Source: an optimization exercise on an open RTL-to-GDS flow (aim: small area). Production flows keep margins and buffers that such runs may drop. At most, simulation tests tie the RTL to the original design; equivalence was not proved. The series may have gaps, and a smaller design here may also do less where the tests do not look. No functional check of the RTL was part of runs 3, 4, 6 and 7.

--- design/flow/config.mk ---
export PLATFORM = sky130hd
export DESIGN_NAME = metronome_display
export DESIGN_NICKNAME = metronome_display
export VERILOG_FILES = /design/flow/design.v
export SDC_FILE = /design/flow/constraint.sdc
export NUM_CORES = 4
export LEC_CHECK = 0
export CAP_MARGIN = 20
export CORE_MARGIN = 2
export CORE_UTILIZATION = 40
export SLEW_MARGIN = 20
--- design/flow/constraint.sdc ---
create_clock -name core_clock -period 100.0 [get_ports {clk}]
set_input_delay 20.0000 -clock core_clock [delete_from_list [all_inputs] [get_ports {clk}]]
set_output_delay 20.0000 -clock core_clock [all_outputs]
set_load 0.01 [all_outputs]
--- design/flow/design.v ---
module metronome_display(
    input wire clk,            
    input wire reset_n,        
    input wire key_inc_n,      
    input wire key_dec_n,      
    input wire key_mode_n,     
    input wire key_opt_n,      
    output wire beep_n,        
    output wire [3:0] led_n,   
    output wire [3:0] dig,     
    output wire [7:0] seg      
);
    wire [8:0] bpm;
    wire [1:0] beat_position;
    wire running;
    wire [1:0] time_sig;
    wire accent_enable;
    wire visual_only;
    wire [1:0] current_mode;
    wire show_mode;
    metronome metro (
        .clk(clk),
        .reset_n(reset_n),
        .key_inc_n(key_inc_n),
        .key_dec_n(key_dec_n),
        .key_mode_n(key_mode_n),
        .key_opt_n(key_opt_n),
        .beep_n(beep_n),
        .bpm_out(bpm),
        .beat_pos(beat_position),
        .running_out(running),
        .time_sig_out(time_sig),
        .accent_out(accent_enable),
        .visual_out(visual_only),
        .mode_out(current_mode),
        .show_mode_out(show_mode)
    );
    assign led_n[0] = ~(running && beat_position == 2'd0);
    assign led_n[1] = ~(running && beat_position == 2'd1);
    assign led_n[2] = ~(running && beat_position == 2'd2);
    assign led_n[3] = ~(running && beat_position == 2'd3);
    wire [8:0] display_val;
    assign display_val = show_mode ? {7'd0, current_mode} : bpm;
    seg7_display display (
        .clk(clk),
        .rst_n(reset_n),
        .display_value(display_val),
        .show_mode(show_mode),
        .mode_value(current_mode),
        .time_sig(time_sig),
        .accent(accent_enable),
        .visual(visual_only),
        .dig(dig),
        .seg(seg)
    );
endmodule
module metronome(
    input wire clk,
    input wire reset_n,
    input wire key_inc_n,
    input wire key_dec_n,
    input wire key_mode_n,
    input wire key_opt_n,
    output reg beep_n,
    output wire [8:0] bpm_out,
    output reg [1:0] beat_pos,
    output wire running_out,
    output wire [1:0] time_sig_out,
    output wire accent_out,
    output wire visual_out,
    output wire [1:0] mode_out,
    output wire show_mode_out
);
    parameter CLK_FREQ = 500000;       
    parameter MIN_BPM = 30;
    parameter MAX_BPM = 300;
    localparam MODE_RUN = 2'd0;
    localparam MODE_TIME_SIG = 2'd1;
    localparam MODE_ACCENT = 2'd2;
    localparam MODE_VISUAL = 2'd3;
    reg [1:0] current_mode;
    reg [8:0] bpm;
    reg running;
    reg [1:0] time_sig_sel;   
    reg accent_enable;
    reg visual_only;
    assign bpm_out = bpm;
    assign running_out = running;
    assign time_sig_out = time_sig_sel;
    assign accent_out = accent_enable;
    assign visual_out = visual_only;
    assign mode_out = current_mode;
    reg [26:0] mode_timer;
    reg show_mode;
    assign show_mode_out = show_mode;
    reg [31:0] tick_counter;
    reg [31:0] tick_threshold;
    reg [2:0] beats_per_measure;
    always @(*) begin
        case (time_sig_sel)
            2'b00: beats_per_measure = 3'd2;   
            2'b01: beats_per_measure = 3'd3;   
            2'b10: beats_per_measure = 3'd4;   
            2'b11: beats_per_measure = 3'd6;   
        endcase
    end
    reg [2:0] beat_count;
    reg [19:0] buzz_counter;
    reg buzz_active;
    reg accent_beat;
    reg [19:0] key_inc_db;
    reg [19:0] key_dec_db;
    reg [19:0] key_mode_db;
    reg [19:0] key_opt_db;
    reg key_mode_prev;
    reg key_opt_prev;
    wire key_mode_edge = key_mode_prev && !(|key_mode_db[19:10]);
    wire key_opt_edge = key_opt_prev && !(|key_opt_db[19:10]);
    reg [23:0] fast_inc_counter;
    reg fast_mode;
    reg [19:0] pulse_length;
    always @(posedge clk or negedge reset_n) begin
        if (!reset_n) begin
            bpm <= 9'd120;
            running <= 1'b1;
            current_mode <= MODE_RUN;
            time_sig_sel <= 2'b10;
            accent_enable <= 1'b1;
            visual_only <= 1'b0;
            tick_counter <= 0;
            tick_threshold <= CLK_FREQ * 60 / 120;
            beep_n <= 1;
            buzz_counter <= 0;
            buzz_active <= 0;
            beat_count <= 0;
            beat_pos <= 0;
            key_inc_db <= 20'hFFFFF;
            key_dec_db <= 20'hFFFFF;
            key_mode_db <= 20'hFFFFF;
            key_opt_db <= 20'hFFFFF;
            key_mode_prev <= 1;
            key_opt_prev <= 1;
            fast_mode <= 0;
            fast_inc_counter <= 0;
            show_mode <= 1'b0;
            mode_timer <= 27'd0;
            accent_beat <= 1'b0;
        end else begin
            key_inc_db <= {key_inc_db[18:0], key_inc_n};
            key_dec_db <= {key_dec_db[18:0], key_dec_n};
            key_mode_db <= {key_mode_db[18:0], key_mode_n};
            key_opt_db <= {key_opt_db[18:0], key_opt_n};
            key_mode_prev <= |key_mode_db[19:10];
            key_opt_prev <= |key_opt_db[19:10];
            if (key_mode_edge) begin
                if (current_mode == MODE_VISUAL)
                    current_mode <= MODE_RUN;
                else
                    current_mode <= current_mode + 1'b1;
                show_mode <= 1'b1;
                mode_timer <= CLK_FREQ * 2;
            end
            if (show_mode) begin
                if (mode_timer > 0)
                    mode_timer <= mode_timer - 1'b1;
                else
                    show_mode <= 1'b0;
            end
            if (key_opt_edge) begin
                case (current_mode)
                    MODE_RUN: begin
                        running <= ~running;
                        if (~running) begin
                            beat_count <= 0;
                            beat_pos <= 0;
                            tick_counter <= 0;
                        end
                    end
                    MODE_TIME_SIG: begin
                        time_sig_sel <= time_sig_sel + 1'b1;
                    end
                    MODE_ACCENT: begin
                        accent_enable <= ~accent_enable;
                    end
                    MODE_VISUAL: begin
                        visual_only <= ~visual_only;
                    end
                endcase
            end
            if (&key_inc_db == 0 || &key_dec_db == 0) begin
                fast_inc_counter <= fast_inc_counter + 1'b1;
                if (fast_inc_counter > CLK_FREQ * 5)  
                    fast_mode <= 1;
            end else begin
                fast_inc_counter <= 0;
                fast_mode <= 0;
            end
            if (&key_inc_db == 0 && bpm < MAX_BPM) begin
                if (fast_inc_counter == 0 || (fast_mode && (tick_counter[16:0] == 0)))
                    bpm <= (bpm < MAX_BPM - 5 && fast_mode) ? bpm + 5 : bpm + 1'b1;
            end
            if (&key_dec_db == 0 && bpm > MIN_BPM) begin
                if (fast_inc_counter == 0 || (fast_mode && (tick_counter[16:0] == 0)))
                    bpm <= (bpm > MIN_BPM + 5 && fast_mode) ? bpm - 5 : bpm - 1'b1;
            end
            tick_threshold <= CLK_FREQ * 60 / bpm;
            if (running) begin
                if (tick_counter >= tick_threshold) begin
                    tick_counter <= 0;
                    buzz_active <= 1;
                    buzz_counter <= 0;
                    accent_beat <= (beat_count == 0) && accent_enable;
                    beat_pos <= beat_count[1:0];
                    if (beat_count >= beats_per_measure - 1)
                        beat_count <= 0;
                    else
                        beat_count <= beat_count + 1'b1;
                end else begin
                    tick_counter <= tick_counter + 1'b1;
                end
            end
            if (buzz_active) begin
                pulse_length = accent_beat ? CLK_FREQ / 100 : CLK_FREQ / 200;
                if (buzz_counter < pulse_length) begin
                    beep_n <= visual_only ? 1'b1 : 1'b0;   
                    buzz_counter <= buzz_counter + 1'b1;
                end else begin
                    beep_n <= 1;
                    buzz_active <= 0;
                end
            end else begin
                beep_n <= 1;
            end
        end
    end
endmodule
module seg7_display (
    input wire clk,
    input wire rst_n,
    input wire [8:0] display_value,   
    input wire show_mode,             
    input wire [1:0] mode_value,      
    input wire [1:0] time_sig,        
    input wire accent,                
    input wire visual,                
    output reg [3:0] dig,
    output reg [7:0] seg
);
    wire [3:0] digit0, digit1, digit2, digit3;
    assign digit0 = display_value % 10;            
    assign digit1 = (display_value / 10) % 10;     
    assign digit2 = (display_value / 100) % 10;    
    assign digit3 = 4'd0;                          
    reg [9:0] refresh_counter;
    reg [1:0] digit_select;
    always @(posedge clk or negedge rst_n) begin
        if (!rst_n) begin
            refresh_counter <= 0;
            digit_select <= 0;
        end else begin
            refresh_counter <= refresh_counter + 1'b1;
            if (refresh_counter == 0) begin
                digit_select <= digit_select + 1'b1;
            end
        end
    end
    reg [3:0] current_digit;
    reg [7:0] mode_seg;
    always @(*) begin
        if (show_mode) begin
            case (mode_value)
                2'd0: begin  
                    case (digit_select)
                        2'b00: dig = 4'b1110;  
                        2'b01: dig = 4'b1101;  
                        2'b10: dig = 4'b1011;  
                        2'b11: dig = 4'b0111;  
                    endcase
                    current_digit = 4'd10;  
                    if (digit_select == 2'b11)
                        mode_seg = 8'b10001100;  
                    else
                        mode_seg = 8'b11111111;
                end
                2'd1: begin  
                    case (digit_select)
                        2'b00: dig = 4'b1110;  
                        2'b01: dig = 4'b1101;  
                        2'b10: dig = 4'b1011;  
                        2'b11: dig = 4'b0111;  
                    endcase
                    if (digit_select == 2'b11) begin
                        case (time_sig)
                            2'b00: current_digit = 4'd2;  
                            2'b01: current_digit = 4'd3;  
                            2'b10: current_digit = 4'd4;  
                            2'b11: current_digit = 4'd6;  
                        endcase
                    end else begin
                        current_digit = 4'd10;  
                    end
                    mode_seg = 8'b11111111;
                end
                2'd2: begin  
                    case (digit_select)
                        2'b00: dig = 4'b1110;  
                        2'b01: dig = 4'b1101;  
                        2'b10: dig = 4'b1011;  
                        2'b11: dig = 4'b0111;  
                    endcase
                    current_digit = 4'd10;
                    case (digit_select)
                        2'b11: mode_seg = 8'b10001000;  
                        2'b10: mode_seg = 8'b11111111;  
                        2'b01: mode_seg = 8'b11000000;  
                        2'b00: mode_seg = accent ? 8'b11001000 : 8'b10001110;  
                    endcase
                end
                2'd3: begin  
                    case (digit_select)
                        2'b00: dig = 4'b1110;  
                        2'b01: dig = 4'b1101;  
                        2'b10: dig = 4'b1011;  
                        2'b11: dig = 4'b0111;  
                    endcase
                    current_digit = 4'd10;
                    case (digit_select)
                        2'b11: mode_seg = 8'b11000001;  
                        2'b10: mode_seg = 8'b11111111;  
                        2'b01: mode_seg = 8'b11000000;  
                        2'b00: mode_seg = visual ? 8'b11001000 : 8'b10001110;  
                    endcase
                end
            endcase
        end else begin
            case (digit_select)
                2'b00: begin
                    dig = 4'b1110;
                    current_digit = digit0;
                end
                2'b01: begin
                    dig = 4'b1101;
                    current_digit = digit1;
                end
                2'b10: begin
                    dig = 4'b1011;
                    current_digit = digit2;
                end
                2'b11: begin
                    dig = 4'b0111;
                    current_digit = digit3;
                end
            endcase
            mode_seg = 8'b11111111;
        end
    end
    always @(*) begin
        if (show_mode && mode_seg != 8'b11111111) begin
            seg = mode_seg;
        end else begin
            case (current_digit)
                4'd0: seg = 8'b11000000;
                4'd1: seg = 8'b11111001;
                4'd2: seg = 8'b10100100;
                4'd3: seg = 8'b10110000;
                4'd4: seg = 8'b10011001;
                4'd5: seg = 8'b10010010;
                4'd6: seg = 8'b10000010;
                4'd7: seg = 8'b11111000;
                4'd8: seg = 8'b10000000;
                4'd9: seg = 8'b10010000;
                default: seg = 8'b11111111;  
            endcase
        end
    end
endmodule
--- design/flow/run.sh ---
#!/bin/bash
# synth_recipe.tcl (not shown) runs the flow's synth.tcl, then flattens the netlist and writes it again
# the make line also repeats each setting of config.mk as NAME=value (left out here)
make -C /OpenROAD-flow-scripts/flow DESIGN_CONFIG=/design/flow/config.mk WORK_HOME=/design/flow/orfs CLKGATE_MAP_FILE= SYNTH_SCRIPT=/design/flow/synth_recipe.tcl finish
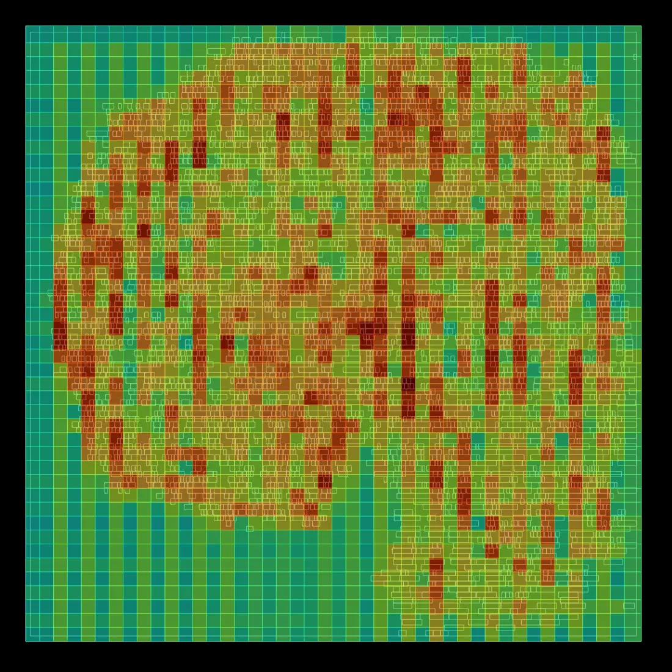
Fig. 1. Routing congestion map (run 1).
GR Layer Usage met1: 0.302
Most Crowded Layer GR: met2
GR Util met2: 0.339
All-Layer GR Usage: 0.210
met3 usage: 0.0184

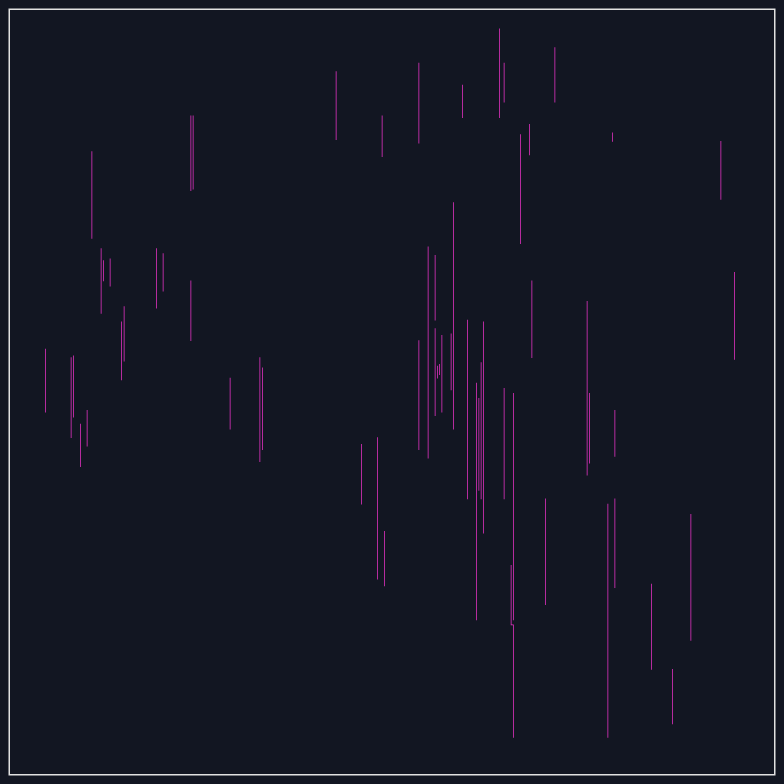
Fig. 2. M4 wires (run 1).
The layer carries 2,140 µm of wire. The layer holds 2.1% of the routed length. 50 nets have wire on it. The wires run mostly vertical. The longest straight run is 94.5 µm.

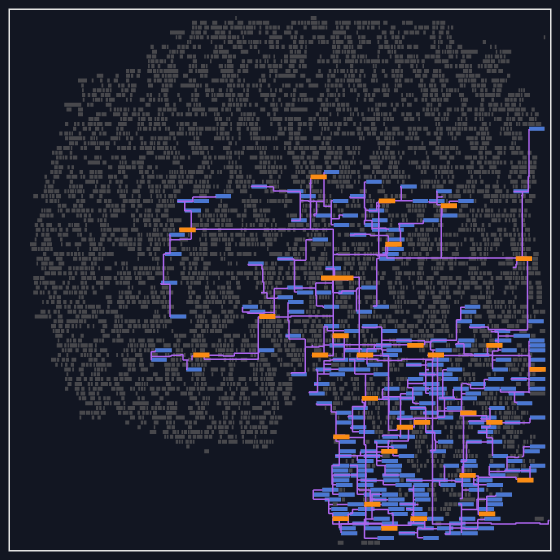
Fig. 3. Clock wires, drivers and flops (run 1).
Purple shows clock wires, length 4,010 µm. Orange shows clock drivers, count 31. Blue shows flip-flops, count 255.
There are 32 routed clock nets.

==> run 1: per-stage QoR <==
stage	util	setup WS, ns
finish	0.431	13.44
global route	0.431	4.55
CTS	0.431	14.26
detailed placement	0.419	14.62
global placement	0.419	17.19
floorplan	-	21.76
==> run 1: layout make-up <==
class,count,area share
multi-input cells,4141,0.732
inverters,222,0.0215
well taps,1176,0.0380
clock buffers,45,0.0246
flip-flops and latches,255,0.168
clock inverters,13,0.00281
repair buffers,60,0.0134
==> run 1: layer usage <==
layer / routed length, µm / share of wire / vias to the layer above
met5: 0 / 0 / -
met4: 2140 / 0.021 / 0
met3: 4870 / 0.048 / 132
met2: 44600 / 0.44 / 905
met1: 49700 / 0.49 / 16500
li1: - / - / 17700
==> run 1: synth_stat cells (25+ instances only) <==
library cell / count / area share
inv_1: 205 / 0.021
ha_1: 333 / 0.11
a211oi_1: 55 / 0.011
xor2_1: 136 / 0.033
mux2i_1: 55 / 0.015
o211ai_1: 55 / 0.011
and2_1: 72 / 0.012
o21ai_1: 25 / 0.0035
dfrtp_1: 158 / 0.11
a31oi_1: 60 / 0.010
xnor2_1: 171 / 0.041
nor2_1: 429 / 0.044
nor4_1: 49 / 0.0085
nand2_1: 399 / 0.041
nor3_1: 154 / 0.021
or2_2: 33 / 0.0057
a21oi_1: 349 / 0.048
mux2_2: 61 / 0.019
or3_1: 58 / 0.010
nand2b_1: 105 / 0.018
and3_1: 91 / 0.016
dfstp_2: 97 / 0.070
o21ai_0: 317 / 0.044
nand4_1: 78 / 0.013
clkbuf_1: 93 / 0.0096
a21o_1: 140 / 0.029
nor2b_1: 55 / 0.0095
o31ai_1: 57 / 0.012
nand3_1: 187 / 0.026
o21a_1: 81 / 0.017
==> run 1: registers in the layout, indices dropped and copies added, names as in the netlist, 3 cells and up <==
signal,count
metro.tick_counter,32
metro.tick_threshold,32
metro.mode_timer,27
metro.fast_inc_counter,24
metro.buzz_counter,20
metro.key_dec_db,20
metro.key_inc_db,20
metro.key_mode_db,20
metro.key_opt_db,20
display.refresh_counter,10
metro.bpm,9
metro.beat_count,3
==> metrics.yaml, run 1 <==
routing:
  drc_errors: 0
  vias: 35200
  wl_per_cell_um: 17.1
  drtAntennaViolNets: 0
  wl_um: 101000
setup_path:
  crit_end: "metro.tick_threshold[0]$_DFF_PN0_"
  path_buf_inv: 37
  crit_top_cell: "a21o_1"
  cp_top_family: "compound AO/OA/AOI/OAI gates"
  worstSetupEndpointType: "register"
  cp.arrival_ns: 87.06
  start_kind: "register"
  r2r_cells: 393
  cp_slowest_cell: "or2_1"
finish:
  finalNonFillerCells: 5912
  final_cell_mix: "nor2_1, nand2_1, a21oi_1"
  final_nets: 5050
  design_area_um2: 38700
  seq_area_um2: 6500
  syn_to_final_growth_pct: 6.84
  drive_above_1_share: 0.0950
clocking:
  cts_tree: "yes"
  cts_buffers: 31
  h-tree-depth: 1
  ctsResizeCount: 0
  insertion_delay_ns: 0.61
  post_cts_buffers: 0
  clkSlewWorstSetupHoldPaths_ns: 0.07
  cts_hold_buf: 0
sta:
  relSlewSlack: 0.229
  drv_slew: 0
  hold_viol: 0
  grt_setup_unrepaired: "false"
  min_period_over_period: 0.866
  hold_ws_ns: 0.345
  fmax_mhz: 11.6
  worst_slew_pin_slew_ns: 1.14
  layout_min_cycle_time_ns: 86.56
  skew_ns: 0.0368
floorplanning:
  die_area_um2: 93100
  die_y_um: 305
  ios: 23
  coreArea_um2: 89900
  rows: 110
hold_path:
  worstHoldPathType: "reg2reg"
  worstHoldStart: "metro.key_opt_db[1]$_DFF_PN1_"
global_route:
  first_global_vias: 32800
  antenna_found_initial: 0
  gr-total-overflow: 0
  grt_pass1_wl_um: 168000
synthesis:
  seq_area_frac_synth: 0.179
  synth_compound_area_frac: 0.280
  synthMuxAreaShare: 0.0384
  synth_cell_types: 148
  synth_area_um2: 36300
  syn_inst: 4754
  ys.warnings.count: 2
  ys_seq_elements: 255
  synth_fa_ha_area_frac: 0.115
  synth-xor-area-share: 0.0760
placement:
  place_congestion: 0.909
  dpl_cell_area_um2: 37700
  dp_hpwl_um: 76900
status:
  status: "finished clean"
==> run 2: a larger rewrite; changed files in full <==
==> design/flow/design.v <==
module metronome_display(
    input wire clk,
    input wire reset_n,
    input wire key_inc_n,
    input wire key_dec_n,
    input wire key_mode_n,
    input wire key_opt_n,
    output reg beep_n,
    output wire [3:0] led_n,
    output wire [3:0] dig,
    output reg [7:0] seg
);
    localparam [25:0] S_RST  = 26'h2363CF7;
    localparam [25:0] S_LOAD = 26'h2363C7F;
    localparam [23:0] FIC_F    = 24'hf5c025;   
    localparam [19:0] MT_START = 20'hd4cd1;    
    localparam [19:0] MT_END   = 20'hfffff;
    localparam [12:0] BZ_N     = 13'h020b;     
    localparam [12:0] BZ_A     = 13'h022b;     
    localparam [12:0] BZ_END   = 13'h0357;
    reg [8:0]  bpm;
    reg        running;
    reg [1:0]  mode;
    reg [1:0]  ts;
    reg        acc_en;
    reg        vis;
    reg        show_mode;
    reg [19:0] mt;               
    reg [19:0] tc;
    reg [25:0] s;                
    reg        d_nz, d_neg, d_5;  
    reg [2:0]  beat_count;
    reg [1:0]  beat_pos;
    reg [12:0] bz;               
    reg        bact;
    reg [4:0]  ki, kd;           
    reg [3:0]  mz, oz;           
    reg [3:0]  md, od;           
    reg [23:0] fic;              
    reg        fast;             
    reg [9:0]  rc;
    reg [1:0]  ds;
    integer i;
    wire inc_h = |ki;
    wire dec_h = |kd;
    wire any_h = inc_h | dec_h;
    wire mode_edge = (md == 4'd1);
    wire opt_edge  = (od == 4'd1);
    reg [4:0] ki_m1, kd_m1;
    reg [3:0] mz_p1, oz_p1, md_m1, od_m1;
    reg c0, c1, c2, c3, c4, c5;
    always @(*) begin
        c0 = 1'b1; c1 = 1'b1;
        for (i = 0; i < 5; i = i + 1) begin
            ki_m1[i] = ki[i] ^ c0; c0 = c0 & ~ki[i];
            kd_m1[i] = kd[i] ^ c1; c1 = c1 & ~kd[i];
        end
        c2 = 1'b1; c3 = 1'b1; c4 = 1'b1; c5 = 1'b1;
        for (i = 0; i < 4; i = i + 1) begin
            mz_p1[i] = mz[i] ^ c2; c2 = c2 & mz[i];
            oz_p1[i] = oz[i] ^ c3; c3 = c3 & oz[i];
            md_m1[i] = md[i] ^ c4; c4 = c4 & ~md[i];
            od_m1[i] = od[i] ^ c5; c5 = c5 & ~od[i];
        end
    end
    wire fic_low0 = ~|fic[22:0];
    wire fic_zero = fic_low0 & ~fic[23];
    wire fic_fb   = fic[23] ^ fic[22] ^ fic[21] ^ fic[16] ^ fic_low0;
    wire tcl0   = ~|tc[16:0];
    wire step   = fic_zero | (fast & tcl0);
    wire at_max = (bpm == 9'd300);
    wire at_min = (bpm == 9'd30);
    wire lt295  = ~(bpm[8] & bpm[5] & (bpm[3] | (bpm[2] & bpm[1] & bpm[0])));   
    wire gt35   = bpm[8] | bpm[7] | bpm[6] | (bpm[5] & (bpm[4] | bpm[3] | bpm[2]));   
    wire dec_ok = dec_h & ~at_min & step;
    wire inc_ok = inc_h & ~at_max & step;
    wire big    = fast & (dec_ok ? gt35 : lt295);
    wire [8:0] add = dec_ok ? {6'b111111, ~big, 2'b11} :
                     inc_ok ? {6'd0, big, 1'b0, 1'b1} : 9'd0;
    reg [8:0] bpm_n;
    reg cb;
    always @(*) begin
        cb = 1'b0;
        for (i = 0; i < 9; i = i + 1) begin
            bpm_n[i] = bpm[i] ^ add[i] ^ cb;
            cb = (bpm[i] & add[i]) | (cb & (bpm[i] ^ add[i]));
        end
    end
    wire restart = opt_edge & (mode == 2'd0) & ~running;
    wire beat    = running & ~s[25];
    wire load    = restart | beat;
    reg [19:0] u;         
    reg ct;
    always @(*) begin
        ct = 1'b1;
        for (i = 0; i < 20; i = i + 1) begin
            u[i] = tc[i] ^ ct; ct = ct & tc[i];
        end
    end
    reg [22:0] m;
    reg cm;
    reg [22:0] q4;
    always @(*) begin
        q4 = {1'b0, u, 2'b00} & {23{d_5}};
        cm = 1'b0;
        for (i = 0; i < 23; i = i + 1) begin
            m[i] = (i < 20 ? u[i] : 1'b0) ^ q4[i] ^ cm;
            cm = ((i < 20 ? u[i] : 1'b0) & q4[i]) | (cm & ((i < 20 ? u[i] : 1'b0) ^ q4[i]));
        end
    end
    reg [25:0] sa, mb, xs, xc, s_n;
    reg cs, xb;
    always @(*) begin
        sa = load ? S_LOAD : s;
        for (i = 0; i < 26; i = i + 1)
            mb[i] = ~load & d_nz & ((i < 23 ? m[i] : 1'b0) ^ d_neg);
        for (i = 0; i < 26; i = i + 1) begin
            xb = (i < 9) ? bpm[i] : 1'b0;
            xs[i] = sa[i] ^ mb[i] ^ xb;
            xc[i] = (sa[i] & mb[i]) | (xb & (sa[i] ^ mb[i]));
        end
        cs = ~load & d_nz & d_neg;
        for (i = 0; i < 26; i = i + 1) begin
            xb = (i > 0) ? xc[i-1] : 1'b0;
            s_n[i] = xs[i] ^ xb ^ cs;
            cs = (xs[i] & xb) | (cs & (xs[i] ^ xb));
        end
    end
    wire last_beat = (ts == 2'd0) ? (beat_count != 3'd0) :
                     (ts == 2'd1) ? beat_count[1] :
                     (ts == 2'd2) ? (beat_count[1] & beat_count[0]) | beat_count[2] :
                                    (beat_count[2] & beat_count[0]);
    wire [2:0] bc_inc = {beat_count[2] | (beat_count[1] & beat_count[0]),
                         beat_count[1] ^ beat_count[0], ~beat_count[0]};
    wire [19:0] mt_step = {mt[18:0], mt[19] ^ mt[16]};
    wire [12:0] bz_step = {bz[11:0], bz[12] ^ bz[3] ^ bz[2] ^ bz[0]};
    wire rc_low0 = ~|rc[8:0];
    wire rc_zero = rc_low0 & ~rc[9];
    wire [9:0]  rc_step = {rc[8:0], rc[9] ^ rc[6] ^ rc_low0};
    always @(posedge clk or negedge reset_n) begin
        if (!reset_n) begin
            bpm <= 9'd120;
            running <= 1'b1;
            mode <= 2'd0;
            ts <= 2'b10;
            acc_en <= 1'b1;
            vis <= 1'b0;
            show_mode <= 1'b0;
            tc <= 20'd0;
            s <= S_RST;
            d_nz <= 1'b0; d_neg <= 1'b0; d_5 <= 1'b0;
            beat_count <= 3'd0;
            beat_pos <= 2'd0;
            bact <= 1'b0;
            beep_n <= 1'b1;
            ki <= 5'd0; kd <= 5'd0;
            mz <= 4'd0; oz <= 4'd0;
            md <= 4'd0; od <= 4'd0;
            rc <= 10'd0;
            ds <= 2'd0;
        end else begin
            ki <= !key_inc_n ? 5'd20 : inc_h ? ki_m1 : 5'd0;
            kd <= !key_dec_n ? 5'd20 : dec_h ? kd_m1 : 5'd0;
            mz <= key_mode_n ? 4'd0 : (mz == 4'd10) ? mz : mz_p1;
            oz <= key_opt_n  ? 4'd0 : (oz == 4'd10) ? oz : oz_p1;
            md <= (!key_mode_n && mz == 4'd9) ? 4'd11 : (md != 4'd0) ? md_m1 : 4'd0;
            od <= (!key_opt_n  && oz == 4'd9) ? 4'd11 : (od != 4'd0) ? od_m1 : 4'd0;
            if (mode_edge) begin
                mode <= mode + 2'd1;
                show_mode <= 1'b1;
            end
            if (show_mode && mt == MT_END)
                show_mode <= 1'b0;
            if (opt_edge) begin
                case (mode)
                    2'd0: running <= ~running;
                    2'd1: ts <= ts + 2'd1;
                    2'd2: acc_en <= ~acc_en;
                    2'd3: vis <= ~vis;
                endcase
            end
            bpm <= bpm_n;
            d_nz <= dec_ok | inc_ok;
            d_neg <= dec_ok;
            d_5 <= big;
            s <= s_n;
            if (load)
                tc <= 20'd0;
            else if (running)
                tc <= u;
            if (restart) begin
                beat_count <= 3'd0;
                beat_pos <= 2'd0;
            end
            if (beat) begin
                beat_pos <= beat_count[1:0];
                beat_count <= last_beat ? 3'd0 : bc_inc;
            end
            if (bact && bz != BZ_END)
                beep_n <= vis;
            else
                beep_n <= 1'b1;
            if (beat)
                bact <= 1'b1;
            else if (bz == BZ_END)
                bact <= 1'b0;
            rc <= rc_step;
            if (rc_zero)
                ds <= ds + 2'd1;
        end
    end
    always @(posedge clk) begin
        fic  <= any_h ? {fic[22:0], fic_fb} : 24'd0;
        fast <= any_h & (fast | (fic == FIC_F));
        mt <= (mode_edge && !show_mode) ? MT_START : mt_step;
        bz <= beat ? ((beat_count == 3'd0 && acc_en) ? BZ_A : BZ_N) : bz_step;
    end
    assign led_n[0] = ~(running && beat_pos == 2'd0);
    assign led_n[1] = ~(running && beat_pos == 2'd1);
    assign led_n[2] = ~(running && beat_pos == 2'd2);
    assign led_n[3] = ~(running && beat_pos == 2'd3);
    assign dig = ~(4'b0001 << ds);
    function [3:0] add3;
        input [3:0] x;
        case (x)
            4'd5: add3 = 4'd8;
            4'd6: add3 = 4'd9;
            4'd7: add3 = 4'd10;
            4'd8: add3 = 4'd11;
            4'd9: add3 = 4'd12;
            default: add3 = x;
        endcase
    endfunction
    reg [20:0] dd;
    always @(*) begin
        dd = {12'd0, bpm};
        for (i = 0; i < 9; i = i + 1) begin
            dd[12:9]  = add3(dd[12:9]);
            dd[16:13] = add3(dd[16:13]);
            dd[20:17] = add3(dd[20:17]);
            dd = dd << 1;
        end
    end
    wire [3:0] d0 = dd[12:9];
    wire [3:0] d1 = dd[16:13];
    wire [3:0] d2 = dd[20:17];
    reg [3:0] cd;
    always @(*) begin
        case (ds)
            2'd0: cd = d0;
            2'd1: cd = d1;
            2'd2: cd = d2;
            default: cd = 4'd0;
        endcase
    end
    function [7:0] dec7;
        input [3:0] v;
        case (v)
            4'd0: dec7 = 8'b11000000;
            4'd1: dec7 = 8'b11111001;
            4'd2: dec7 = 8'b10100100;
            4'd3: dec7 = 8'b10110000;
            4'd4: dec7 = 8'b10011001;
            4'd5: dec7 = 8'b10010010;
            4'd6: dec7 = 8'b10000010;
            4'd7: dec7 = 8'b11111000;
            4'd8: dec7 = 8'b10000000;
            4'd9: dec7 = 8'b10010000;
            default: dec7 = 8'b11111111;
        endcase
    endfunction
    wire [3:0] tsd = (ts == 2'd0) ? 4'd2 : (ts == 2'd1) ? 4'd3 :
                     (ts == 2'd2) ? 4'd4 : 4'd6;
    always @(*) begin
        if (!show_mode)
            seg = dec7(cd);
        else case (mode)
            2'd0: seg = (ds == 2'd3) ? 8'b10001100 : 8'b11111111;
            2'd1: seg = (ds == 2'd3) ? dec7(tsd) : 8'b11111111;
            2'd2: seg = (ds == 2'd3) ? 8'b10001000 : (ds == 2'd2) ? 8'b11111111 :
                        (ds == 2'd1) ? 8'b11000000 : (acc_en ? 8'b11001000 : 8'b10001110);
            default: seg = (ds == 2'd3) ? 8'b11000001 : (ds == 2'd2) ? 8'b11111111 :
                        (ds == 2'd1) ? 8'b11000000 : (vis ? 8'b11001000 : 8'b10001110);
        endcase
    end
endmodule
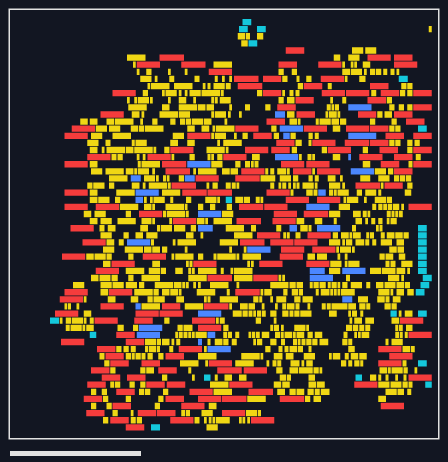
Fig. 4. Cell classes on the final placement (run 2).
Scale bar: 50 µm.
Red shows sequential cells, cells 169. Cyan shows remaining buffers and delay cells, cells 26. Blue shows clock drivers and dummy loads, cells 32. Yellow shows combinational and other logic, cells 796.

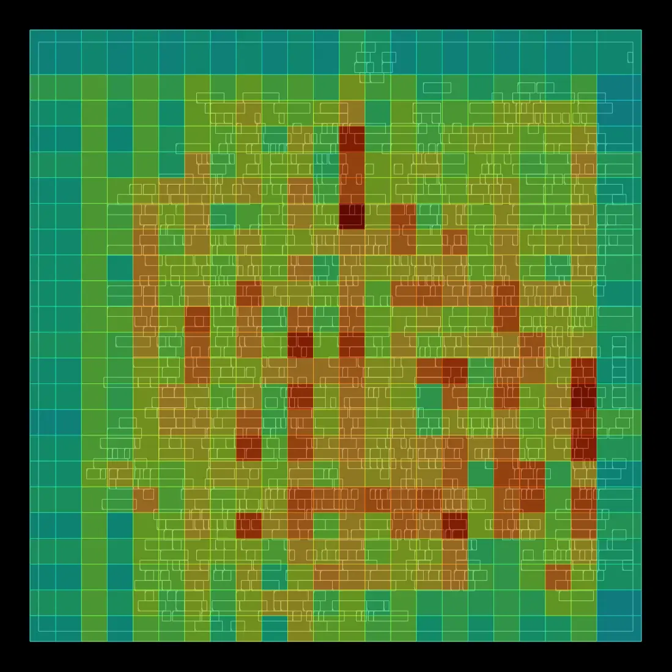
Fig. 5. Routing congestion map (run 2).
GR Layer Usage met1: 0.218
final core occ: 0.450
GR Util met2: 0.248

==> metrics.yaml, run 2 <==
sta:
  min_period_over_period: 0.251
  worst_slew_pin_slew_ns: 0.877
  fmax_mhz: 39.9
  hold_viol: 0
  drv_slew: 0
  final.setup.tns_ns: 0
  relSlewSlack: 0.415
  setup-violations-final: 0
  hold_ws_ns: 0.378
  layout_min_cycle_time_ns: 25.09
  skew_ns: 0.0108
  grt_setup_unrepaired: "false"
synthesis:
  ys_seq_elements: 169
  postSynth.asyncResetShare: 0.657
  synth_cell_types: 84
  syn_inst: 1006
  ys.warnings.count: 1
  netlist_top_cells_count: "inv_1, dfrtp_1, ha_1, nor2_1, and2_1"
  synthFlopType: "dfrtp_1"
  seq_area_frac_synth: 0.389
  synth_top_area_frac: 0.213
  postSynthAreaPerCell_um2: 10.1
  synth_area_um2: 10200
  synth_edf_count: 0
  yosysTopAreaCell: "dfrtp_1"
  yosysMostFrequentCell: "inv_1"
  synth_area_leaders: "dfrtp_1, dfxtp_1, fa_1, ha_1, dfstp_2"
setup_path:
  path_buf_inv: 1
  worstSetupEndpointType: "output port"
  start_kind: "register"
  path_cells: "and4bb_2 > a211oi_1 > a31oi_1 > nor3_2 > a22o_4 > mux2_4 > or3_4 > and2_4 > ha_1 > nor2b_1 > a221oi_1 > o31ai_1 > clkdlybuf4s50_1"
  cp.arrival_ns: 5.09
  cp_slowest_cell: "dfrtp_1"
  rrSetupSlack_ns: 88.46
  cp_top_family: "simple AND/OR/NAND/NOR gates"
  critPathMaxFanout: 22
  required_ns: 80.00
  slowest_delay_ns: 0.82
  crit_type: "reg2out"
clocking:
  cts_buffers: 17
  insertion_delay_ns: 0.43
  cts_tree: "yes"
  cts_hold_buf: 0
  clockBufferDepth: 2
  clkSlewWorstSetupHoldPaths_ns: 0.07
  cts.sinks: 169
  post_cts_buffers: 0
  ctsResizeCount: 0
  h-tree-depth: 4
  cts_root_buffer: "clkbuf_16"
global_route:
  grt.total_usage: 0.157
  first_global_vias: 6855
  gr-total-overflow: 0
  grt_pass1_wl_um: 33700
  antenna_found_initial: 0
  grt_max_degree: 68
floorplanning:
  rows: 58
  initial_core_util: 0.406
  die_y_um: 164
  die_x_um: 164
  die_area_um2: 26800
  coreArea_um2: 25100
  ios: 23
placement:
  place_congestion: 0.849
  port_buffers: 21
  dpl_cell_area_um2: 10700
  dp_hpwl_um: 13500
  place_inst: 1321
finish:
  largest_register: "s"
  reg_top3: "s (26), fic (24)"
  antenna_cells: 0
  final_cell_mix: "inv_1, dfrtp_1, ha_1"
  final_nets: 1151
  syn_to_final_growth_pct: 10.6
  finalNonFillerCells: 1353
  layout_commonest_cell: "inv_1"
  design_area_um2: 11300
  largest_reg_flops: 26
  drive_above_1_share: 0.0929
routing:
  dr.pass1.iters: 4
  wl_per_cell_um: 14.2
  drtAntennaViolNets: 0
  vias: 6862
  wl_um: 19300
  dr.first_iter.drc_count: 420
  drc_errors: 0
  via_per_inst: 5.07
run:
  maxCapViolCount: 0
hold_path:
  worstHoldPathType: "reg2reg"
status:
  status: "finished clean"
run 2: changes by cell type in the layout (fill, tap and decap cells not counted), moves of 99 or more:
| cell | before | now |
|---|---|---|
| inv_1 | 204 | 105 |
| o21ai_0 | 317 | 33 |
| a21o_1 | 140 | 5 |
| nor3_1 | 153 | 13 |
| a21oi_1 | 349 | 18 |
| nor2_1 | 429 | 67 |
| nand3_1 | 187 | 20 |
| nand2_1 | 398 | 54 |
| xor2_1 | 136 | 13 |
| ha_1 | 333 | 78 |
| xnor2_1 | 171 | 37 |
run 2: path summary, 6_finish.rpt:
kind,from,to,cells after the start
min reg2reg,rc[4]$_DFF_PN0_,rc[5]$_DFF_PN0_,0
min,rc[4]$_DFF_PN0_,rc[5]$_DFF_PN0_,0
max in group asynchronous,reset_n,s[24]$_DFF_PN0_,2
max,bpm[7]$_DFF_PN0_,seg[3],13
min in group asynchronous,reset_n,oz[3]$_DFFE_PN0P_,1
max reg2reg,tc[0]$_DFFE_PN0P_,s[25]$_DFF_PN1_,32
run 2: cells by family after synthesis:
family	synth area share
simple gates	0.184
fa+ha+maj	0.208
flops	0.389
other cells	0.000367
xor+xnor	0.0429
mux	0.00883
compound gates	0.109
buf+inv	0.0576
run 2: cell type report:
type                    count  area (µm²)
repair buffers             26         245
fillers                  2358       13800
well taps                 330         413
clock inverters            14         161
clock buffers              18         429
flip-flops and latches    169        3970
inverters                 108         407
multi-input cells         688        5670
run 2: through the flow:
| stage | util | setup WS, ns |
|---|---|---|
| 5_1_grt | 0.450 | 74.62 |
| 2_1_floorplan | - | 76.66 |
| 6_report | 0.450 | 74.91 |
| 3_3_place_gp | 0.426 | 75.45 |
| 4_1_cts | 0.449 | 74.92 |
| 3_5_place_dp | 0.426 | 75.40 |
run 2: metal layers:
layer | track usage | vias to the layer above | share of wire
li1 | - | 3397 | -
met1 | 0.218 | 3357 | 0.50
met2 | 0.248 | 81 | 0.46
met3 | 0.0265 | 27 | 0.026
met4 | 0.0566 | 0 | 0.017
met5 | 0 | - | 0
--- run 3 (changed files replaced; the others as in run 2) ---
==> design/flow/design.v <==
module metronome_display(
    input wire clk,
    input wire reset_n,
    input wire key_inc_n,
    input wire key_dec_n,
    input wire key_mode_n,
    input wire key_opt_n,
    output reg beep_n,
    output wire [3:0] led_n,
    output wire [3:0] dig,
    output reg [7:0] seg
);
    localparam [25:0] S_RST  = 26'h2363CF7;
    localparam [25:0] S_LOAD = 26'h2363C7F;
    localparam [23:0] FIC_F    = 24'hf5c025;   
    localparam [19:0] MT_START = 20'hd4cd1;    
    localparam [19:0] MT_END   = 20'hfffff;
    localparam [12:0] BZ_N     = 13'h020b;     
    localparam [12:0] BZ_A     = 13'h022b;     
    localparam [12:0] BZ_END   = 13'h0357;
    reg [1:0]  bh;               
    reg [3:0]  bt;               
    reg [3:0]  bo;               
    reg        running;
    reg [1:0]  mode;
    reg [1:0]  ts;
    reg        acc_en;
    reg        vis;
    reg        show_mode;
    reg [19:0] mt;               
    reg        fresh;            
    reg [19:0] tc;               
    reg [25:0] s;                
    reg        d_nz, d_neg, d_5;  
    reg [2:0]  beat_count;
    reg [1:0]  beat_pos;
    reg [12:0] bz;               
    reg        bact;
    reg [4:0]  ki, kd;           
    reg [3:0]  mz, oz;           
    reg [3:0]  md, od;           
    reg [23:0] fic;              
    reg        fast;             
    reg [9:0]  rc;
    reg [1:0]  ds;
    integer i;
    wire inc_h = |ki & ~fresh;
    wire dec_h = |kd & ~fresh;
    wire any_h = inc_h | dec_h;
    wire mode_edge = (md == 4'd1);
    wire opt_edge  = (od == 4'd1);
    reg [4:0] ki_m1, kd_m1;
    reg [3:0] mz_p1, oz_p1, md_m1, od_m1;
    reg c0, c1, c2, c3, c4, c5;
    always @(*) begin
        c0 = 1'b1; c1 = 1'b1;
        for (i = 0; i < 5; i = i + 1) begin
            ki_m1[i] = ki[i] ^ c0; c0 = c0 & ~ki[i];
            kd_m1[i] = kd[i] ^ c1; c1 = c1 & ~kd[i];
        end
        c2 = 1'b1; c3 = 1'b1; c4 = 1'b1; c5 = 1'b1;
        for (i = 0; i < 4; i = i + 1) begin
            mz_p1[i] = mz[i] ^ c2; c2 = c2 & mz[i];
            oz_p1[i] = oz[i] ^ c3; c3 = c3 & oz[i];
            md_m1[i] = md[i] ^ c4; c4 = c4 & ~md[i];
            od_m1[i] = od[i] ^ c5; c5 = c5 & ~od[i];
        end
    end
    wire fic_low0 = ~|fic[22:0];
    wire fic_zero = fic_low0 & ~fic[23];
    wire fic_fb   = fic[23] ^ fic[22] ^ fic[21] ^ fic[16] ^ fic_low0;
    wire tcl0   = ~|tc[16:0];
    wire step   = fic_zero | (fast & tcl0);
    wire at_max = bh[1] & bh[0];
    wire at_min = (bh == 2'd0) & (bt == 4'd3) & (bo == 4'd0);
    wire o_ge5  = bo[3] | (bo[2] & (bo[1] | bo[0]));
    wire lt295  = ~((bh == 2'd2) & (bt == 4'd9) & o_ge5);
    wire gt35   = ~((bh == 2'd0) & (bt == 4'd3) & ~(bo[3] | (bo[2] & bo[1])));
    wire dec_ok = dec_h & ~at_min & step;
    wire inc_ok = inc_h & ~at_max & step;
    wire big    = fast & (dec_ok ? gt35 : lt295);
    reg [3:0] bo_n, bt_n;
    reg [1:0] bh_n;
    reg oc, tc_c;    
    always @(*) begin
        bo_n = bo; bt_n = bt; bh_n = bh; oc = 1'b0; tc_c = 1'b0;
        if (big) begin
            bo_n = o_ge5 ? bo - 4'd5 : bo + 4'd5;
            oc = dec_ok ? ~o_ge5 : o_ge5;
        end else if (dec_ok) begin
            bo_n = (bo == 4'd0) ? 4'd9 : bo - 4'd1;
            oc = (bo == 4'd0);
        end else begin
            bo_n = (bo == 4'd9) ? 4'd0 : bo + 4'd1;
            oc = (bo == 4'd9);
        end
        if (dec_ok) begin
            if (oc) begin
                bt_n = (bt == 4'd0) ? 4'd9 : bt - 4'd1;
                tc_c = (bt == 4'd0);
            end
            if (tc_c) bh_n = bh - 2'd1;
        end else begin
            if (oc) begin
                bt_n = (bt == 4'd9) ? 4'd0 : bt + 4'd1;
                tc_c = (bt == 4'd9);
            end
            if (tc_c) bh_n = bh + 2'd1;
        end
        if (!(dec_ok | inc_ok)) begin
            bo_n = bo; bt_n = bt; bh_n = bh;
        end
    end
    wire restart = opt_edge & (mode == 2'd0) & ~running;
    wire beat    = running & ~s[25] & ~fresh;
    wire load    = restart | beat;
    reg [19:0] u;         
    reg ct;
    always @(*) begin
        ct = 1'b1;
        for (i = 0; i < 20; i = i + 1) begin
            u[i] = tc[i] ^ ct; ct = ct & tc[i];
        end
    end
    wire nzg   = d_nz & ~load;
    wire d5g   = d_5 & ~load;
    wire cneg  = nzg & d_neg;
    wire cneg5 = d5g & d_neg;
    wire cneg1 = nzg & d_neg & ~d5g;
    wire h6 = bh[1] ^ bh[0];
    wire h7 = bh[1] & ~bh[0];
    wire h8 = bh[1] & bh[0];
    wire [25:0] sa = fresh ? S_RST : load ? S_LOAD : s;
    wire [19:0] ra = {20{nzg}} & (u ^ {20{d_neg}});
    wire [19:0] rb = {20{d5g}} & (u ^ {20{d_neg}});
    wire [25:0] s_n;
    wire ca0_s = sa[0] ^ ra[0] ^ cneg;
    wire ca0_c = (sa[0] & ra[0]) | (cneg & (sa[0] ^ ra[0]));
    wire ca1_s = bo[0] ^ ca0_s;
    wire ca1_c = bo[0] & ca0_s;
    assign s_n[0] = ca1_s;
    wire ca2_s = sa[1] ^ ra[1] ^ bo[1];
    wire ca2_c = (sa[1] & ra[1]) | (bo[1] & (sa[1] ^ ra[1]));
    wire ca3_s = bt[0] ^ ca0_c ^ ca1_c;
    wire ca3_c = (bt[0] & ca0_c) | (ca1_c & (bt[0] ^ ca0_c));
    wire ca4_s = ca2_s ^ ca3_s;
    wire ca4_c = ca2_s & ca3_s;
    assign s_n[1] = ca4_s;
    wire ca5_s = sa[2] ^ ra[2] ^ rb[0];
    wire ca5_c = (sa[2] & ra[2]) | (rb[0] & (sa[2] ^ ra[2]));
    wire ca6_s = cneg5 ^ bo[2] ^ bt[1];
    wire ca6_c = (cneg5 & bo[2]) | (bt[1] & (cneg5 ^ bo[2]));
    wire ca7_s = bh[0] ^ ca2_c ^ ca3_c;
    wire ca7_c = (bh[0] & ca2_c) | (ca3_c & (bh[0] ^ ca2_c));
    wire ca8_s = ca4_c ^ ca5_s ^ ca6_s;
    wire ca8_c = (ca4_c & ca5_s) | (ca6_s & (ca4_c ^ ca5_s));
    wire ca9_s = ca7_s ^ ca8_s;
    wire ca9_c = ca7_s & ca8_s;
    assign s_n[2] = ca9_s;
    wire ca10_s = sa[3] ^ ra[3] ^ rb[1];
    wire ca10_c = (sa[3] & ra[3]) | (rb[1] & (sa[3] ^ ra[3]));
    wire ca11_s = bo[3] ^ bt[0] ^ bt[2];
    wire ca11_c = (bo[3] & bt[0]) | (bt[2] & (bo[3] ^ bt[0]));
    wire ca12_s = bh[1] ^ ca5_c ^ ca6_c;
    wire ca12_c = (bh[1] & ca5_c) | (ca6_c & (bh[1] ^ ca5_c));
    wire ca13_s = ca7_c ^ ca8_c ^ ca9_c;
    wire ca13_c = (ca7_c & ca8_c) | (ca9_c & (ca7_c ^ ca8_c));
    wire ca14_s = ca10_s ^ ca11_s ^ ca12_s;
    wire ca14_c = (ca10_s & ca11_s) | (ca12_s & (ca10_s ^ ca11_s));
    wire ca15_s = ca13_s ^ ca14_s;
    wire ca15_c = ca13_s & ca14_s;
    assign s_n[3] = ca15_s;
    wire ca16_s = sa[4] ^ ra[4] ^ rb[2];
    wire ca16_c = (sa[4] & ra[4]) | (rb[2] & (sa[4] ^ ra[4]));
    wire ca17_s = bt[1] ^ bt[3] ^ ca10_c;
    wire ca17_c = (bt[1] & bt[3]) | (ca10_c & (bt[1] ^ bt[3]));
    wire ca18_s = ca11_c ^ ca12_c ^ ca13_c;
    wire ca18_c = (ca11_c & ca12_c) | (ca13_c & (ca11_c ^ ca12_c));
    wire ca19_s = ca14_c ^ ca15_c ^ ca16_s;
    wire ca19_c = (ca14_c & ca15_c) | (ca16_s & (ca14_c ^ ca15_c));
    wire ca20_s = ca17_s ^ ca18_s ^ ca19_s;
    wire ca20_c = (ca17_s & ca18_s) | (ca19_s & (ca17_s ^ ca18_s));
    assign s_n[4] = ca20_s;
    wire ca21_s = sa[5] ^ ra[5] ^ rb[3];
    wire ca21_c = (sa[5] & ra[5]) | (rb[3] & (sa[5] ^ ra[5]));
    wire ca22_s = bh[0] ^ bt[2] ^ ca16_c;
    wire ca22_c = (bh[0] & bt[2]) | (ca16_c & (bh[0] ^ bt[2]));
    wire ca23_s = ca17_c ^ ca18_c ^ ca19_c;
    wire ca23_c = (ca17_c & ca18_c) | (ca19_c & (ca17_c ^ ca18_c));
    wire ca24_s = ca20_c ^ ca21_s ^ ca22_s;
    wire ca24_c = (ca20_c & ca21_s) | (ca22_s & (ca20_c ^ ca21_s));
    wire ca25_s = ca23_s ^ ca24_s;
    wire ca25_c = ca23_s & ca24_s;
    assign s_n[5] = ca25_s;
    wire ca26_s = sa[6] ^ ra[6] ^ rb[4];
    wire ca26_c = (sa[6] & ra[6]) | (rb[4] & (sa[6] ^ ra[6]));
    wire ca27_s = h6 ^ bt[3] ^ ca21_c;
    wire ca27_c = (h6 & bt[3]) | (ca21_c & (h6 ^ bt[3]));
    wire ca28_s = ca22_c ^ ca23_c ^ ca24_c;
    wire ca28_c = (ca22_c & ca23_c) | (ca24_c & (ca22_c ^ ca23_c));
    wire ca29_s = ca25_c ^ ca26_s ^ ca27_s;
    wire ca29_c = (ca25_c & ca26_s) | (ca27_s & (ca25_c ^ ca26_s));
    wire ca30_s = ca28_s ^ ca29_s;
    wire ca30_c = ca28_s & ca29_s;
    assign s_n[6] = ca30_s;
    wire ca31_s = sa[7] ^ ra[7] ^ rb[5];
    wire ca31_c = (sa[7] & ra[7]) | (rb[5] & (sa[7] ^ ra[7]));
    wire ca32_s = h7 ^ ca26_c ^ ca27_c;
    wire ca32_c = (h7 & ca26_c) | (ca27_c & (h7 ^ ca26_c));
    wire ca33_s = ca28_c ^ ca29_c ^ ca30_c;
    wire ca33_c = (ca28_c & ca29_c) | (ca30_c & (ca28_c ^ ca29_c));
    wire ca34_s = ca31_s ^ ca32_s ^ ca33_s;
    wire ca34_c = (ca31_s & ca32_s) | (ca33_s & (ca31_s ^ ca32_s));
    assign s_n[7] = ca34_s;
    wire ca35_s = sa[8] ^ ra[8] ^ rb[6];
    wire ca35_c = (sa[8] & ra[8]) | (rb[6] & (sa[8] ^ ra[8]));
    wire ca36_s = h8 ^ ca31_c ^ ca32_c;
    wire ca36_c = (h8 & ca31_c) | (ca32_c & (h8 ^ ca31_c));
    wire ca37_s = ca33_c ^ ca34_c ^ ca35_s;
    wire ca37_c = (ca33_c & ca34_c) | (ca35_s & (ca33_c ^ ca34_c));
    wire ca38_s = ca36_s ^ ca37_s;
    wire ca38_c = ca36_s & ca37_s;
    assign s_n[8] = ca38_s;
    wire ca39_s = sa[9] ^ ra[9] ^ rb[7];
    wire ca39_c = (sa[9] & ra[9]) | (rb[7] & (sa[9] ^ ra[9]));
    wire ca40_s = ca35_c ^ ca36_c ^ ca37_c;
    wire ca40_c = (ca35_c & ca36_c) | (ca37_c & (ca35_c ^ ca36_c));
    wire ca41_s = ca38_c ^ ca39_s ^ ca40_s;
    wire ca41_c = (ca38_c & ca39_s) | (ca40_s & (ca38_c ^ ca39_s));
    assign s_n[9] = ca41_s;
    wire ca42_s = sa[10] ^ ra[10] ^ rb[8];
    wire ca42_c = (sa[10] & ra[10]) | (rb[8] & (sa[10] ^ ra[10]));
    wire ca43_s = ca39_c ^ ca40_c ^ ca41_c;
    wire ca43_c = (ca39_c & ca40_c) | (ca41_c & (ca39_c ^ ca40_c));
    wire ca44_s = ca42_s ^ ca43_s;
    wire ca44_c = ca42_s & ca43_s;
    assign s_n[10] = ca44_s;
    wire ca45_s = sa[11] ^ ra[11] ^ rb[9];
    wire ca45_c = (sa[11] & ra[11]) | (rb[9] & (sa[11] ^ ra[11]));
    wire ca46_s = ca42_c ^ ca43_c ^ ca44_c;
    wire ca46_c = (ca42_c & ca43_c) | (ca44_c & (ca42_c ^ ca43_c));
    wire ca47_s = ca45_s ^ ca46_s;
    wire ca47_c = ca45_s & ca46_s;
    assign s_n[11] = ca47_s;
    wire ca48_s = sa[12] ^ ra[12] ^ rb[10];
    wire ca48_c = (sa[12] & ra[12]) | (rb[10] & (sa[12] ^ ra[12]));
    wire ca49_s = ca45_c ^ ca46_c ^ ca47_c;
    wire ca49_c = (ca45_c & ca46_c) | (ca47_c & (ca45_c ^ ca46_c));
    wire ca50_s = ca48_s ^ ca49_s;
    wire ca50_c = ca48_s & ca49_s;
    assign s_n[12] = ca50_s;
    wire ca51_s = sa[13] ^ ra[13] ^ rb[11];
    wire ca51_c = (sa[13] & ra[13]) | (rb[11] & (sa[13] ^ ra[13]));
    wire ca52_s = ca48_c ^ ca49_c ^ ca50_c;
    wire ca52_c = (ca48_c & ca49_c) | (ca50_c & (ca48_c ^ ca49_c));
    wire ca53_s = ca51_s ^ ca52_s;
    wire ca53_c = ca51_s & ca52_s;
    assign s_n[13] = ca53_s;
    wire ca54_s = sa[14] ^ ra[14] ^ rb[12];
    wire ca54_c = (sa[14] & ra[14]) | (rb[12] & (sa[14] ^ ra[14]));
    wire ca55_s = ca51_c ^ ca52_c ^ ca53_c;
    wire ca55_c = (ca51_c & ca52_c) | (ca53_c & (ca51_c ^ ca52_c));
    wire ca56_s = ca54_s ^ ca55_s;
    wire ca56_c = ca54_s & ca55_s;
    assign s_n[14] = ca56_s;
    wire ca57_s = sa[15] ^ ra[15] ^ rb[13];
    wire ca57_c = (sa[15] & ra[15]) | (rb[13] & (sa[15] ^ ra[15]));
    wire ca58_s = ca54_c ^ ca55_c ^ ca56_c;
    wire ca58_c = (ca54_c & ca55_c) | (ca56_c & (ca54_c ^ ca55_c));
    wire ca59_s = ca57_s ^ ca58_s;
    wire ca59_c = ca57_s & ca58_s;
    assign s_n[15] = ca59_s;
    wire ca60_s = sa[16] ^ ra[16] ^ rb[14];
    wire ca60_c = (sa[16] & ra[16]) | (rb[14] & (sa[16] ^ ra[16]));
    wire ca61_s = ca57_c ^ ca58_c ^ ca59_c;
    wire ca61_c = (ca57_c & ca58_c) | (ca59_c & (ca57_c ^ ca58_c));
    wire ca62_s = ca60_s ^ ca61_s;
    wire ca62_c = ca60_s & ca61_s;
    assign s_n[16] = ca62_s;
    wire ca63_s = sa[17] ^ ra[17] ^ rb[15];
    wire ca63_c = (sa[17] & ra[17]) | (rb[15] & (sa[17] ^ ra[17]));
    wire ca64_s = ca60_c ^ ca61_c ^ ca62_c;
    wire ca64_c = (ca60_c & ca61_c) | (ca62_c & (ca60_c ^ ca61_c));
    wire ca65_s = ca63_s ^ ca64_s;
    wire ca65_c = ca63_s & ca64_s;
    assign s_n[17] = ca65_s;
    wire ca66_s = sa[18] ^ ra[18] ^ rb[16];
    wire ca66_c = (sa[18] & ra[18]) | (rb[16] & (sa[18] ^ ra[18]));
    wire ca67_s = ca63_c ^ ca64_c ^ ca65_c;
    wire ca67_c = (ca63_c & ca64_c) | (ca65_c & (ca63_c ^ ca64_c));
    wire ca68_s = ca66_s ^ ca67_s;
    wire ca68_c = ca66_s & ca67_s;
    assign s_n[18] = ca68_s;
    wire ca69_s = sa[19] ^ ra[19] ^ rb[17];
    wire ca69_c = (sa[19] & ra[19]) | (rb[17] & (sa[19] ^ ra[19]));
    wire ca70_s = ca66_c ^ ca67_c ^ ca68_c;
    wire ca70_c = (ca66_c & ca67_c) | (ca68_c & (ca66_c ^ ca67_c));
    wire ca71_s = ca69_s ^ ca70_s;
    wire ca71_c = ca69_s & ca70_s;
    assign s_n[19] = ca71_s;
    wire ca72_s = sa[20] ^ rb[18] ^ cneg;
    wire ca72_c = (sa[20] & rb[18]) | (cneg & (sa[20] ^ rb[18]));
    wire ca73_s = ca69_c ^ ca70_c ^ ca71_c;
    wire ca73_c = (ca69_c & ca70_c) | (ca71_c & (ca69_c ^ ca70_c));
    wire ca74_s = ca72_s ^ ca73_s;
    wire ca74_c = ca72_s & ca73_s;
    assign s_n[20] = ca74_s;
    wire ca75_s = sa[21] ^ rb[19] ^ cneg;
    wire ca75_c = (sa[21] & rb[19]) | (cneg & (sa[21] ^ rb[19]));
    wire ca76_s = ca72_c ^ ca73_c ^ ca74_c;
    wire ca76_c = (ca72_c & ca73_c) | (ca74_c & (ca72_c ^ ca73_c));
    wire ca77_s = ca75_s ^ ca76_s;
    wire ca77_c = ca75_s & ca76_s;
    assign s_n[21] = ca77_s;
    wire ca78_s = sa[22] ^ cneg1 ^ ca75_c;
    wire ca78_c = (sa[22] & cneg1) | (ca75_c & (sa[22] ^ cneg1));
    wire ca79_s = ca76_c ^ ca77_c ^ ca78_s;
    wire ca79_c = (ca76_c & ca77_c) | (ca78_s & (ca76_c ^ ca77_c));
    assign s_n[22] = ca79_s;
    wire ca80_s = sa[23] ^ cneg ^ ca78_c;
    wire ca80_c = (sa[23] & cneg) | (ca78_c & (sa[23] ^ cneg));
    wire ca81_s = ca79_c ^ ca80_s;
    wire ca81_c = ca79_c & ca80_s;
    assign s_n[23] = ca81_s;
    wire ca82_s = sa[24] ^ cneg ^ ca80_c;
    wire ca82_c = (sa[24] & cneg) | (ca80_c & (sa[24] ^ cneg));
    wire ca83_s = ca81_c ^ ca82_s;
    wire ca83_c = ca81_c & ca82_s;
    assign s_n[24] = ca83_s;
    wire ca84_s = sa[25] ^ cneg ^ ca82_c;
    wire ca85_s = ca83_c ^ ca84_s;
    assign s_n[25] = ca85_s;
    wire last_beat = (ts == 2'd0) ? (beat_count != 3'd0) :
                     (ts == 2'd1) ? beat_count[1] :
                     (ts == 2'd2) ? (beat_count[1] & beat_count[0]) | beat_count[2] :
                                    (beat_count[2] & beat_count[0]);
    wire [2:0] bc_inc = {beat_count[2] | (beat_count[1] & beat_count[0]),
                         beat_count[1] ^ beat_count[0], ~beat_count[0]};
    wire [19:0] mt_step = {mt[18:0], mt[19] ^ mt[16]};
    wire [12:0] bz_step = {bz[11:0], bz[12] ^ bz[3] ^ bz[2] ^ bz[0]};
    wire rc_low0 = ~|rc[8:0];
    wire rc_zero = rc_low0 & ~rc[9];
    wire [9:0]  rc_step = {rc[8:0], rc[9] ^ rc[6] ^ rc_low0};
    always @(posedge clk or negedge reset_n) begin
        if (!reset_n) begin
            bh <= 2'd1; bt <= 4'd2; bo <= 4'd0;
            running <= 1'b1;
            mode <= 2'd0;
            ts <= 2'b10;
            acc_en <= 1'b1;
            vis <= 1'b0;
            show_mode <= 1'b0;
            fresh <= 1'b1;
            d_nz <= 1'b0; d_neg <= 1'b0; d_5 <= 1'b0;
            beat_count <= 3'd0;
            beat_pos <= 2'd0;
            bact <= 1'b0;
            beep_n <= 1'b1;
            mz <= 4'd0; oz <= 4'd0;
            md <= 4'd0; od <= 4'd0;
            rc <= 10'd0;
            ds <= 2'd0;
        end else begin
            fresh <= 1'b0;
            mz <= key_mode_n ? 4'd0 : (mz == 4'd10) ? mz : mz_p1;
            oz <= key_opt_n  ? 4'd0 : (oz == 4'd10) ? oz : oz_p1;
            md <= (!key_mode_n && mz == 4'd9) ? 4'd11 : (md != 4'd0) ? md_m1 : 4'd0;
            od <= (!key_opt_n  && oz == 4'd9) ? 4'd11 : (od != 4'd0) ? od_m1 : 4'd0;
            if (mode_edge) begin
                mode <= mode + 2'd1;
                show_mode <= 1'b1;
            end
            if (show_mode && mt == MT_END)
                show_mode <= 1'b0;
            if (opt_edge) begin
                case (mode)
                    2'd0: running <= ~running;
                    2'd1: ts <= ts + 2'd1;
                    2'd2: acc_en <= ~acc_en;
                    2'd3: vis <= ~vis;
                endcase
            end
            bh <= bh_n; bt <= bt_n; bo <= bo_n;
            d_nz <= dec_ok | inc_ok;
            d_neg <= dec_ok;
            d_5 <= big & (dec_ok | inc_ok);
            if (restart) begin
                beat_count <= 3'd0;
                beat_pos <= 2'd0;
            end
            if (beat) begin
                beat_pos <= beat_count[1:0];
                beat_count <= last_beat ? 3'd0 : bc_inc;
            end
            if (bact && bz != BZ_END)
                beep_n <= vis;
            else
                beep_n <= 1'b1;
            if (beat)
                bact <= 1'b1;
            else if (bz == BZ_END)
                bact <= 1'b0;
            rc <= rc_step;
            if (rc_zero)
                ds <= ds + 2'd1;
        end
    end
    always @(posedge clk) begin
        ki <= !key_inc_n ? 5'd20 : inc_h ? ki_m1 : 5'd0;
        kd <= !key_dec_n ? 5'd20 : dec_h ? kd_m1 : 5'd0;
        s <= s_n;
        if (load | fresh)
            tc <= {19'd0, fresh};
        else if (running)
            tc <= u;
        fic  <= any_h ? {fic[22:0], fic_fb} : 24'd0;
        fast <= any_h & (fast | (fic == FIC_F));
        mt <= (mode_edge && !show_mode) ? MT_START : mt_step;
        bz <= beat ? ((beat_count == 3'd0 && acc_en) ? BZ_A : BZ_N) : bz_step;
    end
    assign led_n[0] = ~(running && beat_pos == 2'd0);
    assign led_n[1] = ~(running && beat_pos == 2'd1);
    assign led_n[2] = ~(running && beat_pos == 2'd2);
    assign led_n[3] = ~(running && beat_pos == 2'd3);
    assign dig = ~(4'b0001 << ds);
    wire [3:0] d0 = bo;
    wire [3:0] d1 = bt;
    wire [3:0] d2 = {2'b00, bh};
    reg [3:0] cd;
    always @(*) begin
        case (ds)
            2'd0: cd = d0;
            2'd1: cd = d1;
            2'd2: cd = d2;
            default: cd = 4'd0;
        endcase
    end
    function [7:0] dec7;
        input [3:0] v;
        case (v)
            4'd0: dec7 = 8'b11000000;
            4'd1: dec7 = 8'b11111001;
            4'd2: dec7 = 8'b10100100;
            4'd3: dec7 = 8'b10110000;
            4'd4: dec7 = 8'b10011001;
            4'd5: dec7 = 8'b10010010;
            4'd6: dec7 = 8'b10000010;
            4'd7: dec7 = 8'b11111000;
            4'd8: dec7 = 8'b10000000;
            4'd9: dec7 = 8'b10010000;
            default: dec7 = 8'b11111111;
        endcase
    endfunction
    wire [3:0] tsd = (ts == 2'd0) ? 4'd2 : (ts == 2'd1) ? 4'd3 :
                     (ts == 2'd2) ? 4'd4 : 4'd6;
    always @(*) begin
        if (!show_mode)
            seg = dec7(cd);
        else case (mode)
            2'd0: seg = (ds == 2'd3) ? 8'b10001100 : 8'b11111111;
            2'd1: seg = (ds == 2'd3) ? dec7(tsd) : 8'b11111111;
            2'd2: seg = (ds == 2'd3) ? 8'b10001000 : (ds == 2'd2) ? 8'b11111111 :
                        (ds == 2'd1) ? 8'b11000000 : (acc_en ? 8'b11001000 : 8'b10001110);
            default: seg = (ds == 2'd3) ? 8'b11000001 : (ds == 2'd2) ? 8'b11111111 :
                        (ds == 2'd1) ? 8'b11000000 : (vis ? 8'b11001000 : 8'b10001110);
        endcase
    end
endmodule
==> design/flow/config.mk <==
export PLATFORM = sky130hd
export DESIGN_NAME = metronome_display
export DESIGN_NICKNAME = metronome_display
export VERILOG_FILES = /design/flow/design.v
export SDC_FILE = /design/flow/constraint.sdc
export NUM_CORES = 4
export LEC_CHECK = 0
export CAP_MARGIN = 20
export CORE_MARGIN = 2
export CORE_UTILIZATION = 70
export SLEW_MARGIN = 20
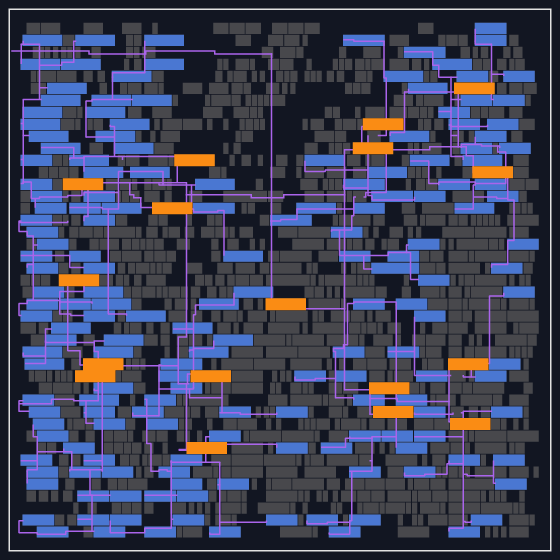
Fig. 6. Clock wires, drivers and flops (run 3).
Purple shows clock wires, length 1,990 µm. Blue shows flip-flops, count 171. Orange shows clock drivers, count 17.
There are 18 routed clock nets. Position of the flops: widely spread.

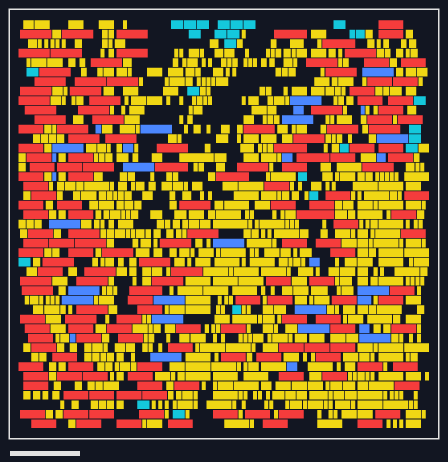
Fig. 7. Cell classes on the final placement (run 3).
Scale bar: 20 µm.
Red shows sequential cells, cells 171. Cyan shows remaining buffers and delay cells, cells 26. Blue shows clock drivers and dummy loads, cells 31. Yellow shows combinational and other logic, cells 791.

==> metrics.yaml, run 3 <==
status:
  status: "finished clean"
global_route:
  gr-total-overflow: 0
  top_usage_layer: "met2"
  grt_pass1_wl_um: 32800
  first_global_vias: 7057
  antenna_found_initial: 0
  grtUsageMet1: 0.348
  grt_max_degree: 58
  use_met2: 0.487
setup_path:
  cp_slowest_cell: "a222oi_1"
  slowest_delay_ns: 0.63
  crit_type: "reg2out"
  worstSetupEndpointType: "output port"
  cp_top_family: "compound AO/OA/AOI/OAI gates"
  start_kind: "register"
  path_cells: "inv_1 > ha_1 > a222oi_1 > nor2_1 > ha_1 > nand2_1 > nand2_1 > a221o_1 > o21ai_0 > clkdlybuf4s50_1"
  cp.arrival_ns: 3.45
  critPathMaxFanout: 7
routing:
  wl_um: 19500
  wl_per_cell_um: 16.3
  dr.first_iter.drc_count: 420
  drc_errors: 0
  vias: 6796
  via_per_inst: 5.67
  dr.pass1.iters: 4
finish:
  antenna_cells: 0
  final_cell_mix: "inv_1, dfxtp_1, nand2_1"
  fillers: 900
  largest_register: "s"
  seq_area_um2: 3730
  layout_commonest_cell: "inv_1"
  largest_reg_flops: 26
  drive_above_1_share: 0.0716
  multi_input_area_um2: 5510
  final_nets: 1161
  reg_top3: "s (26), fic (24)"
sta:
  worst_slew_pin_slew_ns: 0.868
  grt_setup_unrepaired: "false"
  drv_slew: 0
  skew_ns: 0.00944
  final.setup.tns_ns: 0
  setup-violations-final: 0
  timing.final.ws_setup_ns: 76.55
  layout_min_cycle_time_ns: 23.45
  min_period_over_period: 0.234
  hold_viol: 0
  hold_ws_ns: 0.383
synthesis:
  synth_area_leaders: "dfxtp_1, fa_1, dfrtp_1, ha_1, inv_1"
  postSynth.asyncResetShare: 0.333
  seq_area_frac_synth: 0.379
  synth_area_um2: 9830
  syn_inst: 999
  yosysMostFrequentCell: "inv_1"
  postSynthAreaPerCell_um2: 9.84
  synth_edf_count: 1
  netlist_top_cells_count: "inv_1, dfxtp_1, nand2_1, ha_1, nor2_1"
  ys_seq_elements: 171
  synth_cell_types: 62
run:
  maxCapViolCount: 0
clocking:
  ctsResizeCount: 0
  clkSlewWorstSetupHoldPaths_ns: 0.06
  cts.sinks: 171
  cts_hold_buf: 0
  post_cts_buffers: 0
  cts_buffers: 17
  clockBufferDepth: 2
  cts_root_buffer: "clkbuf_16"
floorplanning:
  ios: 23
  die_x_um: 123
  die_y_um: 123
  coreArea_um2: 13800
  rows: 43
  die_area_um2: 15000
  initial_core_util: 0.714
placement:
  dp_hpwl_um: 14000
  port_buffers: 21
  place_congestion: 0.893
  dp_slack_ns: 77.04
hold_path:
  worstHoldPathType: "reg2reg"
run 3: cell count changes after synthesis, moves of 9 or more:
cell      delta
mux2i_1     +15
a22o_1      -21
and2_1      -19
dfstp_2     -17
dfxtp_1     +55
dfrtp_1     -37
xor2_1      +10
a31oi_1      -9
nand2_1     +38
nor2_1      +13
inv_1       +11
nand2b_1    -20
buf_2       -10
run 3: cell families after synthesis:
logic type               share of synthesized area
AND/OR/NAND/NOR                              0.177
flip-flops                                   0.379
buffers and inverters                       0.0607
adder cells (fa/ha/maj)                      0.237
AO/OA/AOI/OAI                               0.0756
XOR/XNOR                                    0.0463
multiplexers                                0.0229
other                                     0.000764
run 3: cell type report:
cell class,count,share of cell area
Multi-Input combinational cell,674,0.515
Sequential cell,171,0.349
Clock buffer,21,0.0432
Inverter,117,0.0411
Timing Repair Buffer,26,0.0227
Tap cell,180,0.0211
Clock inverter,10,0.00761
run 3: worst paths after layout:
kind                                      from  cells after the start                to  slack (ns)
hold / removal                 rc[0]$_DFF_PN0_                      0   rc[1]$_DFF_PN0_        0.38
setup reg to reg           running$_DFFE_PN1N_                     93     s[25]$_DFF_P_       80.14
max in group asynchronous              reset_n                      2   rc[7]$_DFF_PN0_       79.79
min in group asynchronous              reset_n                      2  bact$_DFFE_PN0P_       19.70
setup / recovery             ds[1]$_DFFE_PN0P_                     10            seg[4]       76.55
hold reg to reg                rc[0]$_DFF_PN0_                      0   rc[1]$_DFF_PN0_        0.38
run 3: through the flow:
stage	utilization	cell area, µm²	cells
3_5_place_dp	0.736	10100	1168
4_1_cts	0.776	10700	1199
3_3_place_gp	0.736	10100	1168
6_report	0.776	10700	1199
5_1_grt	0.776	10700	1199
2_1_floorplan	-	9830	999
run 3: layer usage:
metal	up-vias	wire length [µm]
li1	3268	-
met1	3361	8420
met2	125	10000
met3	42	635
met4	0	494
met5	-	0
==> run 4, diff against run 3 <==
--- a/design/flow/config.mk
+++ b/design/flow/config.mk
@@ -9,3 +9,5 @@
 export CORE_MARGIN = 2
 export CORE_UTILIZATION = 70
+export CTS_BUF_LIST = sky130_fd_sc_hd__clkbuf_8
+export CTS_CLUSTER_SIZE = 50
 export SLEW_MARGIN = 20
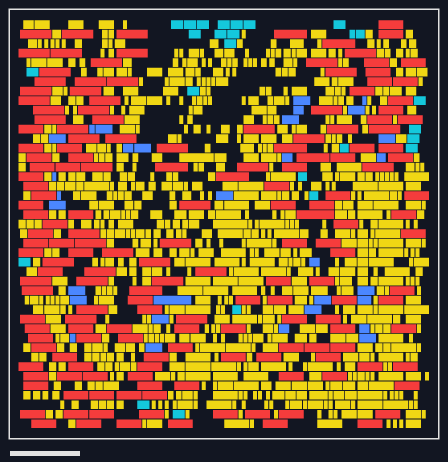
Fig. 8. Cell classes on the final placement (run 4).
Scale bar: 20 µm.
core area: 13,800 µm²
design area: 10,500 µm²
# rows: 43
final core occ: 0.762

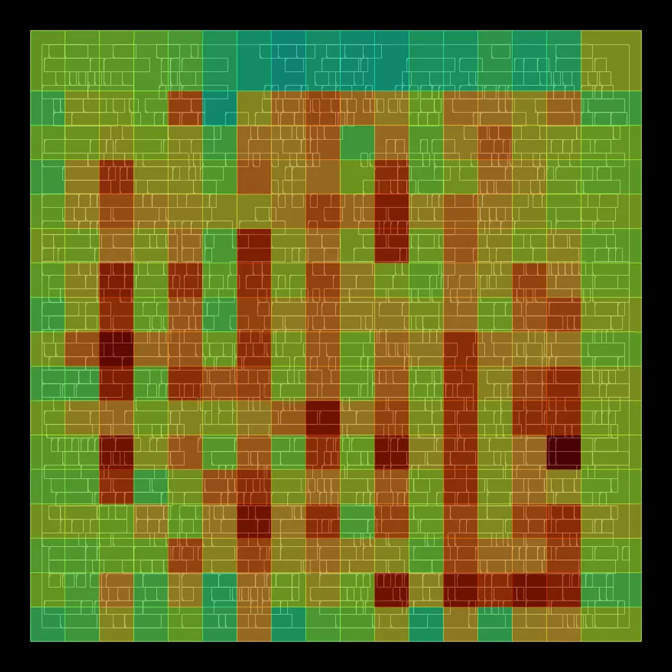
Fig. 9. Routing congestion map (run 4).
All-Layer GR Usage: 0.278
GR Layer Usage met1: 0.342
met3 usage: 0.0562

==> metrics.yaml, run 4 <==
status:
  status: "finished clean"
synthesis:
  postSynthAreaPerCell_um2: 9.84
  netlist_top_cells_count: "inv_1, dfxtp_1, nand2_1, ha_1, nor2_1"
  postSynth.asyncResetShare: 0.333
  ys_seq_elements: 171
  synth_area_leaders: "dfxtp_1, fa_1, dfrtp_1, ha_1, inv_1"
  syn_inst: 999
  synthFlopType: "dfxtp_1"
  seq_area_frac_synth: 0.379
  synth_edf_count: 1
  synth_top_area_frac: 0.230
  yosysMostFrequentCell: "inv_1"
  yosysTopAreaCell: "dfxtp_1"
  synth_area_um2: 9830
  synth_cell_types: 62
  ys.warnings.count: 1
clocking:
  cts_tree: "yes"
  cts.sinks: 171
  cts_buffers: 17
  ctsResizeCount: 0
  h-tree-depth: 4
  cts_hold_buf: 0
  cts_root_buffer: "clkbuf_8"
  post_cts_buffers: 0
  clkSlewWorstSetupHoldPaths_ns: 0.09
  insertion_delay_ns: 0.46
  clockBufferDepth: 2
sta:
  hold_viol: 0
  setup-violations-final: 0
  drv_slew: 0
  relSlewSlack: 0.447
  worst_slew_pin_slew_ns: 0.830
  skew_ns: 0.0123
  layout_min_cycle_time_ns: 23.45
  grt_setup_unrepaired: "false"
  final.setup.tns_ns: 0
  min_period_over_period: 0.235
  timing.final.ws_setup_ns: 76.55
  fmax_mhz: 42.6
routing:
  wl_um: 19100
  dr.pass1.iters: 5
  drtAntennaViolNets: 0
  dr.first_iter.drc_count: 442
  drc_errors: 0
  vias: 6790
  via_per_inst: 5.66
  wl_per_cell_um: 15.9
global_route:
  gr-total-overflow: 0
  grt_max_degree: 58
  grt_pass1_wl_um: 32500
  first_global_vias: 7109
  antenna_found_initial: 0
placement:
  dp_slack_ns: 77.04
  dp_hpwl_um: 14000
  port_buffers: 21
  place_congestion: 0.893
  dpl_cell_area_um2: 10100
setup_path:
  crit_type: "reg2out"
  cp.arrival_ns: 3.45
  critPathMaxFanout: 7
  start_kind: "register"
  worstSetupEndpointType: "output port"
  required_ns: 80.00
finish:
  layout_commonest_cell: "inv_1"
  antenna_cells: 0
  final_cell_mix: "inv_1, dfxtp_1, nand2_1"
  reg_top3: "s (26), fic (24)"
  drive_above_1_share: 0.0716
  syn_to_final_growth_pct: 6.81
  final_nets: 1161
  largest_reg_flops: 26
  largest_register: "s"
floorplanning:
  die_y_um: 123
  ios: 23
  die_x_um: 123
  die_area_um2: 15000
  initial_core_util: 0.714
hold_path:
  worstHoldPathType: "reg2reg"
run:
  maxCapViolCount: 0
==> run 4: critical path: stages (launching register included) <==
cell,delay [ns]
dfrtp_1,0.43
inv_1,0.13
ha_1,0.29
a222oi_1,0.62
nor2_1,0.16
ha_1,0.24
nand2_1,0.06
nand2_1,0.05
a221o_1,0.29
o21ai_0,0.17
clkdlybuf4s50_1,0.57
==> run 4: routing by layer <==
metal	wire, µm	part of all wire	global-route usage
met1	8220	0.43	0.342
met2	9840	0.51	0.480
met3	631	0.033	0.0562
met4	427	0.022	0.109
met5	0	0	0
==> run 4: per-stage QoR <==
stage / cells / hold WS (ns)
floorplan: 999 / 0.354
finish: 1199 / 0.389
CTS: 1199 / 0.391
global placement: 1168 / 0.360
global route: 1199 / 0.405
detailed placement: 1168 / 0.368
==> run 4: final timing paths <==
check | startpoint | slack [ns] | to | cells after the start
worst max-delay path | ds[1]$_DFFE_PN0P_ | 76.55 | seg[4] | 10
worst min-delay path | rc[0]$_DFF_PN0_ | 0.39 | rc[1]$_DFF_PN0_ | 0
worst max register to register | running$_DFFE_PN1N_ | 80.20 | s[25]$_DFF_P_ | 93
worst min register to register | rc[0]$_DFF_PN0_ | 0.39 | rc[1]$_DFF_PN0_ | 0
max in group asynchronous | reset_n | 79.82 | od[3]$_DFF_PN0_ | 2
min in group asynchronous | reset_n | 19.67 | bact$_DFFE_PN0P_ | 2
==> run 4: cell families after synthesis <==
family | synth area share
AND/OR/NAND/NOR | 0.177
flip-flops | 0.379
buffers and inverters | 0.0607
adder cells (fa/ha/maj) | 0.237
AO/OA/AOI/OAI | 0.0756
XOR/XNOR | 0.0463
multiplexers | 0.0229
other | 0.000764
==> run 4: cell type report <==
cell class	instances	area (µm²)
inverter	117	439
multi-input combinational	674	5510
timing repair buffer	26	243
tap	180	225
sequential	171	3730
fill	928	3270
clock buffer	17	234
clock inverter	14	123
==> run 5, diff against run 4 <==
--- a/design/flow/design.v
+++ b/design/flow/design.v
@@ -29,6 +29,5 @@
     reg        show_mode;
     reg [19:0] mt;               
-    reg        fresh;            
-    reg [19:0] tc;               
+    reg [19:0] tc;
     reg [25:0] s;                
     reg        d_nz, d_neg, d_5;  
@@ -45,6 +44,6 @@
     reg [1:0]  ds;
     integer i;
-    wire inc_h = |ki & ~fresh;
-    wire dec_h = |kd & ~fresh;
+    wire inc_h = |ki;
+    wire dec_h = |kd;
     wire any_h = inc_h | dec_h;
     wire mode_edge = (md == 4'd1);
@@ -113,5 +112,5 @@
     end
     wire restart = opt_edge & (mode == 2'd0) & ~running;
-    wire beat    = running & ~s[25] & ~fresh;
+    wire beat    = running & ~s[25];
     wire load    = restart | beat;
     reg [19:0] u;         
@@ -131,5 +130,5 @@
     wire h7 = bh[1] & ~bh[0];
     wire h8 = bh[1] & bh[0];
-    wire [25:0] sa = fresh ? S_RST : load ? S_LOAD : s;
+    wire [25:0] sa = load ? S_LOAD : s;
     wire [19:0] ra = {20{nzg}} & (u ^ {20{d_neg}});
     wire [19:0] rb = {20{d5g}} & (u ^ {20{d_neg}});
@@ -351,5 +350,6 @@
             vis <= 1'b0;
             show_mode <= 1'b0;
-            fresh <= 1'b1;
+            tc <= 20'd0;
+            s <= S_RST;
             d_nz <= 1'b0; d_neg <= 1'b0; d_5 <= 1'b0;
             beat_count <= 3'd0;
@@ -357,4 +357,5 @@
             bact <= 1'b0;
             beep_n <= 1'b1;
+            ki <= 5'd0; kd <= 5'd0;
             mz <= 4'd0; oz <= 4'd0;
             md <= 4'd0; od <= 4'd0;
@@ -362,5 +363,6 @@
             ds <= 2'd0;
         end else begin
-            fresh <= 1'b0;
+            ki <= !key_inc_n ? 5'd20 : inc_h ? ki_m1 : 5'd0;
+            kd <= !key_dec_n ? 5'd20 : dec_h ? kd_m1 : 5'd0;
             mz <= key_mode_n ? 4'd0 : (mz == 4'd10) ? mz : mz_p1;
             oz <= key_opt_n  ? 4'd0 : (oz == 4'd10) ? oz : oz_p1;
@@ -385,4 +387,9 @@
             d_neg <= dec_ok;
             d_5 <= big & (dec_ok | inc_ok);
+            s <= s_n;
+            if (load)
+                tc <= 20'd0;
+            else if (running)
+                tc <= u;
             if (restart) begin
                 beat_count <= 3'd0;
@@ -407,11 +414,4 @@
     end
     always @(posedge clk) begin
-        ki <= !key_inc_n ? 5'd20 : inc_h ? ki_m1 : 5'd0;
-        kd <= !key_dec_n ? 5'd20 : dec_h ? kd_m1 : 5'd0;
-        s <= s_n;
-        if (load | fresh)
-            tc <= {19'd0, fresh};
-        else if (running)
-            tc <= u;
         fic  <= any_h ? {fic[22:0], fic_fb} : 24'd0;
         fast <= any_h & (fast | (fic == FIC_F));
--- a/design/flow/config.mk
+++ b/design/flow/config.mk
@@ -8,6 +8,4 @@
 export CAP_MARGIN = 20
 export CORE_MARGIN = 2
-export CORE_UTILIZATION = 70
-export CTS_BUF_LIST = sky130_fd_sc_hd__clkbuf_8
-export CTS_CLUSTER_SIZE = 50
+export CORE_UTILIZATION = 40
 export SLEW_MARGIN = 20
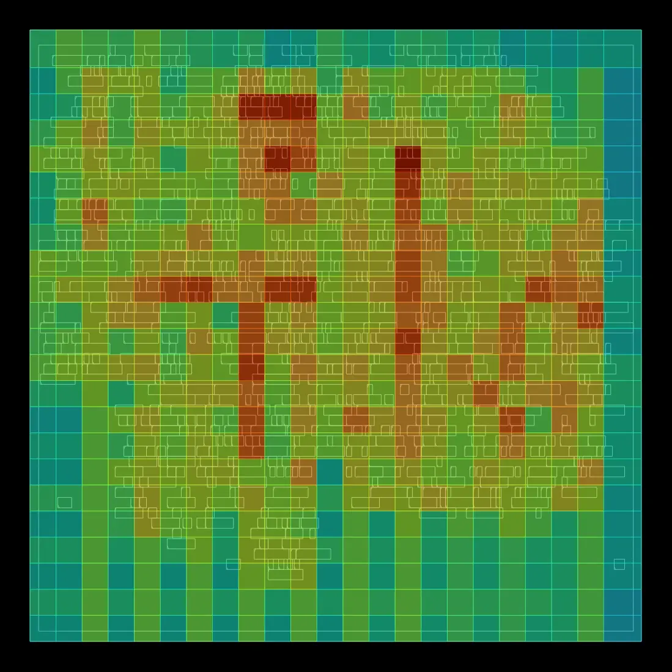
Fig. 10. Routing congestion map (run 5).
met3 usage: 0.0283
All-Layer GR Usage: 0.153
Avg WL per Cell: 14.0 µm
GR Layer Usage met1: 0.218

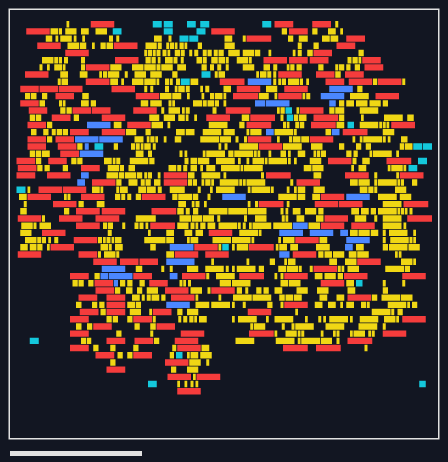
Fig. 11. Cell classes on the final placement (run 5).
Scale bar: 50 µm.
Yellow shows combinational and other logic, cells 762. Cyan shows remaining buffers and delay cells, cells 27. Red shows sequential cells, cells 170. Blue shows clock drivers and dummy loads, cells 32.

==> metrics.yaml, run 5 <==
clocking:
  cts_root_buffer: "clkbuf_16"
  ctsResizeCount: 0
  clockBufferDepth: 2
  h-tree-depth: 4
  cts_buffers: 17
  cts_tree: "yes"
  post_cts_buffers: 0
  cts.sinks: 170
  insertion_delay_ns: 0.43
  cts_hold_buf: 0
  clkSlewWorstSetupHoldPaths_ns: 0.08
finish:
  syn_to_final_growth_pct: 11.1
  seq_area_um2: 3990
  largest_register: "s"
  reg_top3: "s (26), fic (24)"
  largest_reg_flops: 26
  fillers: 2339
  multi_input_area_um2: 5370
  final_cell_mix: "inv_1, dfrtp_1, ha_1"
  antenna_cells: 0
  drive_above_1_share: 0.0949
  layout_commonest_cell: "inv_1"
  finalNonFillerCells: 1315
  final_nets: 1132
global_route:
  grt_pass1_wl_um: 32400
  antenna_found_initial: 0
  first_global_vias: 6570
  grt_max_degree: 58
  gr-total-overflow: 0
setup_path:
  cp.arrival_ns: 3.38
  critPathMaxFanout: 7
  reg2reg_to: "s[25]$_DFF_PN1_"
  worstSetupEndpointType: "output port"
  reg2reg_from: "mode[0]$_DFFE_PN0N_"
  required_ns: 80.00
  crit_type: "reg2out"
  start_kind: "register"
  rrSetupSlack_ns: 80.56
  r2r_cells: 94
  startpoint: "ds[1]$_DFFE_PN0P_"
floorplanning:
  die_y_um: 162
  die_x_um: 162
  rows: 57
  die_area_um2: 26200
  ios: 23
  initial_core_util: 0.408
  coreArea_um2: 24400
routing:
  drc_errors: 0
  dr.first_iter.drc_count: 315
  dr.pass1.iters: 6
  wl_um: 18500
  vias: 6363
  via_per_inst: 4.84
  drtAntennaViolNets: 0
sta:
  hold_viol: 0
  setup-violations-final: 0
  worst_slew_pin_slew_ns: 0.755
  skew_ns: 0.0182
  drv_slew: 0
  grt_setup_unrepaired: "false"
  final.setup.tns_ns: 0
  fmax_mhz: 42.8
  relSlewSlack: 0.497
  layout_min_cycle_time_ns: 23.38
  timing.final.ws_setup_ns: 76.62
  min_period_over_period: 0.234
status:
  status: "finished clean"
synthesis:
  synth_top_area_frac: 0.226
  postSynthAreaPerCell_um2: 10.3
  yosysMostFrequentCell: "inv_1"
  postSynth.asyncResetShare: 0.659
  seq_area_frac_synth: 0.401
  synth_area_um2: 9960
  synthFlopType: "dfrtp_1"
  syn_inst: 967
  yosysTopAreaCell: "dfrtp_1"
  ys_seq_elements: 170
  synth_edf_count: 0
  netlist_top_cells_count: "inv_1, dfrtp_1, ha_1, nand2_1, fa_1"
  synth_cell_types: 64
  synth_area_leaders: "dfrtp_1, fa_1, dfxtp_1, ha_1, dfstp_2"
  ys.warnings.count: 1
placement:
  dp_slack_ns: 77.11
  port_buffers: 21
  place_congestion: 0.841
  dp_hpwl_um: 13200
  place_inst: 1283
hold_path:
  worstHoldPathType: "reg2reg"
  holdPathEnd: "rc[8]$_DFF_PN0_"
  holdPathStages: 0
  worstHoldStart: "rc[7]$_DFF_PN0_"
run:
  maxCapViolCount: 0
## run 5: cell type report
| type | instances | share of cell area |
|---|---|---|
| Clock inverter | 15 | 0.0141 |
| Timing Repair Buffer | 27 | 0.0229 |
| Sequential cell | 170 | 0.361 |
| Inverter | 121 | 0.0415 |
| Tap cell | 324 | 0.0367 |
| Clock buffer | 17 | 0.0385 |
| Multi-Input combinational cell | 641 | 0.485 |
## run 5: layer usage
metal / wire [µm] / track usage
met5: 0 / 0
met3: 399 / 0.0283
met2: 8680 / 0.241
met1: 9200 / 0.218
met4: 171 / 0.0398
## run 5: through the flow
stage	hold slack (ns)	utilization	area (µm²)
CTS	0.379	0.453	11100
global placement	0.360	0.429	10500
finish	0.376	0.453	11100
detailed placement	0.367	0.429	10500
global route	0.393	0.453	11100
floorplan	0.354	-	9960
## run 5: logic make-up after synthesis
kind of cell / count (synthesis) / synth area share
AND/OR/NAND/NOR: 301 / 0.158
flip-flops: 170 / 0.401
buffers and inverters: 156 / 0.0602
adder cells (fa/ha/maj): 148 / 0.234
AO/OA/AOI/OAI: 128 / 0.0876
XOR/XNOR: 51 / 0.0449
multiplexers: 12 / 0.0139
other: 1 / 0.000377
## run 5: worst max-delay path by stage
stage | endpoint | slack (ns) | cells past startpoint
global route | seg[6] | 76.35 | 11
CTS | seg[5] | 76.63 | 9
finish | seg[5] | 76.62 | 9
global placement | seg[5] | 77.25 | 9
floorplan | seg[3] | 77.88 | 10
detailed placement | seg[5] | 77.11 | 9
## run 5: critical path, cell delays in order (launching register included)
cell and delay (ns):
dfrtp_1 0.43, inv_1 0.13, ha_1 0.29, a22oi_1 0.60, nor2_1 0.23, o21ai_0 0.21, nand2b_1 0.15, a311oi_1 0.33
a21oi_1 0.08, clkdlybuf4s50_1 0.49
==> run 6, diff against run 5 <==
--- a/design/flow/design.v
+++ b/design/flow/design.v
@@ -29,5 +29,6 @@
     reg        show_mode;
     reg [19:0] mt;               
-    reg [19:0] tc;
+    reg        fresh;            
+    reg [19:0] tc;               
     reg [25:0] s;                
     reg        d_nz, d_neg, d_5;  
@@ -47,23 +48,36 @@
     wire dec_h = |kd;
     wire any_h = inc_h | dec_h;
-    wire mode_edge = (md == 4'd1);
-    wire opt_edge  = (od == 4'd1);
-    reg [4:0] ki_m1, kd_m1;
-    reg [3:0] mz_p1, oz_p1, md_m1, od_m1;
-    reg c0, c1, c2, c3, c4, c5;
-    always @(*) begin
-        c0 = 1'b1; c1 = 1'b1;
-        for (i = 0; i < 5; i = i + 1) begin
-            ki_m1[i] = ki[i] ^ c0; c0 = c0 & ~ki[i];
-            kd_m1[i] = kd[i] ^ c1; c1 = c1 & ~kd[i];
-        end
-        c2 = 1'b1; c3 = 1'b1; c4 = 1'b1; c5 = 1'b1;
-        for (i = 0; i < 4; i = i + 1) begin
-            mz_p1[i] = mz[i] ^ c2; c2 = c2 & mz[i];
-            oz_p1[i] = oz[i] ^ c3; c3 = c3 & oz[i];
-            md_m1[i] = md[i] ^ c4; c4 = c4 & ~md[i];
-            od_m1[i] = od[i] ^ c5; c5 = c5 & ~od[i];
-        end
-    end
+    wire mode_edge = ~md[3] & ~md[2] & ~md[1] & md[0];
+    wire opt_edge  = ~od[3] & ~od[2] & ~od[1] & od[0];
+    wire [4:0] ki_n;
+    assign ki_n[0] = (key_inc_n & ki[1] & ~ki[0]) | (key_inc_n & ki[2] & ~ki[0]) | (key_inc_n & ki[3] & ~ki[0]) | (key_inc_n & ki[4] & ~ki[0]);
+    assign ki_n[1] = (key_inc_n & ki[1] & ki[0]) | (key_inc_n & ki[2] & ~ki[1] & ~ki[0]) | (key_inc_n & ki[3] & ~ki[1] & ~ki[0]) | (key_inc_n & ki[4] & ~ki[1] & ~ki[0]);
+    assign ki_n[2] = (~key_inc_n) | (ki[2] & ki[0]) | (ki[3] & ~ki[2] & ~ki[1] & ~ki[0]) | (ki[4] & ~ki[2] & ~ki[1] & ~ki[0]) | (ki[2] & ki[1]);
+    assign ki_n[3] = (key_inc_n & ki[3] & ki[0]) | (key_inc_n & ki[4] & ~ki[2] & ~ki[1] & ~ki[0]) | (key_inc_n & ki[3] & ki[1]) | (key_inc_n & ki[3] & ki[2]);
+    assign ki_n[4] = (~key_inc_n) | (ki[4] & ki[0]) | (ki[4] & ki[1]) | (ki[4] & ki[2]);
+    wire [4:0] kd_n;
+    assign kd_n[0] = (key_dec_n & kd[1] & ~kd[0]) | (key_dec_n & kd[2] & ~kd[0]) | (key_dec_n & kd[3] & ~kd[0]) | (key_dec_n & kd[4] & ~kd[0]);
+    assign kd_n[1] = (key_dec_n & kd[1] & kd[0]) | (key_dec_n & kd[2] & ~kd[1] & ~kd[0]) | (key_dec_n & kd[3] & ~kd[1] & ~kd[0]) | (key_dec_n & kd[4] & ~kd[1] & ~kd[0]);
+    assign kd_n[2] = (~key_dec_n) | (kd[2] & kd[0]) | (kd[3] & ~kd[2] & ~kd[1] & ~kd[0]) | (kd[4] & ~kd[2] & ~kd[1] & ~kd[0]) | (kd[2] & kd[1]);
+    assign kd_n[3] = (key_dec_n & kd[3] & kd[0]) | (key_dec_n & kd[4] & ~kd[2] & ~kd[1] & ~kd[0]) | (key_dec_n & kd[3] & kd[1]) | (key_dec_n & kd[3] & kd[2]);
+    assign kd_n[4] = (~key_dec_n) | (kd[4] & kd[0]) | (kd[4] & kd[1]) | (kd[4] & kd[2]);
+    wire [3:0] mz_n, md_n;
+    assign mz_n[0] = (~key_mode_n & ~mz[1] & ~mz[0]) | (~key_mode_n & ~mz[3] & ~mz[0]);
+    assign mz_n[1] = (~key_mode_n & ~mz[1] & mz[0]) | (~key_mode_n & mz[1] & ~mz[0]);
+    assign mz_n[2] = (~key_mode_n & ~mz[2] & mz[1] & mz[0]) | (~key_mode_n & mz[2] & ~mz[1]) | (~key_mode_n & mz[2] & ~mz[0]);
+    assign mz_n[3] = (~key_mode_n & mz[3]) | (~key_mode_n & mz[2] & mz[1] & mz[0]);
+    assign md_n[0] = (md[1] & ~md[0]) | (md[2] & ~md[0]) | (md[3] & ~md[0]) | (~key_mode_n & mz[3] & mz[0]);
+    assign md_n[1] = (md[1] & md[0]) | (md[2] & ~md[1] & ~md[0]) | (md[3] & ~md[1] & ~md[0]) | (~key_mode_n & mz[3] & mz[0]);
+    assign md_n[2] = (~mz[3] & md[2] & md[0]) | (~mz[0] & md[2] & md[0]) | (~mz[0] & md[2] & md[1]) | (~mz[0] & md[3] & ~md[1] & ~md[0]) | (key_mode_n & md[2] & md[0]) | (key_mode_n & md[3] & ~md[1] & ~md[0]) | (~mz[3] & md[3] & ~md[1] & ~md[0]) | (key_mode_n & md[2] & md[1]) | (~mz[3] & md[2] & md[1]);
+    assign md_n[3] = (md[3] & md[0]) | (md[3] & md[1]) | (~key_mode_n & mz[3] & mz[0]);
+    wire [3:0] oz_n, od_n;
+    assign oz_n[0] = (~key_opt_n & ~oz[1] & ~oz[0]) | (~key_opt_n & ~oz[3] & ~oz[0]);
+    assign oz_n[1] = (~key_opt_n & ~oz[1] & oz[0]) | (~key_opt_n & oz[1] & ~oz[0]);
+    assign oz_n[2] = (~key_opt_n & ~oz[2] & oz[1] & oz[0]) | (~key_opt_n & oz[2] & ~oz[1]) | (~key_opt_n & oz[2] & ~oz[0]);
+    assign oz_n[3] = (~key_opt_n & oz[3]) | (~key_opt_n & oz[2] & oz[1] & oz[0]);
+    assign od_n[0] = (od[1] & ~od[0]) | (od[2] & ~od[0]) | (od[3] & ~od[0]) | (~key_opt_n & oz[3] & oz[0]);
+    assign od_n[1] = (od[1] & od[0]) | (od[2] & ~od[1] & ~od[0]) | (od[3] & ~od[1] & ~od[0]) | (~key_opt_n & oz[3] & oz[0]);
+    assign od_n[2] = (~oz[3] & od[2] & od[0]) | (~oz[0] & od[2] & od[0]) | (~oz[0] & od[2] & od[1]) | (~oz[0] & od[3] & ~od[1] & ~od[0]) | (key_opt_n & od[2] & od[0]) | (key_opt_n & od[3] & ~od[1] & ~od[0]) | (~oz[3] & od[3] & ~od[1] & ~od[0]) | (key_opt_n & od[2] & od[1]) | (~oz[3] & od[2] & od[1]);
+    assign od_n[3] = (od[3] & od[0]) | (od[3] & od[1]) | (~key_opt_n & oz[3] & oz[0]);
     wire fic_low0 = ~|fic[22:0];
     wire fic_zero = fic_low0 & ~fic[23];
@@ -79,43 +93,27 @@
     wire inc_ok = inc_h & ~at_max & step;
     wire big    = fast & (dec_ok ? gt35 : lt295);
-    reg [3:0] bo_n, bt_n;
-    reg [1:0] bh_n;
-    reg oc, tc_c;    
-    always @(*) begin
-        bo_n = bo; bt_n = bt; bh_n = bh; oc = 1'b0; tc_c = 1'b0;
-        if (big) begin
-            bo_n = o_ge5 ? bo - 4'd5 : bo + 4'd5;
-            oc = dec_ok ? ~o_ge5 : o_ge5;
-        end else if (dec_ok) begin
-            bo_n = (bo == 4'd0) ? 4'd9 : bo - 4'd1;
-            oc = (bo == 4'd0);
-        end else begin
-            bo_n = (bo == 4'd9) ? 4'd0 : bo + 4'd1;
-            oc = (bo == 4'd9);
-        end
-        if (dec_ok) begin
-            if (oc) begin
-                bt_n = (bt == 4'd0) ? 4'd9 : bt - 4'd1;
-                tc_c = (bt == 4'd0);
-            end
-            if (tc_c) bh_n = bh - 2'd1;
-        end else begin
-            if (oc) begin
-                bt_n = (bt == 4'd9) ? 4'd0 : bt + 4'd1;
-                tc_c = (bt == 4'd9);
-            end
-            if (tc_c) bh_n = bh + 2'd1;
-        end
-        if (!(dec_ok | inc_ok)) begin
-            bo_n = bo; bt_n = bt; bh_n = bh;
-        end
-    end
+    wire bcd_en = dec_ok | inc_ok;
+    wire [3:0] bo_n, bt_n;
+    wire [1:0] bh_n;
+    wire oc, tcy;
+    assign bo_n[0] = (~bcd_en & bo[0]) | (bcd_en & ~bo[0]);
+    assign bo_n[1] = (~bcd_en & bo[1]) | (~big & ~dec_ok & bo[1] & ~bo[0]) | (big & bo[2] & bo[1] & bo[0]) | (bcd_en & big & bo[3] & ~bo[0]) | (bcd_en & big & ~bo[3] & ~bo[2] & ~bo[1] & bo[0]) | (big & ~bo[2] & bo[1] & ~bo[0]) | (~big & dec_ok & bo[1] & bo[0]) | (bcd_en & dec_ok & bo[3] & ~bo[0]) | (bcd_en & ~big & dec_ok & bo[2] & ~bo[1] & ~bo[0]) | (bcd_en & ~big & ~dec_ok & ~bo[3] & ~bo[1] & bo[0]);
+    assign bo_n[2] = (~bcd_en & bo[2]) | (bcd_en & ~big & ~dec_ok & ~bo[2] & bo[1] & bo[0]) | (bcd_en & ~big & dec_ok & bo[3] & ~bo[0]) | (bcd_en & big & ~bo[2] & ~bo[1] & bo[0]) | (bcd_en & big & ~bo[3] & ~bo[2] & ~bo[0]) | (~big & ~dec_ok & bo[2] & ~bo[0]) | (~big & dec_ok & bo[2] & bo[1]) | (~big & bo[2] & ~bo[1] & bo[0]);
+    assign bo_n[3] = (~big & dec_ok & bo[3] & bo[0]) | (bcd_en & big & ~bo[2] & bo[1] & bo[0]) | (bcd_en & big & bo[2] & ~bo[1] & ~bo[0]) | (bcd_en & ~big & ~dec_ok & bo[2] & bo[1] & bo[0]) | (~bcd_en & bo[3]) | (~big & ~dec_ok & bo[3] & ~bo[0]) | (bcd_en & ~big & dec_ok & ~bo[3] & ~bo[2] & ~bo[1] & ~bo[0]);
+    assign oc = (bcd_en & big & ~dec_ok & bo[2] & bo[0]) | (bcd_en & big & ~dec_ok & bo[2] & bo[1]) | (bcd_en & big & ~dec_ok & bo[3]) | (bcd_en & ~dec_ok & bo[3] & bo[0]) | (bcd_en & dec_ok & ~bo[3] & ~bo[2] & ~bo[1] & ~bo[0]) | (bcd_en & big & dec_ok & ~bo[3] & ~bo[2]) | (bcd_en & big & dec_ok & ~bo[3] & ~bo[1] & ~bo[0]);
+    assign bt_n[0] = (~oc & bt[0]) | (oc & ~bt[0]);
+    assign bt_n[1] = (oc & ~dec_ok & ~bt[3] & ~bt[1] & bt[0]) | (~oc & bt[1]) | (~dec_ok & bt[1] & ~bt[0]) | (oc & dec_ok & bt[3] & ~bt[0]) | (dec_ok & bt[1] & bt[0]) | (oc & dec_ok & bt[2] & ~bt[1] & ~bt[0]);
+    assign bt_n[2] = (oc & ~dec_ok & ~bt[2] & bt[1] & bt[0]) | (~oc & bt[2]) | (oc & dec_ok & bt[3] & ~bt[0]) | (~dec_ok & bt[2] & ~bt[0]) | (dec_ok & bt[2] & bt[1]) | (bt[2] & ~bt[1] & bt[0]);
+    assign bt_n[3] = (oc & ~dec_ok & bt[2] & bt[1] & bt[0]) | (~oc & bt[3]) | (~dec_ok & bt[3] & ~bt[0]) | (oc & dec_ok & ~bt[3] & ~bt[2] & ~bt[1] & ~bt[0]) | (dec_ok & bt[3] & bt[0]);
+    assign tcy = (oc & dec_ok & ~bt[3] & ~bt[2] & ~bt[1] & ~bt[0]) | (oc & ~dec_ok & bt[3] & bt[0]);
+    assign bh_n[0] = (~tcy & bh[0]) | (tcy & ~bh[0]);
+    assign bh_n[1] = (~tcy & bh[1]) | (tcy & ~dec_ok & ~bh[1] & bh[0]) | (~dec_ok & bh[1] & ~bh[0]) | (tcy & dec_ok & ~bh[1] & ~bh[0]) | (dec_ok & bh[1] & bh[0]);
     wire restart = opt_edge & (mode == 2'd0) & ~running;
-    wire beat    = running & ~s[25];
+    wire beat    = running & ~s[25] & ~fresh;
     wire load    = restart | beat;
     reg [19:0] u;         
     reg ct;
     always @(*) begin
-        ct = 1'b1;
+        ct = running;
         for (i = 0; i < 20; i = i + 1) begin
             u[i] = tc[i] ^ ct; ct = ct & tc[i];
@@ -130,5 +128,5 @@
     wire h7 = bh[1] & ~bh[0];
     wire h8 = bh[1] & bh[0];
-    wire [25:0] sa = load ? S_LOAD : s;
+    wire [25:0] sa = fresh ? S_RST : load ? S_LOAD : s;
     wire [19:0] ra = {20{nzg}} & (u ^ {20{d_neg}});
     wire [19:0] rb = {20{d5g}} & (u ^ {20{d_neg}});
@@ -350,6 +348,5 @@
             vis <= 1'b0;
             show_mode <= 1'b0;
-            tc <= 20'd0;
-            s <= S_RST;
+            fresh <= 1'b1;
             d_nz <= 1'b0; d_neg <= 1'b0; d_5 <= 1'b0;
             beat_count <= 3'd0;
@@ -363,10 +360,8 @@
             ds <= 2'd0;
         end else begin
-            ki <= !key_inc_n ? 5'd20 : inc_h ? ki_m1 : 5'd0;
-            kd <= !key_dec_n ? 5'd20 : dec_h ? kd_m1 : 5'd0;
-            mz <= key_mode_n ? 4'd0 : (mz == 4'd10) ? mz : mz_p1;
-            oz <= key_opt_n  ? 4'd0 : (oz == 4'd10) ? oz : oz_p1;
-            md <= (!key_mode_n && mz == 4'd9) ? 4'd11 : (md != 4'd0) ? md_m1 : 4'd0;
-            od <= (!key_opt_n  && oz == 4'd9) ? 4'd11 : (od != 4'd0) ? od_m1 : 4'd0;
+            fresh <= 1'b0;
+            ki <= ki_n; kd <= kd_n;
+            mz <= mz_n; oz <= oz_n;
+            md <= md_n; od <= od_n;
             if (mode_edge) begin
                 mode <= mode + 2'd1;
@@ -387,9 +382,4 @@
             d_neg <= dec_ok;
             d_5 <= big & (dec_ok | inc_ok);
-            s <= s_n;
-            if (load)
-                tc <= 20'd0;
-            else if (running)
-                tc <= u;
             if (restart) begin
                 beat_count <= 3'd0;
@@ -414,4 +404,9 @@
     end
     always @(posedge clk) begin
+        s <= s_n;
+        if (load | fresh)
+            tc <= {19'd0, fresh};
+        else
+            tc <= u;
         fic  <= any_h ? {fic[22:0], fic_fb} : 24'd0;
         fast <= any_h & (fast | (fic == FIC_F));
--- a/design/flow/config.mk
+++ b/design/flow/config.mk
@@ -8,4 +8,7 @@
 export CAP_MARGIN = 20
 export CORE_MARGIN = 2
-export CORE_UTILIZATION = 40
+export CORE_UTILIZATION = 70
+export CTS_BUF_LIST = sky130_fd_sc_hd__clkbuf_16
+export CTS_CLUSTER_DIAMETER = 300
+export CTS_CLUSTER_SIZE = 80
 export SLEW_MARGIN = 20
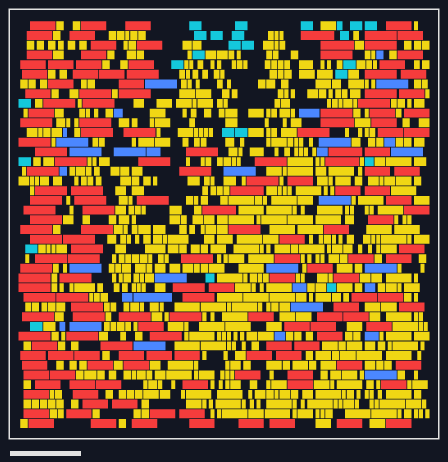
Fig. 12. Cell classes on the final placement (run 6).
Scale bar: 20 µm.
final core occ: 0.783
Seq/total area: 0.365
design area: 10,300 µm²

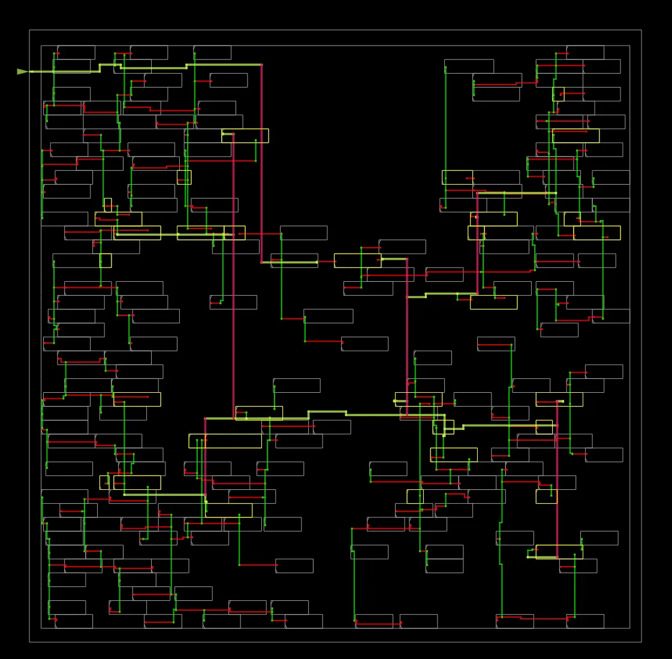
Fig. 13. Clock wiring as the flow saved it (run 6).
sequential cell count: 171
total CTS buffers: 17
Sink Count: 171

==> metrics.yaml, run 6 <==
floorplanning:
  initial_core_util: 0.715
  rows: 42
  ios: 23
  die_area_um2: 14400
  coreArea_um2: 13200
  die_y_um: 120
  die_x_um: 120
setup_path:
  cp_slowest_cell: "clkdlybuf4s50_1"
  cp_top_family: "compound AO/OA/AOI/OAI gates"
  path_buf_inv: 3
  worstSetupEndpointType: "output port"
  cp.arrival_ns: 3.33
  crit_type: "reg2out"
  slowest_delay_ns: 0.50
  start_kind: "register"
  critPathMaxFanout: 6
  required_ns: 80.00
synthesis:
  yosysMostFrequentCell: "dfxtp_1"
  synth_compound_area_frac: 0.0811
  ys_seq_elements: 171
  synth_top_area_frac: 0.221
  syn_inst: 953
  synth_top_family_by_area: "adder cells"
  postSynthAreaPerCell_um2: 9.89
  synthMuxAreaShare: 0.00770
  synth_area_um2: 9430
  postSynth.asyncResetShare: 0.392
  netlist_top_cells_count: "dfxtp_1, inv_1, nand2_1, ha_1, fa_1"
  synth_fa_ha_area_frac: 0.221
  synth_cell_types: 66
  yosysTopAreaCell: "dfxtp_1"
  synthFlopType: "dfxtp_1"
  seq_area_frac_synth: 0.400
  synth-xor-area-share: 0.0455
  synth_edf_count: 0
  ys.warnings.count: 1
  synth_simple_gate_area_frac: 0.189
clocking:
  cts_root_buffer: "clkbuf_16"
  clockBufferDepth: 2
  insertion_delay_ns: 0.44
  cts_tree: "yes"
  cts_hold_buf: 0
  h-tree-depth: 4
  clkSlewWorstSetupHoldPaths_ns: 0.07
  ctsResizeCount: 0
  post_cts_buffers: 0
routing:
  vias: 6602
  wl_met2_um: 9690
  dr.first_iter.drc_count: 408
  wl_per_cell_um: 16.4
  drc_errors: 0
  via_per_inst: 5.72
  highest_layer: "met4"
  dr.pass1.iters: 5
  wl_um: 18900
  drtAntennaViolNets: 0
  wl_met3_um: 809
finish:
  syn_to_final_growth_pct: 9.62
  fillers: 861
  largest_register: "s"
  largest_reg_flops: 26
  final_cell_mix: "inv_1, dfxtp_1, nand2_1"
  reg_top3: "s (26), fic (24)"
  antenna_cells: 0
  multi_input_area_um2: 5140
  drive_above_1_share: 0.0695
  seq_area_um2: 3770
  final_nets: 1100
placement:
  place_congestion: 0.853
  dp_hpwl_um: 13300
  port_buffers: 21
sta:
  min_period_over_period: 0.233
  fmax_mhz: 42.9
  final.setup.tns_ns: 0
  drv_slew: 0
  hold_ws_ns: 0.385
  layout_min_cycle_time_ns: 23.33
  relSlewSlack: 0.215
  grt_setup_unrepaired: "false"
  skew_ns: 0.0106
  setup-violations-final: 0
  hold_viol: 0
  worst_slew_pin_slew_ns: 1.16
global_route:
  grt_pass1_wl_um: 32300
  antenna_found_initial: 0
  grt_max_degree: 68
  first_global_vias: 6920
  grt.total_usage: 0.286
  gr-total-overflow: 0
status:
  status: "finished clean"
hold_path:
  worstHoldPathType: "reg2reg"
==> run 6: metrics by stage <==
step / instances / cell area, µm² / setup WS (ns)
3_5_place_dp: 1123 / 9750 / 77.12
6_report: 1155 / 10300 / 76.67
5_1_grt: 1155 / 10300 / 76.46
2_1_floorplan: 953 / 9430 / 77.92
3_3_place_gp: 1123 / 9750 / 77.22
4_1_cts: 1155 / 10300 / 76.68
==> run 6: logic make-up after synthesis <==
logic type,count (synthesis)
AOI/OAI and AO/OA,117
xor gates and xnor gates,49
adders and majority gates,129
buffers and inverters,134
DFF,171
muxes,7
other,2
and+or+nand+nor,344
==> run 6: metal layers <==
layer,vias up,track usage
met5,-,0
met4,0,0.102
li1,3145,-
met3,35,0.0570
met1,3278,0.352
met2,144,0.500
==> run 6: worst register-to-register path: cells and delay by family (launching register included) <==
kind,cells,cell delay [ns]
adder cells (fa/ha/maj),46,14.32
buffers and inverters,39,2.33
AND/OR/NAND/NOR,4,2.10
AO/OA/AOI/OAI,1,0.49
XOR/XNOR,3,0.49
flip-flops,1,0.43
==> run 6: path summary, 6_finish.rpt <==
path,startpoint,to,slack [ns],depth (start not counted)
max,ds[0]$_DFFE_PN0P_,seg[5],76.67,11
max reg2reg,od[1]$_DFF_PN0_,s[25]$_DFF_P_,79.77,93
max in group asynchronous,reset_n,ki[1]$_DFF_PN0_,79.67,2
min reg2reg,rc[4]$_DFF_PN0_,rc[5]$_DFF_PN0_,0.38,0
min in group asynchronous,reset_n,ts[0]$_DFFE_PN0P_,19.73,2
min,rc[4]$_DFF_PN0_,rc[5]$_DFF_PN0_,0.38,0
==> run 6: final cells by class <==
type                       count  area share
tap                          176      0.0213
timing repair buffer          25      0.0228
clock buffer                  17      0.0412
multi-input combinational    648       0.498
sequential                   171       0.365
clock inverter                15      0.0148
inverter                     103      0.0374
==> run 7, diff against run 6 <==
--- a/design/flow/config.mk
+++ b/design/flow/config.mk
@@ -9,6 +9,6 @@
 export CORE_MARGIN = 2
 export CORE_UTILIZATION = 70
-export CTS_BUF_LIST = sky130_fd_sc_hd__clkbuf_16
-export CTS_CLUSTER_DIAMETER = 300
-export CTS_CLUSTER_SIZE = 80
+export CTS_BUF_LIST = sky130_fd_sc_hd__clkbuf_8
+export CTS_CLUSTER_DIAMETER = 200
+export CTS_CLUSTER_SIZE = 40
 export SLEW_MARGIN = 20
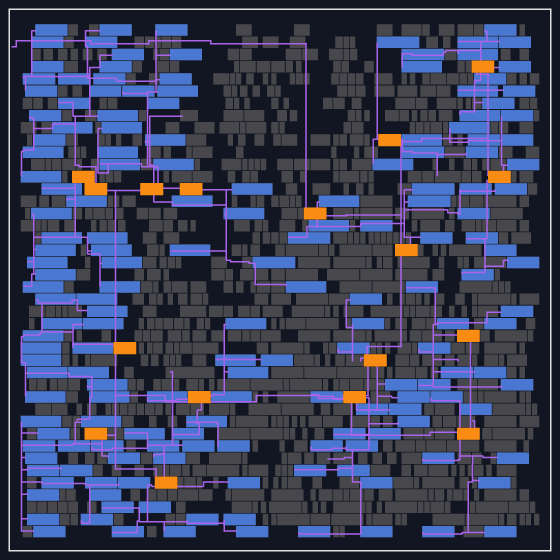
Fig. 14. Clock wires, drivers and flops (run 7).
skew final: 0.0154 ns
Worst-Skew Late Latency: 0.47 ns

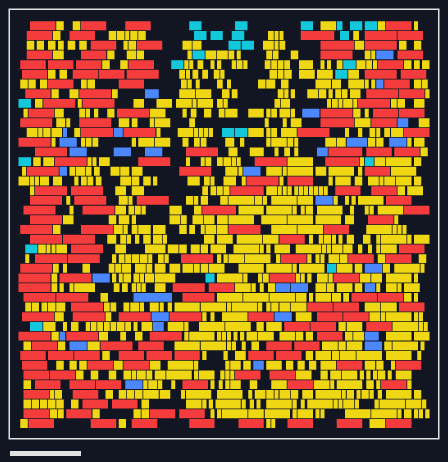
Fig. 15. Cell classes on the final placement (run 7).
Scale bar: 20 µm.
Blue shows clock drivers and dummy loads, cells 32. Yellow shows combinational and other logic, cells 751. Red shows sequential cells, cells 171. Cyan shows remaining buffers and delay cells, cells 25.

==> metrics.yaml, run 7 <==
routing:
  via_per_inst: 5.65
  wl_um: 18100
  drc_errors: 0
  wl_met1_um: 8140
  highest_layer: "met4"
  wl_met3_um: 739
  wl_met2_um: 8870
  dr.pass1.iters: 6
  vias: 6523
  dr.first_iter.drc_count: 399
  drtAntennaViolNets: 0
  wl_per_cell_um: 15.6
sta:
  fmax_mhz: 42.8
  worst_slew_pin_slew_ns: 1.05
  final.setup.tns_ns: 0
  relSlewSlack: 0.290
  hold_viol: 0
  layout_min_cycle_time_ns: 23.38
  grt_setup_unrepaired: "false"
  hold_ws_ns: 0.390
  min_period_over_period: 0.234
  drv_slew: 0
  timing.final.ws_setup_ns: 76.62
synthesis:
  yosysTopAreaCell: "dfxtp_1"
  yosysMostFrequentCell: "dfxtp_1"
  ys_seq_elements: 171
  postSynthAreaPerCell_um2: 9.89
  synth_top_area_frac: 0.221
  ys.warnings.count: 1
  postSynth.asyncResetShare: 0.392
  synth_cell_types: 66
  synthFlopType: "dfxtp_1"
  synth_area_um2: 9430
  synth_area_leaders: "dfxtp_1, dfrtp_1, fa_1, ha_1, inv_1"
  seq_area_frac_synth: 0.400
  netlist_top_cells_count: "dfxtp_1, inv_1, nand2_1, ha_1, fa_1"
  syn_inst: 953
  synth_edf_count: 0
floorplanning:
  die_y_um: 120
  rows: 42
  die_area_um2: 14400
  ios: 23
  die_x_um: 120
  coreArea_um2: 13200
  initial_core_util: 0.715
clocking:
  cts_buffers: 17
  cts.sinks: 171
  ctsResizeCount: 0
  cts_hold_buf: 0
  clkSlewWorstSetupHoldPaths_ns: 0.09
  h-tree-depth: 4
  cts_tree: "yes"
  clockBufferDepth: 2
  cts_root_buffer: "clkbuf_8"
finish:
  drive_above_1_share: 0.0695
  syn_to_final_growth_pct: 7.59
  antenna_cells: 0
  final_cell_mix: "inv_1, dfxtp_1, nand2_1"
  largest_reg_flops: 26
  largest_register: "s"
  final_nets: 1100
setup_path:
  crit_type: "reg2out"
  start_kind: "register"
  crit_end: "seg[5]"
  worstSetupEndpointType: "output port"
  required_ns: 80.00
  reg2reg_to: "s[25]$_DFF_P_"
  r2r_cells: 93
  reg2reg_from: "fresh$_DFF_PN1_"
  rrSetupSlack_ns: 80.04
  critPathMaxFanout: 6
hold_path:
  worstHoldStart: "rc[2]$_DFF_PN0_"
  worstHoldPathType: "reg2reg"
global_route:
  antenna_found_initial: 0
  grt_pass1_wl_um: 31200
  gr-total-overflow: 0
  grt.total_usage: 0.273
  first_global_vias: 6761
  grt_max_degree: 68
placement:
  dp_slack_ns: 77.12
  port_buffers: 21
  place_congestion: 0.853
  dp_hpwl_um: 13300
status:
  status: "finished clean"
-- run 7: cell counts after synthesis --
Identical to the previous run, type by type.
-- run 7: cell families (layout without fill, tap and decap cells) --
family                   after synthesis  in the layout  share of synthesized area
AO/OA/AOI/OAI                        117            117                     0.0811
XOR/XNOR                              49             49                     0.0455
adder cells (fa/ha/maj)              129            129                      0.221
buffers and inverters                134            160                     0.0547
flip-flops                           171            171                      0.400
multiplexers                           7              7                    0.00770
other                                  2              2                   0.000797
AND/OR/NAND/NOR                      344            344                      0.189
-- run 7: critical path, cell delays in order, from the launching register on --
cell	delay [ns]
dfrtp_1	0.46
inv_1	0.14
ha_1	0.27
a222oi_1	0.48
or2_2	0.24
inv_1	0.07
ha_1	0.21
nor3_1	0.20
nor2_1	0.07
o21ai_0	0.18
o21ai_0	0.11
clkdlybuf4s50_1	0.50
-- run 7: worst min path at each step --
stage | to | depth (start not counted)
2_1_floorplan | rc[2]$_DFF_PN0_ | 0
3_3_place_gp | rc[6]$_DFF_PN0_ | 0
6_report | rc[3]$_DFF_PN0_ | 0
3_5_place_dp | rc[2]$_DFF_PN0_ | 0
4_1_cts | rc[9]$_DFF_PN0_ | 0
5_1_grt | rc[9]$_DFF_PN0_ | 0
-- run 7: layout make-up --
cell class | instances | area, µm²
sequential | 171 | 3770
clock inverter | 15 | 153
clock buffer | 17 | 234
timing repair buffer | 25 | 235
inverter | 103 | 387
fill | 887 | 3050
multi-input combinational | 648 | 5140
tap | 176 | 220
-- run 7: through the flow --
stage                     cell area, µm²   util  std cells
after floorplan                     9430      -        953
after global placement              9750  0.739       1123
after detailed placement            9750  0.739       1123
after CTS                          10100  0.769       1155
after global routing               10100  0.769       1155
final                              10100  0.769       1155
-- run 7: layer usage --
layer / vias to the layer above / global-route usage
met4: 0 / 0.0890
met2: 134 / 0.467
met3: 36 / 0.0604
met1: 3213 / 0.347
li1: 3140 / -
met5: - / 0
==> run 8, diff against run 7 <==
--- a/design/flow/design.v
+++ b/design/flow/design.v
@@ -431,33 +431,21 @@
         endcase
     end
-    function [7:0] dec7;
-        input [3:0] v;
-        case (v)
-            4'd0: dec7 = 8'b11000000;
-            4'd1: dec7 = 8'b11111001;
-            4'd2: dec7 = 8'b10100100;
-            4'd3: dec7 = 8'b10110000;
-            4'd4: dec7 = 8'b10011001;
-            4'd5: dec7 = 8'b10010010;
-            4'd6: dec7 = 8'b10000010;
-            4'd7: dec7 = 8'b11111000;
-            4'd8: dec7 = 8'b10000000;
-            4'd9: dec7 = 8'b10010000;
-            default: dec7 = 8'b11111111;
-        endcase
-    endfunction
-    wire [3:0] tsd = (ts == 2'd0) ? 4'd2 : (ts == 2'd1) ? 4'd3 :
-                     (ts == 2'd2) ? 4'd4 : 4'd6;
-    always @(*) begin
-        if (!show_mode)
-            seg = dec7(cd);
-        else case (mode)
-            2'd0: seg = (ds == 2'd3) ? 8'b10001100 : 8'b11111111;
-            2'd1: seg = (ds == 2'd3) ? dec7(tsd) : 8'b11111111;
-            2'd2: seg = (ds == 2'd3) ? 8'b10001000 : (ds == 2'd2) ? 8'b11111111 :
-                        (ds == 2'd1) ? 8'b11000000 : (acc_en ? 8'b11001000 : 8'b10001110);
-            default: seg = (ds == 2'd3) ? 8'b11000001 : (ds == 2'd2) ? 8'b11111111 :
-                        (ds == 2'd1) ? 8'b11000000 : (vis ? 8'b11001000 : 8'b10001110);
-        endcase
-    end
+    wire [6:0] dn;
+    wire [7:0] sp;
+    assign dn[0] = (~cd[3] & ~cd[2] & ~cd[1] & cd[0]) | (cd[2] & ~cd[1] & ~cd[0]);
+    assign dn[1] = (cd[2] & ~cd[1] & cd[0]) | (cd[2] & cd[1] & ~cd[0]);
+    assign dn[2] = (~cd[2] & cd[1] & ~cd[0]);
+    assign dn[3] = (~cd[3] & ~cd[2] & ~cd[1] & cd[0]) | (cd[2] & ~cd[1] & ~cd[0]) | (cd[2] & cd[1] & cd[0]);
+    assign dn[4] = (cd[0]) | (cd[2] & ~cd[1]);
+    assign dn[5] = (~cd[3] & ~cd[2] & cd[0]) | (~cd[2] & cd[1]) | (cd[1] & cd[0]);
+    assign dn[6] = (~cd[3] & ~cd[2] & ~cd[1]) | (cd[2] & cd[1] & cd[0]);
+    assign sp[0] = (~mode[1] & ~ds[1]) | (ds[1] & ~ds[0]) | (mode[1] & mode[0] & ds[1]) | (mode[0] & ds[1] & ts[1] & ~ts[0]);
+    assign sp[1] = (~mode[1] & ~ds[1]) | (~mode[1] & mode[0] & ts[1] & ts[0]) | (~mode[0] & ~ds[0] & ~acc_en) | (ds[1] & ~ds[0]) | (mode[0] & ~ds[0] & ~vis);
+    assign sp[2] = (~mode[1] & ~mode[0]) | (~mode[1] & ~ds[1]) | (~mode[0] & ~ds[0] & ~acc_en) | (ds[1] & ~ds[0]) | (mode[0] & ~ds[0] & ~vis) | (~mode[1] & ~ts[1] & ~ts[0]);
+    assign sp[3] = (~mode[1] & ~ds[1]) | (~ds[0]) | (~mode[0] & ds[1]) | (~mode[1] & ts[1] & ~ts[0]);
+    assign sp[4] = (~mode[1] & ~ds[1]) | (ds[1] & ~ds[0]) | (~mode[1] & mode[0] & ~ts[1] & ts[0]) | (~mode[1] & mode[0] & ts[1] & ~ts[0]);
+    assign sp[5] = (~mode[1] & ~ds[1]) | (ds[1] & ~ds[0]) | (~mode[1] & mode[0] & ~ts[1]);
+    assign sp[6] = (~ds[1] & ds[0]) | (ds[1] & ~ds[0]) | (~mode[1] & ~ds[1]) | (mode[1] & mode[0] & vis) | (mode[1] & mode[0] & ds[0]) | (~mode[0] & ~ds[1] & acc_en);
+    assign sp[7] = 1'b1;
+    always @(*) seg = show_mode ? sp : {1'b1, dn};
 endmodule
==> design/flow/flow/run.sh (new file) <==
#!/bin/bash
# The standard layout, with the port buffers made from the smallest buffer cell.
set -euo pipefail
bash standard.sh BUFFER_PORTS_ARGS="-buffer_cell sky130_fd_sc_hd__buf_1" finish > standard.log 2>&1
==> design/flow/standard.sh (new file) <==
#!/bin/bash
# synth_recipe.tcl (not shown) runs the flow's synth.tcl, then flattens the netlist and writes it again
# the make line also repeats each setting of config.mk as NAME=value (left out here)
make -C /OpenROAD-flow-scripts/flow DESIGN_CONFIG=/design/flow/config.mk WORK_HOME=/design/flow/orfs CLKGATE_MAP_FILE= SYNTH_SCRIPT=/design/flow/synth_recipe.tcl "${@:-finish}"
--- a/design/flow/config.mk
+++ b/design/flow/config.mk
@@ -10,5 +10,3 @@
 export CORE_UTILIZATION = 70
 export CTS_BUF_LIST = sky130_fd_sc_hd__clkbuf_8
-export CTS_CLUSTER_DIAMETER = 200
-export CTS_CLUSTER_SIZE = 40
 export SLEW_MARGIN = 20
removed: design/flow/run.sh
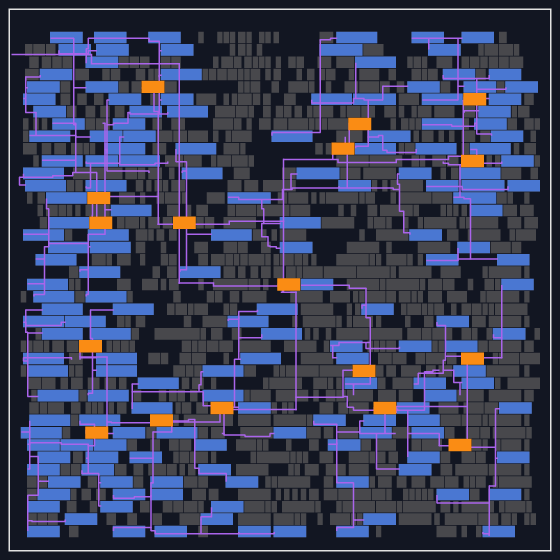
Fig. 16. Clock wires, drivers and flops (run 8).
skew final: 0.0101 ns
Worst-Skew Late Latency: 0.48 ns

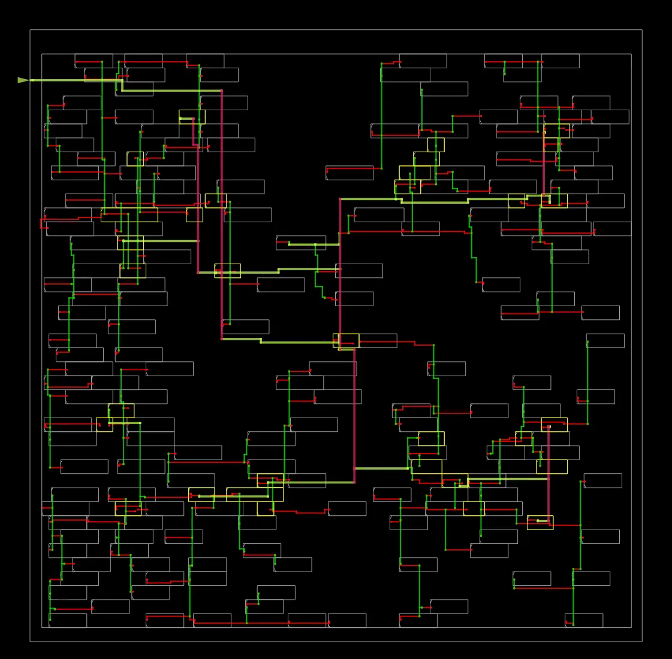
Fig. 17. Clock wiring as the flow saved it (run 8).
final-layout clock buffer total: 17

==> metrics.yaml, run 8 <==
sta:
  hold_viol: 0
  min_period_over_period: 0.231
  hold_ws_ns: 0.392
  drv_slew: 0
  layout_min_cycle_time_ns: 23.14
  worst_slew_pin_slew_ns: 1.11
  grt_setup_unrepaired: "false"
  setup-violations-final: 0
  final.setup.tns_ns: 0
  fmax_mhz: 43.2
  relSlewSlack: 0.250
finish:
  design_area_um2: 9870
  multi_input_area_share: 0.503
  num-nonclk-buffers: 24
  syn_to_final_growth_pct: 6.70
  reg_top3: "s (26), fic (24)"
  seq_area_um2: 3770
  seq_cells: 171
  largest_reg_flops: 26
  inverters: 102
  final_cell_mix: "dfxtp_1, inv_1, nand2_1"
  antenna_cells: 0
  multi_input_gates: 615
  final_nets: 1058
  fillers: 875
  clk_share: 0.0440
  layout_commonest_cell: "dfxtp_1"
  multi_input_area_um2: 4960
  largest_register: "s"
  largest_class: "multi-input combinational cells"
  drive_above_1_share: 0.0773
  bufAreaShareNonClock: 0.0104
  sh_seq_area: 0.382
synthesis:
  synth_area_leaders: "dfxtp_1, dfrtp_1, fa_1, ha_1, inv_1"
  ys_seq_elements: 171
  seq_area_frac_synth: 0.407
  synth_top_area_frac: 0.225
  ys.warnings.count: 1
  postSynth.asyncResetShare: 0.392
  synth_area_um2: 9250
  synthFlopType: "dfxtp_1"
  synth_cell_types: 68
  syn_inst: 920
  yosysMostFrequentCell: "dfxtp_1"
  postSynthAreaPerCell_um2: 10.1
  netlist_top_cells_count: "dfxtp_1, inv_1, nand2_1, fa_1, dfrtp_1"
  synth_edf_count: 0
  yosysTopAreaCell: "dfxtp_1"
global_route:
  gr-total-overflow: 0
  grt.total_usage: 0.277
  antenna_found_initial: 0
  first_global_vias: 6421
  grt_pass1_wl_um: 31100
  grt_max_degree: 68
clocking:
  post_cts_buffers: 0
  ctsResizeCount: 0
  clkSlewWorstSetupHoldPaths_ns: 0.09
  cts_tree: "yes"
  clockBufferDepth: 2
  cts.sinks: 171
  cts_hold_buf: 0
  h-tree-depth: 4
  cts_buffers: 17
placement:
  dpl_cell_area_um2: 9420
  place_congestion: 0.889
  dp_hpwl_um: 13400
  port_buffers: 21
setup_path:
  slowest_delay_ns: 0.83
  crit_type: "reg2out"
  cp.arrival_ns: 3.14
  start_kind: "register"
  rrSetupSlack_ns: 80.06
  required_ns: 80.00
  cp_slowest_cell: "a222oi_1"
  path_cells: "inv_1 > ha_1 > a222oi_1 > nand2_1 > o21ai_0 > nand2_1 > a21oi_1 > nor2_1 > a31oi_1 > buf_1"
  worstSetupEndpointType: "output port"
  critPathMaxFanout: 9
routing:
  wl_um: 18000
  dr.first_iter.drc_count: 466
  dr.pass1.iters: 5
  wl_per_cell_um: 16.1
  via_per_inst: 5.60
  drtAntennaViolNets: 0
  vias: 6246
floorplanning:
  initial_core_util: 0.724
  die_x_um: 119
  ios: 23
  die_area_um2: 14100
  rows: 41
  coreArea_um2: 12800
  die_y_um: 119
  num_tap_cells: 172
status:
  status: "finished clean"
run:
  maxCapViolCount: 0
hold_path:
  worstHoldPathType: "reg2reg"
-- run 8: cell types whose count changed in the layout (fill, tap and decap cells not counted), sizes merged, moves of 7 or more --
cell / before / now
o21ai: 42 / 32
buf: 5 / 24
clkdlybuf4s50: 20 / 0
ha: 65 / 58
a31oi: 3 / 12
nand3: 18 / 11
-- run 8: final timing paths --
path	cells past startpoint	startpoint	endpoint
max reg2reg	93	fresh$_DFF_PN1_	s[25]$_DFF_P_
max in group asynchronous	2	reset_n	beat_count[1]$_DFFE_PN0P_
max	10	ds[1]$_DFFE_PN0P_	seg[3]
min in group asynchronous	2	reset_n	oz[1]$_DFF_PN0_
min reg2reg	0	rc[7]$_DFF_PN0_	rc[8]$_DFF_PN0_
min	0	rc[7]$_DFF_PN0_	rc[8]$_DFF_PN0_
-- run 8: stage by stage --
step / utilization / setup WS [ns] / std cells
2_1_floorplan: - / 77.87 / 920
3_3_place_gp: 0.738 / 77.59 / 1084
3_5_place_dp: 0.738 / 77.44 / 1084
4_1_cts: 0.772 / 76.90 / 1116
5_1_grt: 0.772 / 76.71 / 1116
6_report: 0.772 / 76.86 / 1116
-- run 8: kinds of logic (layout without fill, tap and decap cells) --
group                      count (synthesis)  in the layout  share of synthesized area
muxes                                      5              5                    0.00568
and+or+nand+nor                          322            322                      0.183
other                                      2              2                   0.000812
DFF                                      171            171                      0.407
xor gates and xnor gates                  49             49                     0.0464
buffers and inverters                    134            158                     0.0570
AOI/OAI and AO/OA                        116            116                     0.0848
adders and majority gates                121            121                      0.215
-- run 8: layer usage --
metal | GRT usage | vias to the layer above | wire, µm | part of all wire
li1 | - | 3028 | - | -
met5 | 0 | - | 0 | 0
met2 | 0.474 | 109 | 9170 | 0.51
met1 | 0.359 | 3077 | 8030 | 0.45
met4 | 0.0833 | 0 | 291 | 0.016
met3 | 0.0522 | 32 | 505 | 0.028
-- run 8: worst max-delay path: cells and delay by family (launching register included) --
kind                       cells  cell delay [ns]
adders and majority gates      1             0.26
DFF                            1             0.51
and+or+nand+nor                3             0.27
buffers and inverters          2             0.31
AOI/OAI and AO/OA              4             1.32

port drivers added, routing unchanged:
The flow's constraints put no driver on any port. The routed layouts listed below were extracted and timed again, unchanged, in two steps.
Step 1: set_driving_cell puts a clkbuf_16 on clk and a buf_2 on each other input, an assumption about the parent block.
Step 2 adds t to the input delays and takes it off the output delays; t is the mean of the earliest and latest rising clock arrival at the registers after step 1. Input paths then give back, and output paths get back, about the clock's delay inside the block.
Three values: ideal ports, drivers, drivers and shift; two values: the first two.
run	t, ns	slack for setup (ns)	worst setup path after step 2	worst data-port slew with drivers (ns)
run 1	0.644	13.436 / 13.436 / 13.436	register to register	0.05
run 2	0.476	74.909 / 74.861 / 75.338	register to output	0.03
run 3	0.472	76.550 / 76.504 / 76.976	register to output	0.03
run 4	0.492	76.550 / 76.510 / 77.002	register to output	0.03
run 5	0.470	76.622 / 76.573 / 77.043	register to output	0.04
run 6	0.473	76.673 / 76.634 / 77.107	register to output	0.03
run 7	0.498	76.617 / 76.583 / 77.081	register to output	0.03
run 8	0.511	76.862 / 76.822 / 77.333	register to output	0.04
After both steps setup and hold are still met in every run listed.
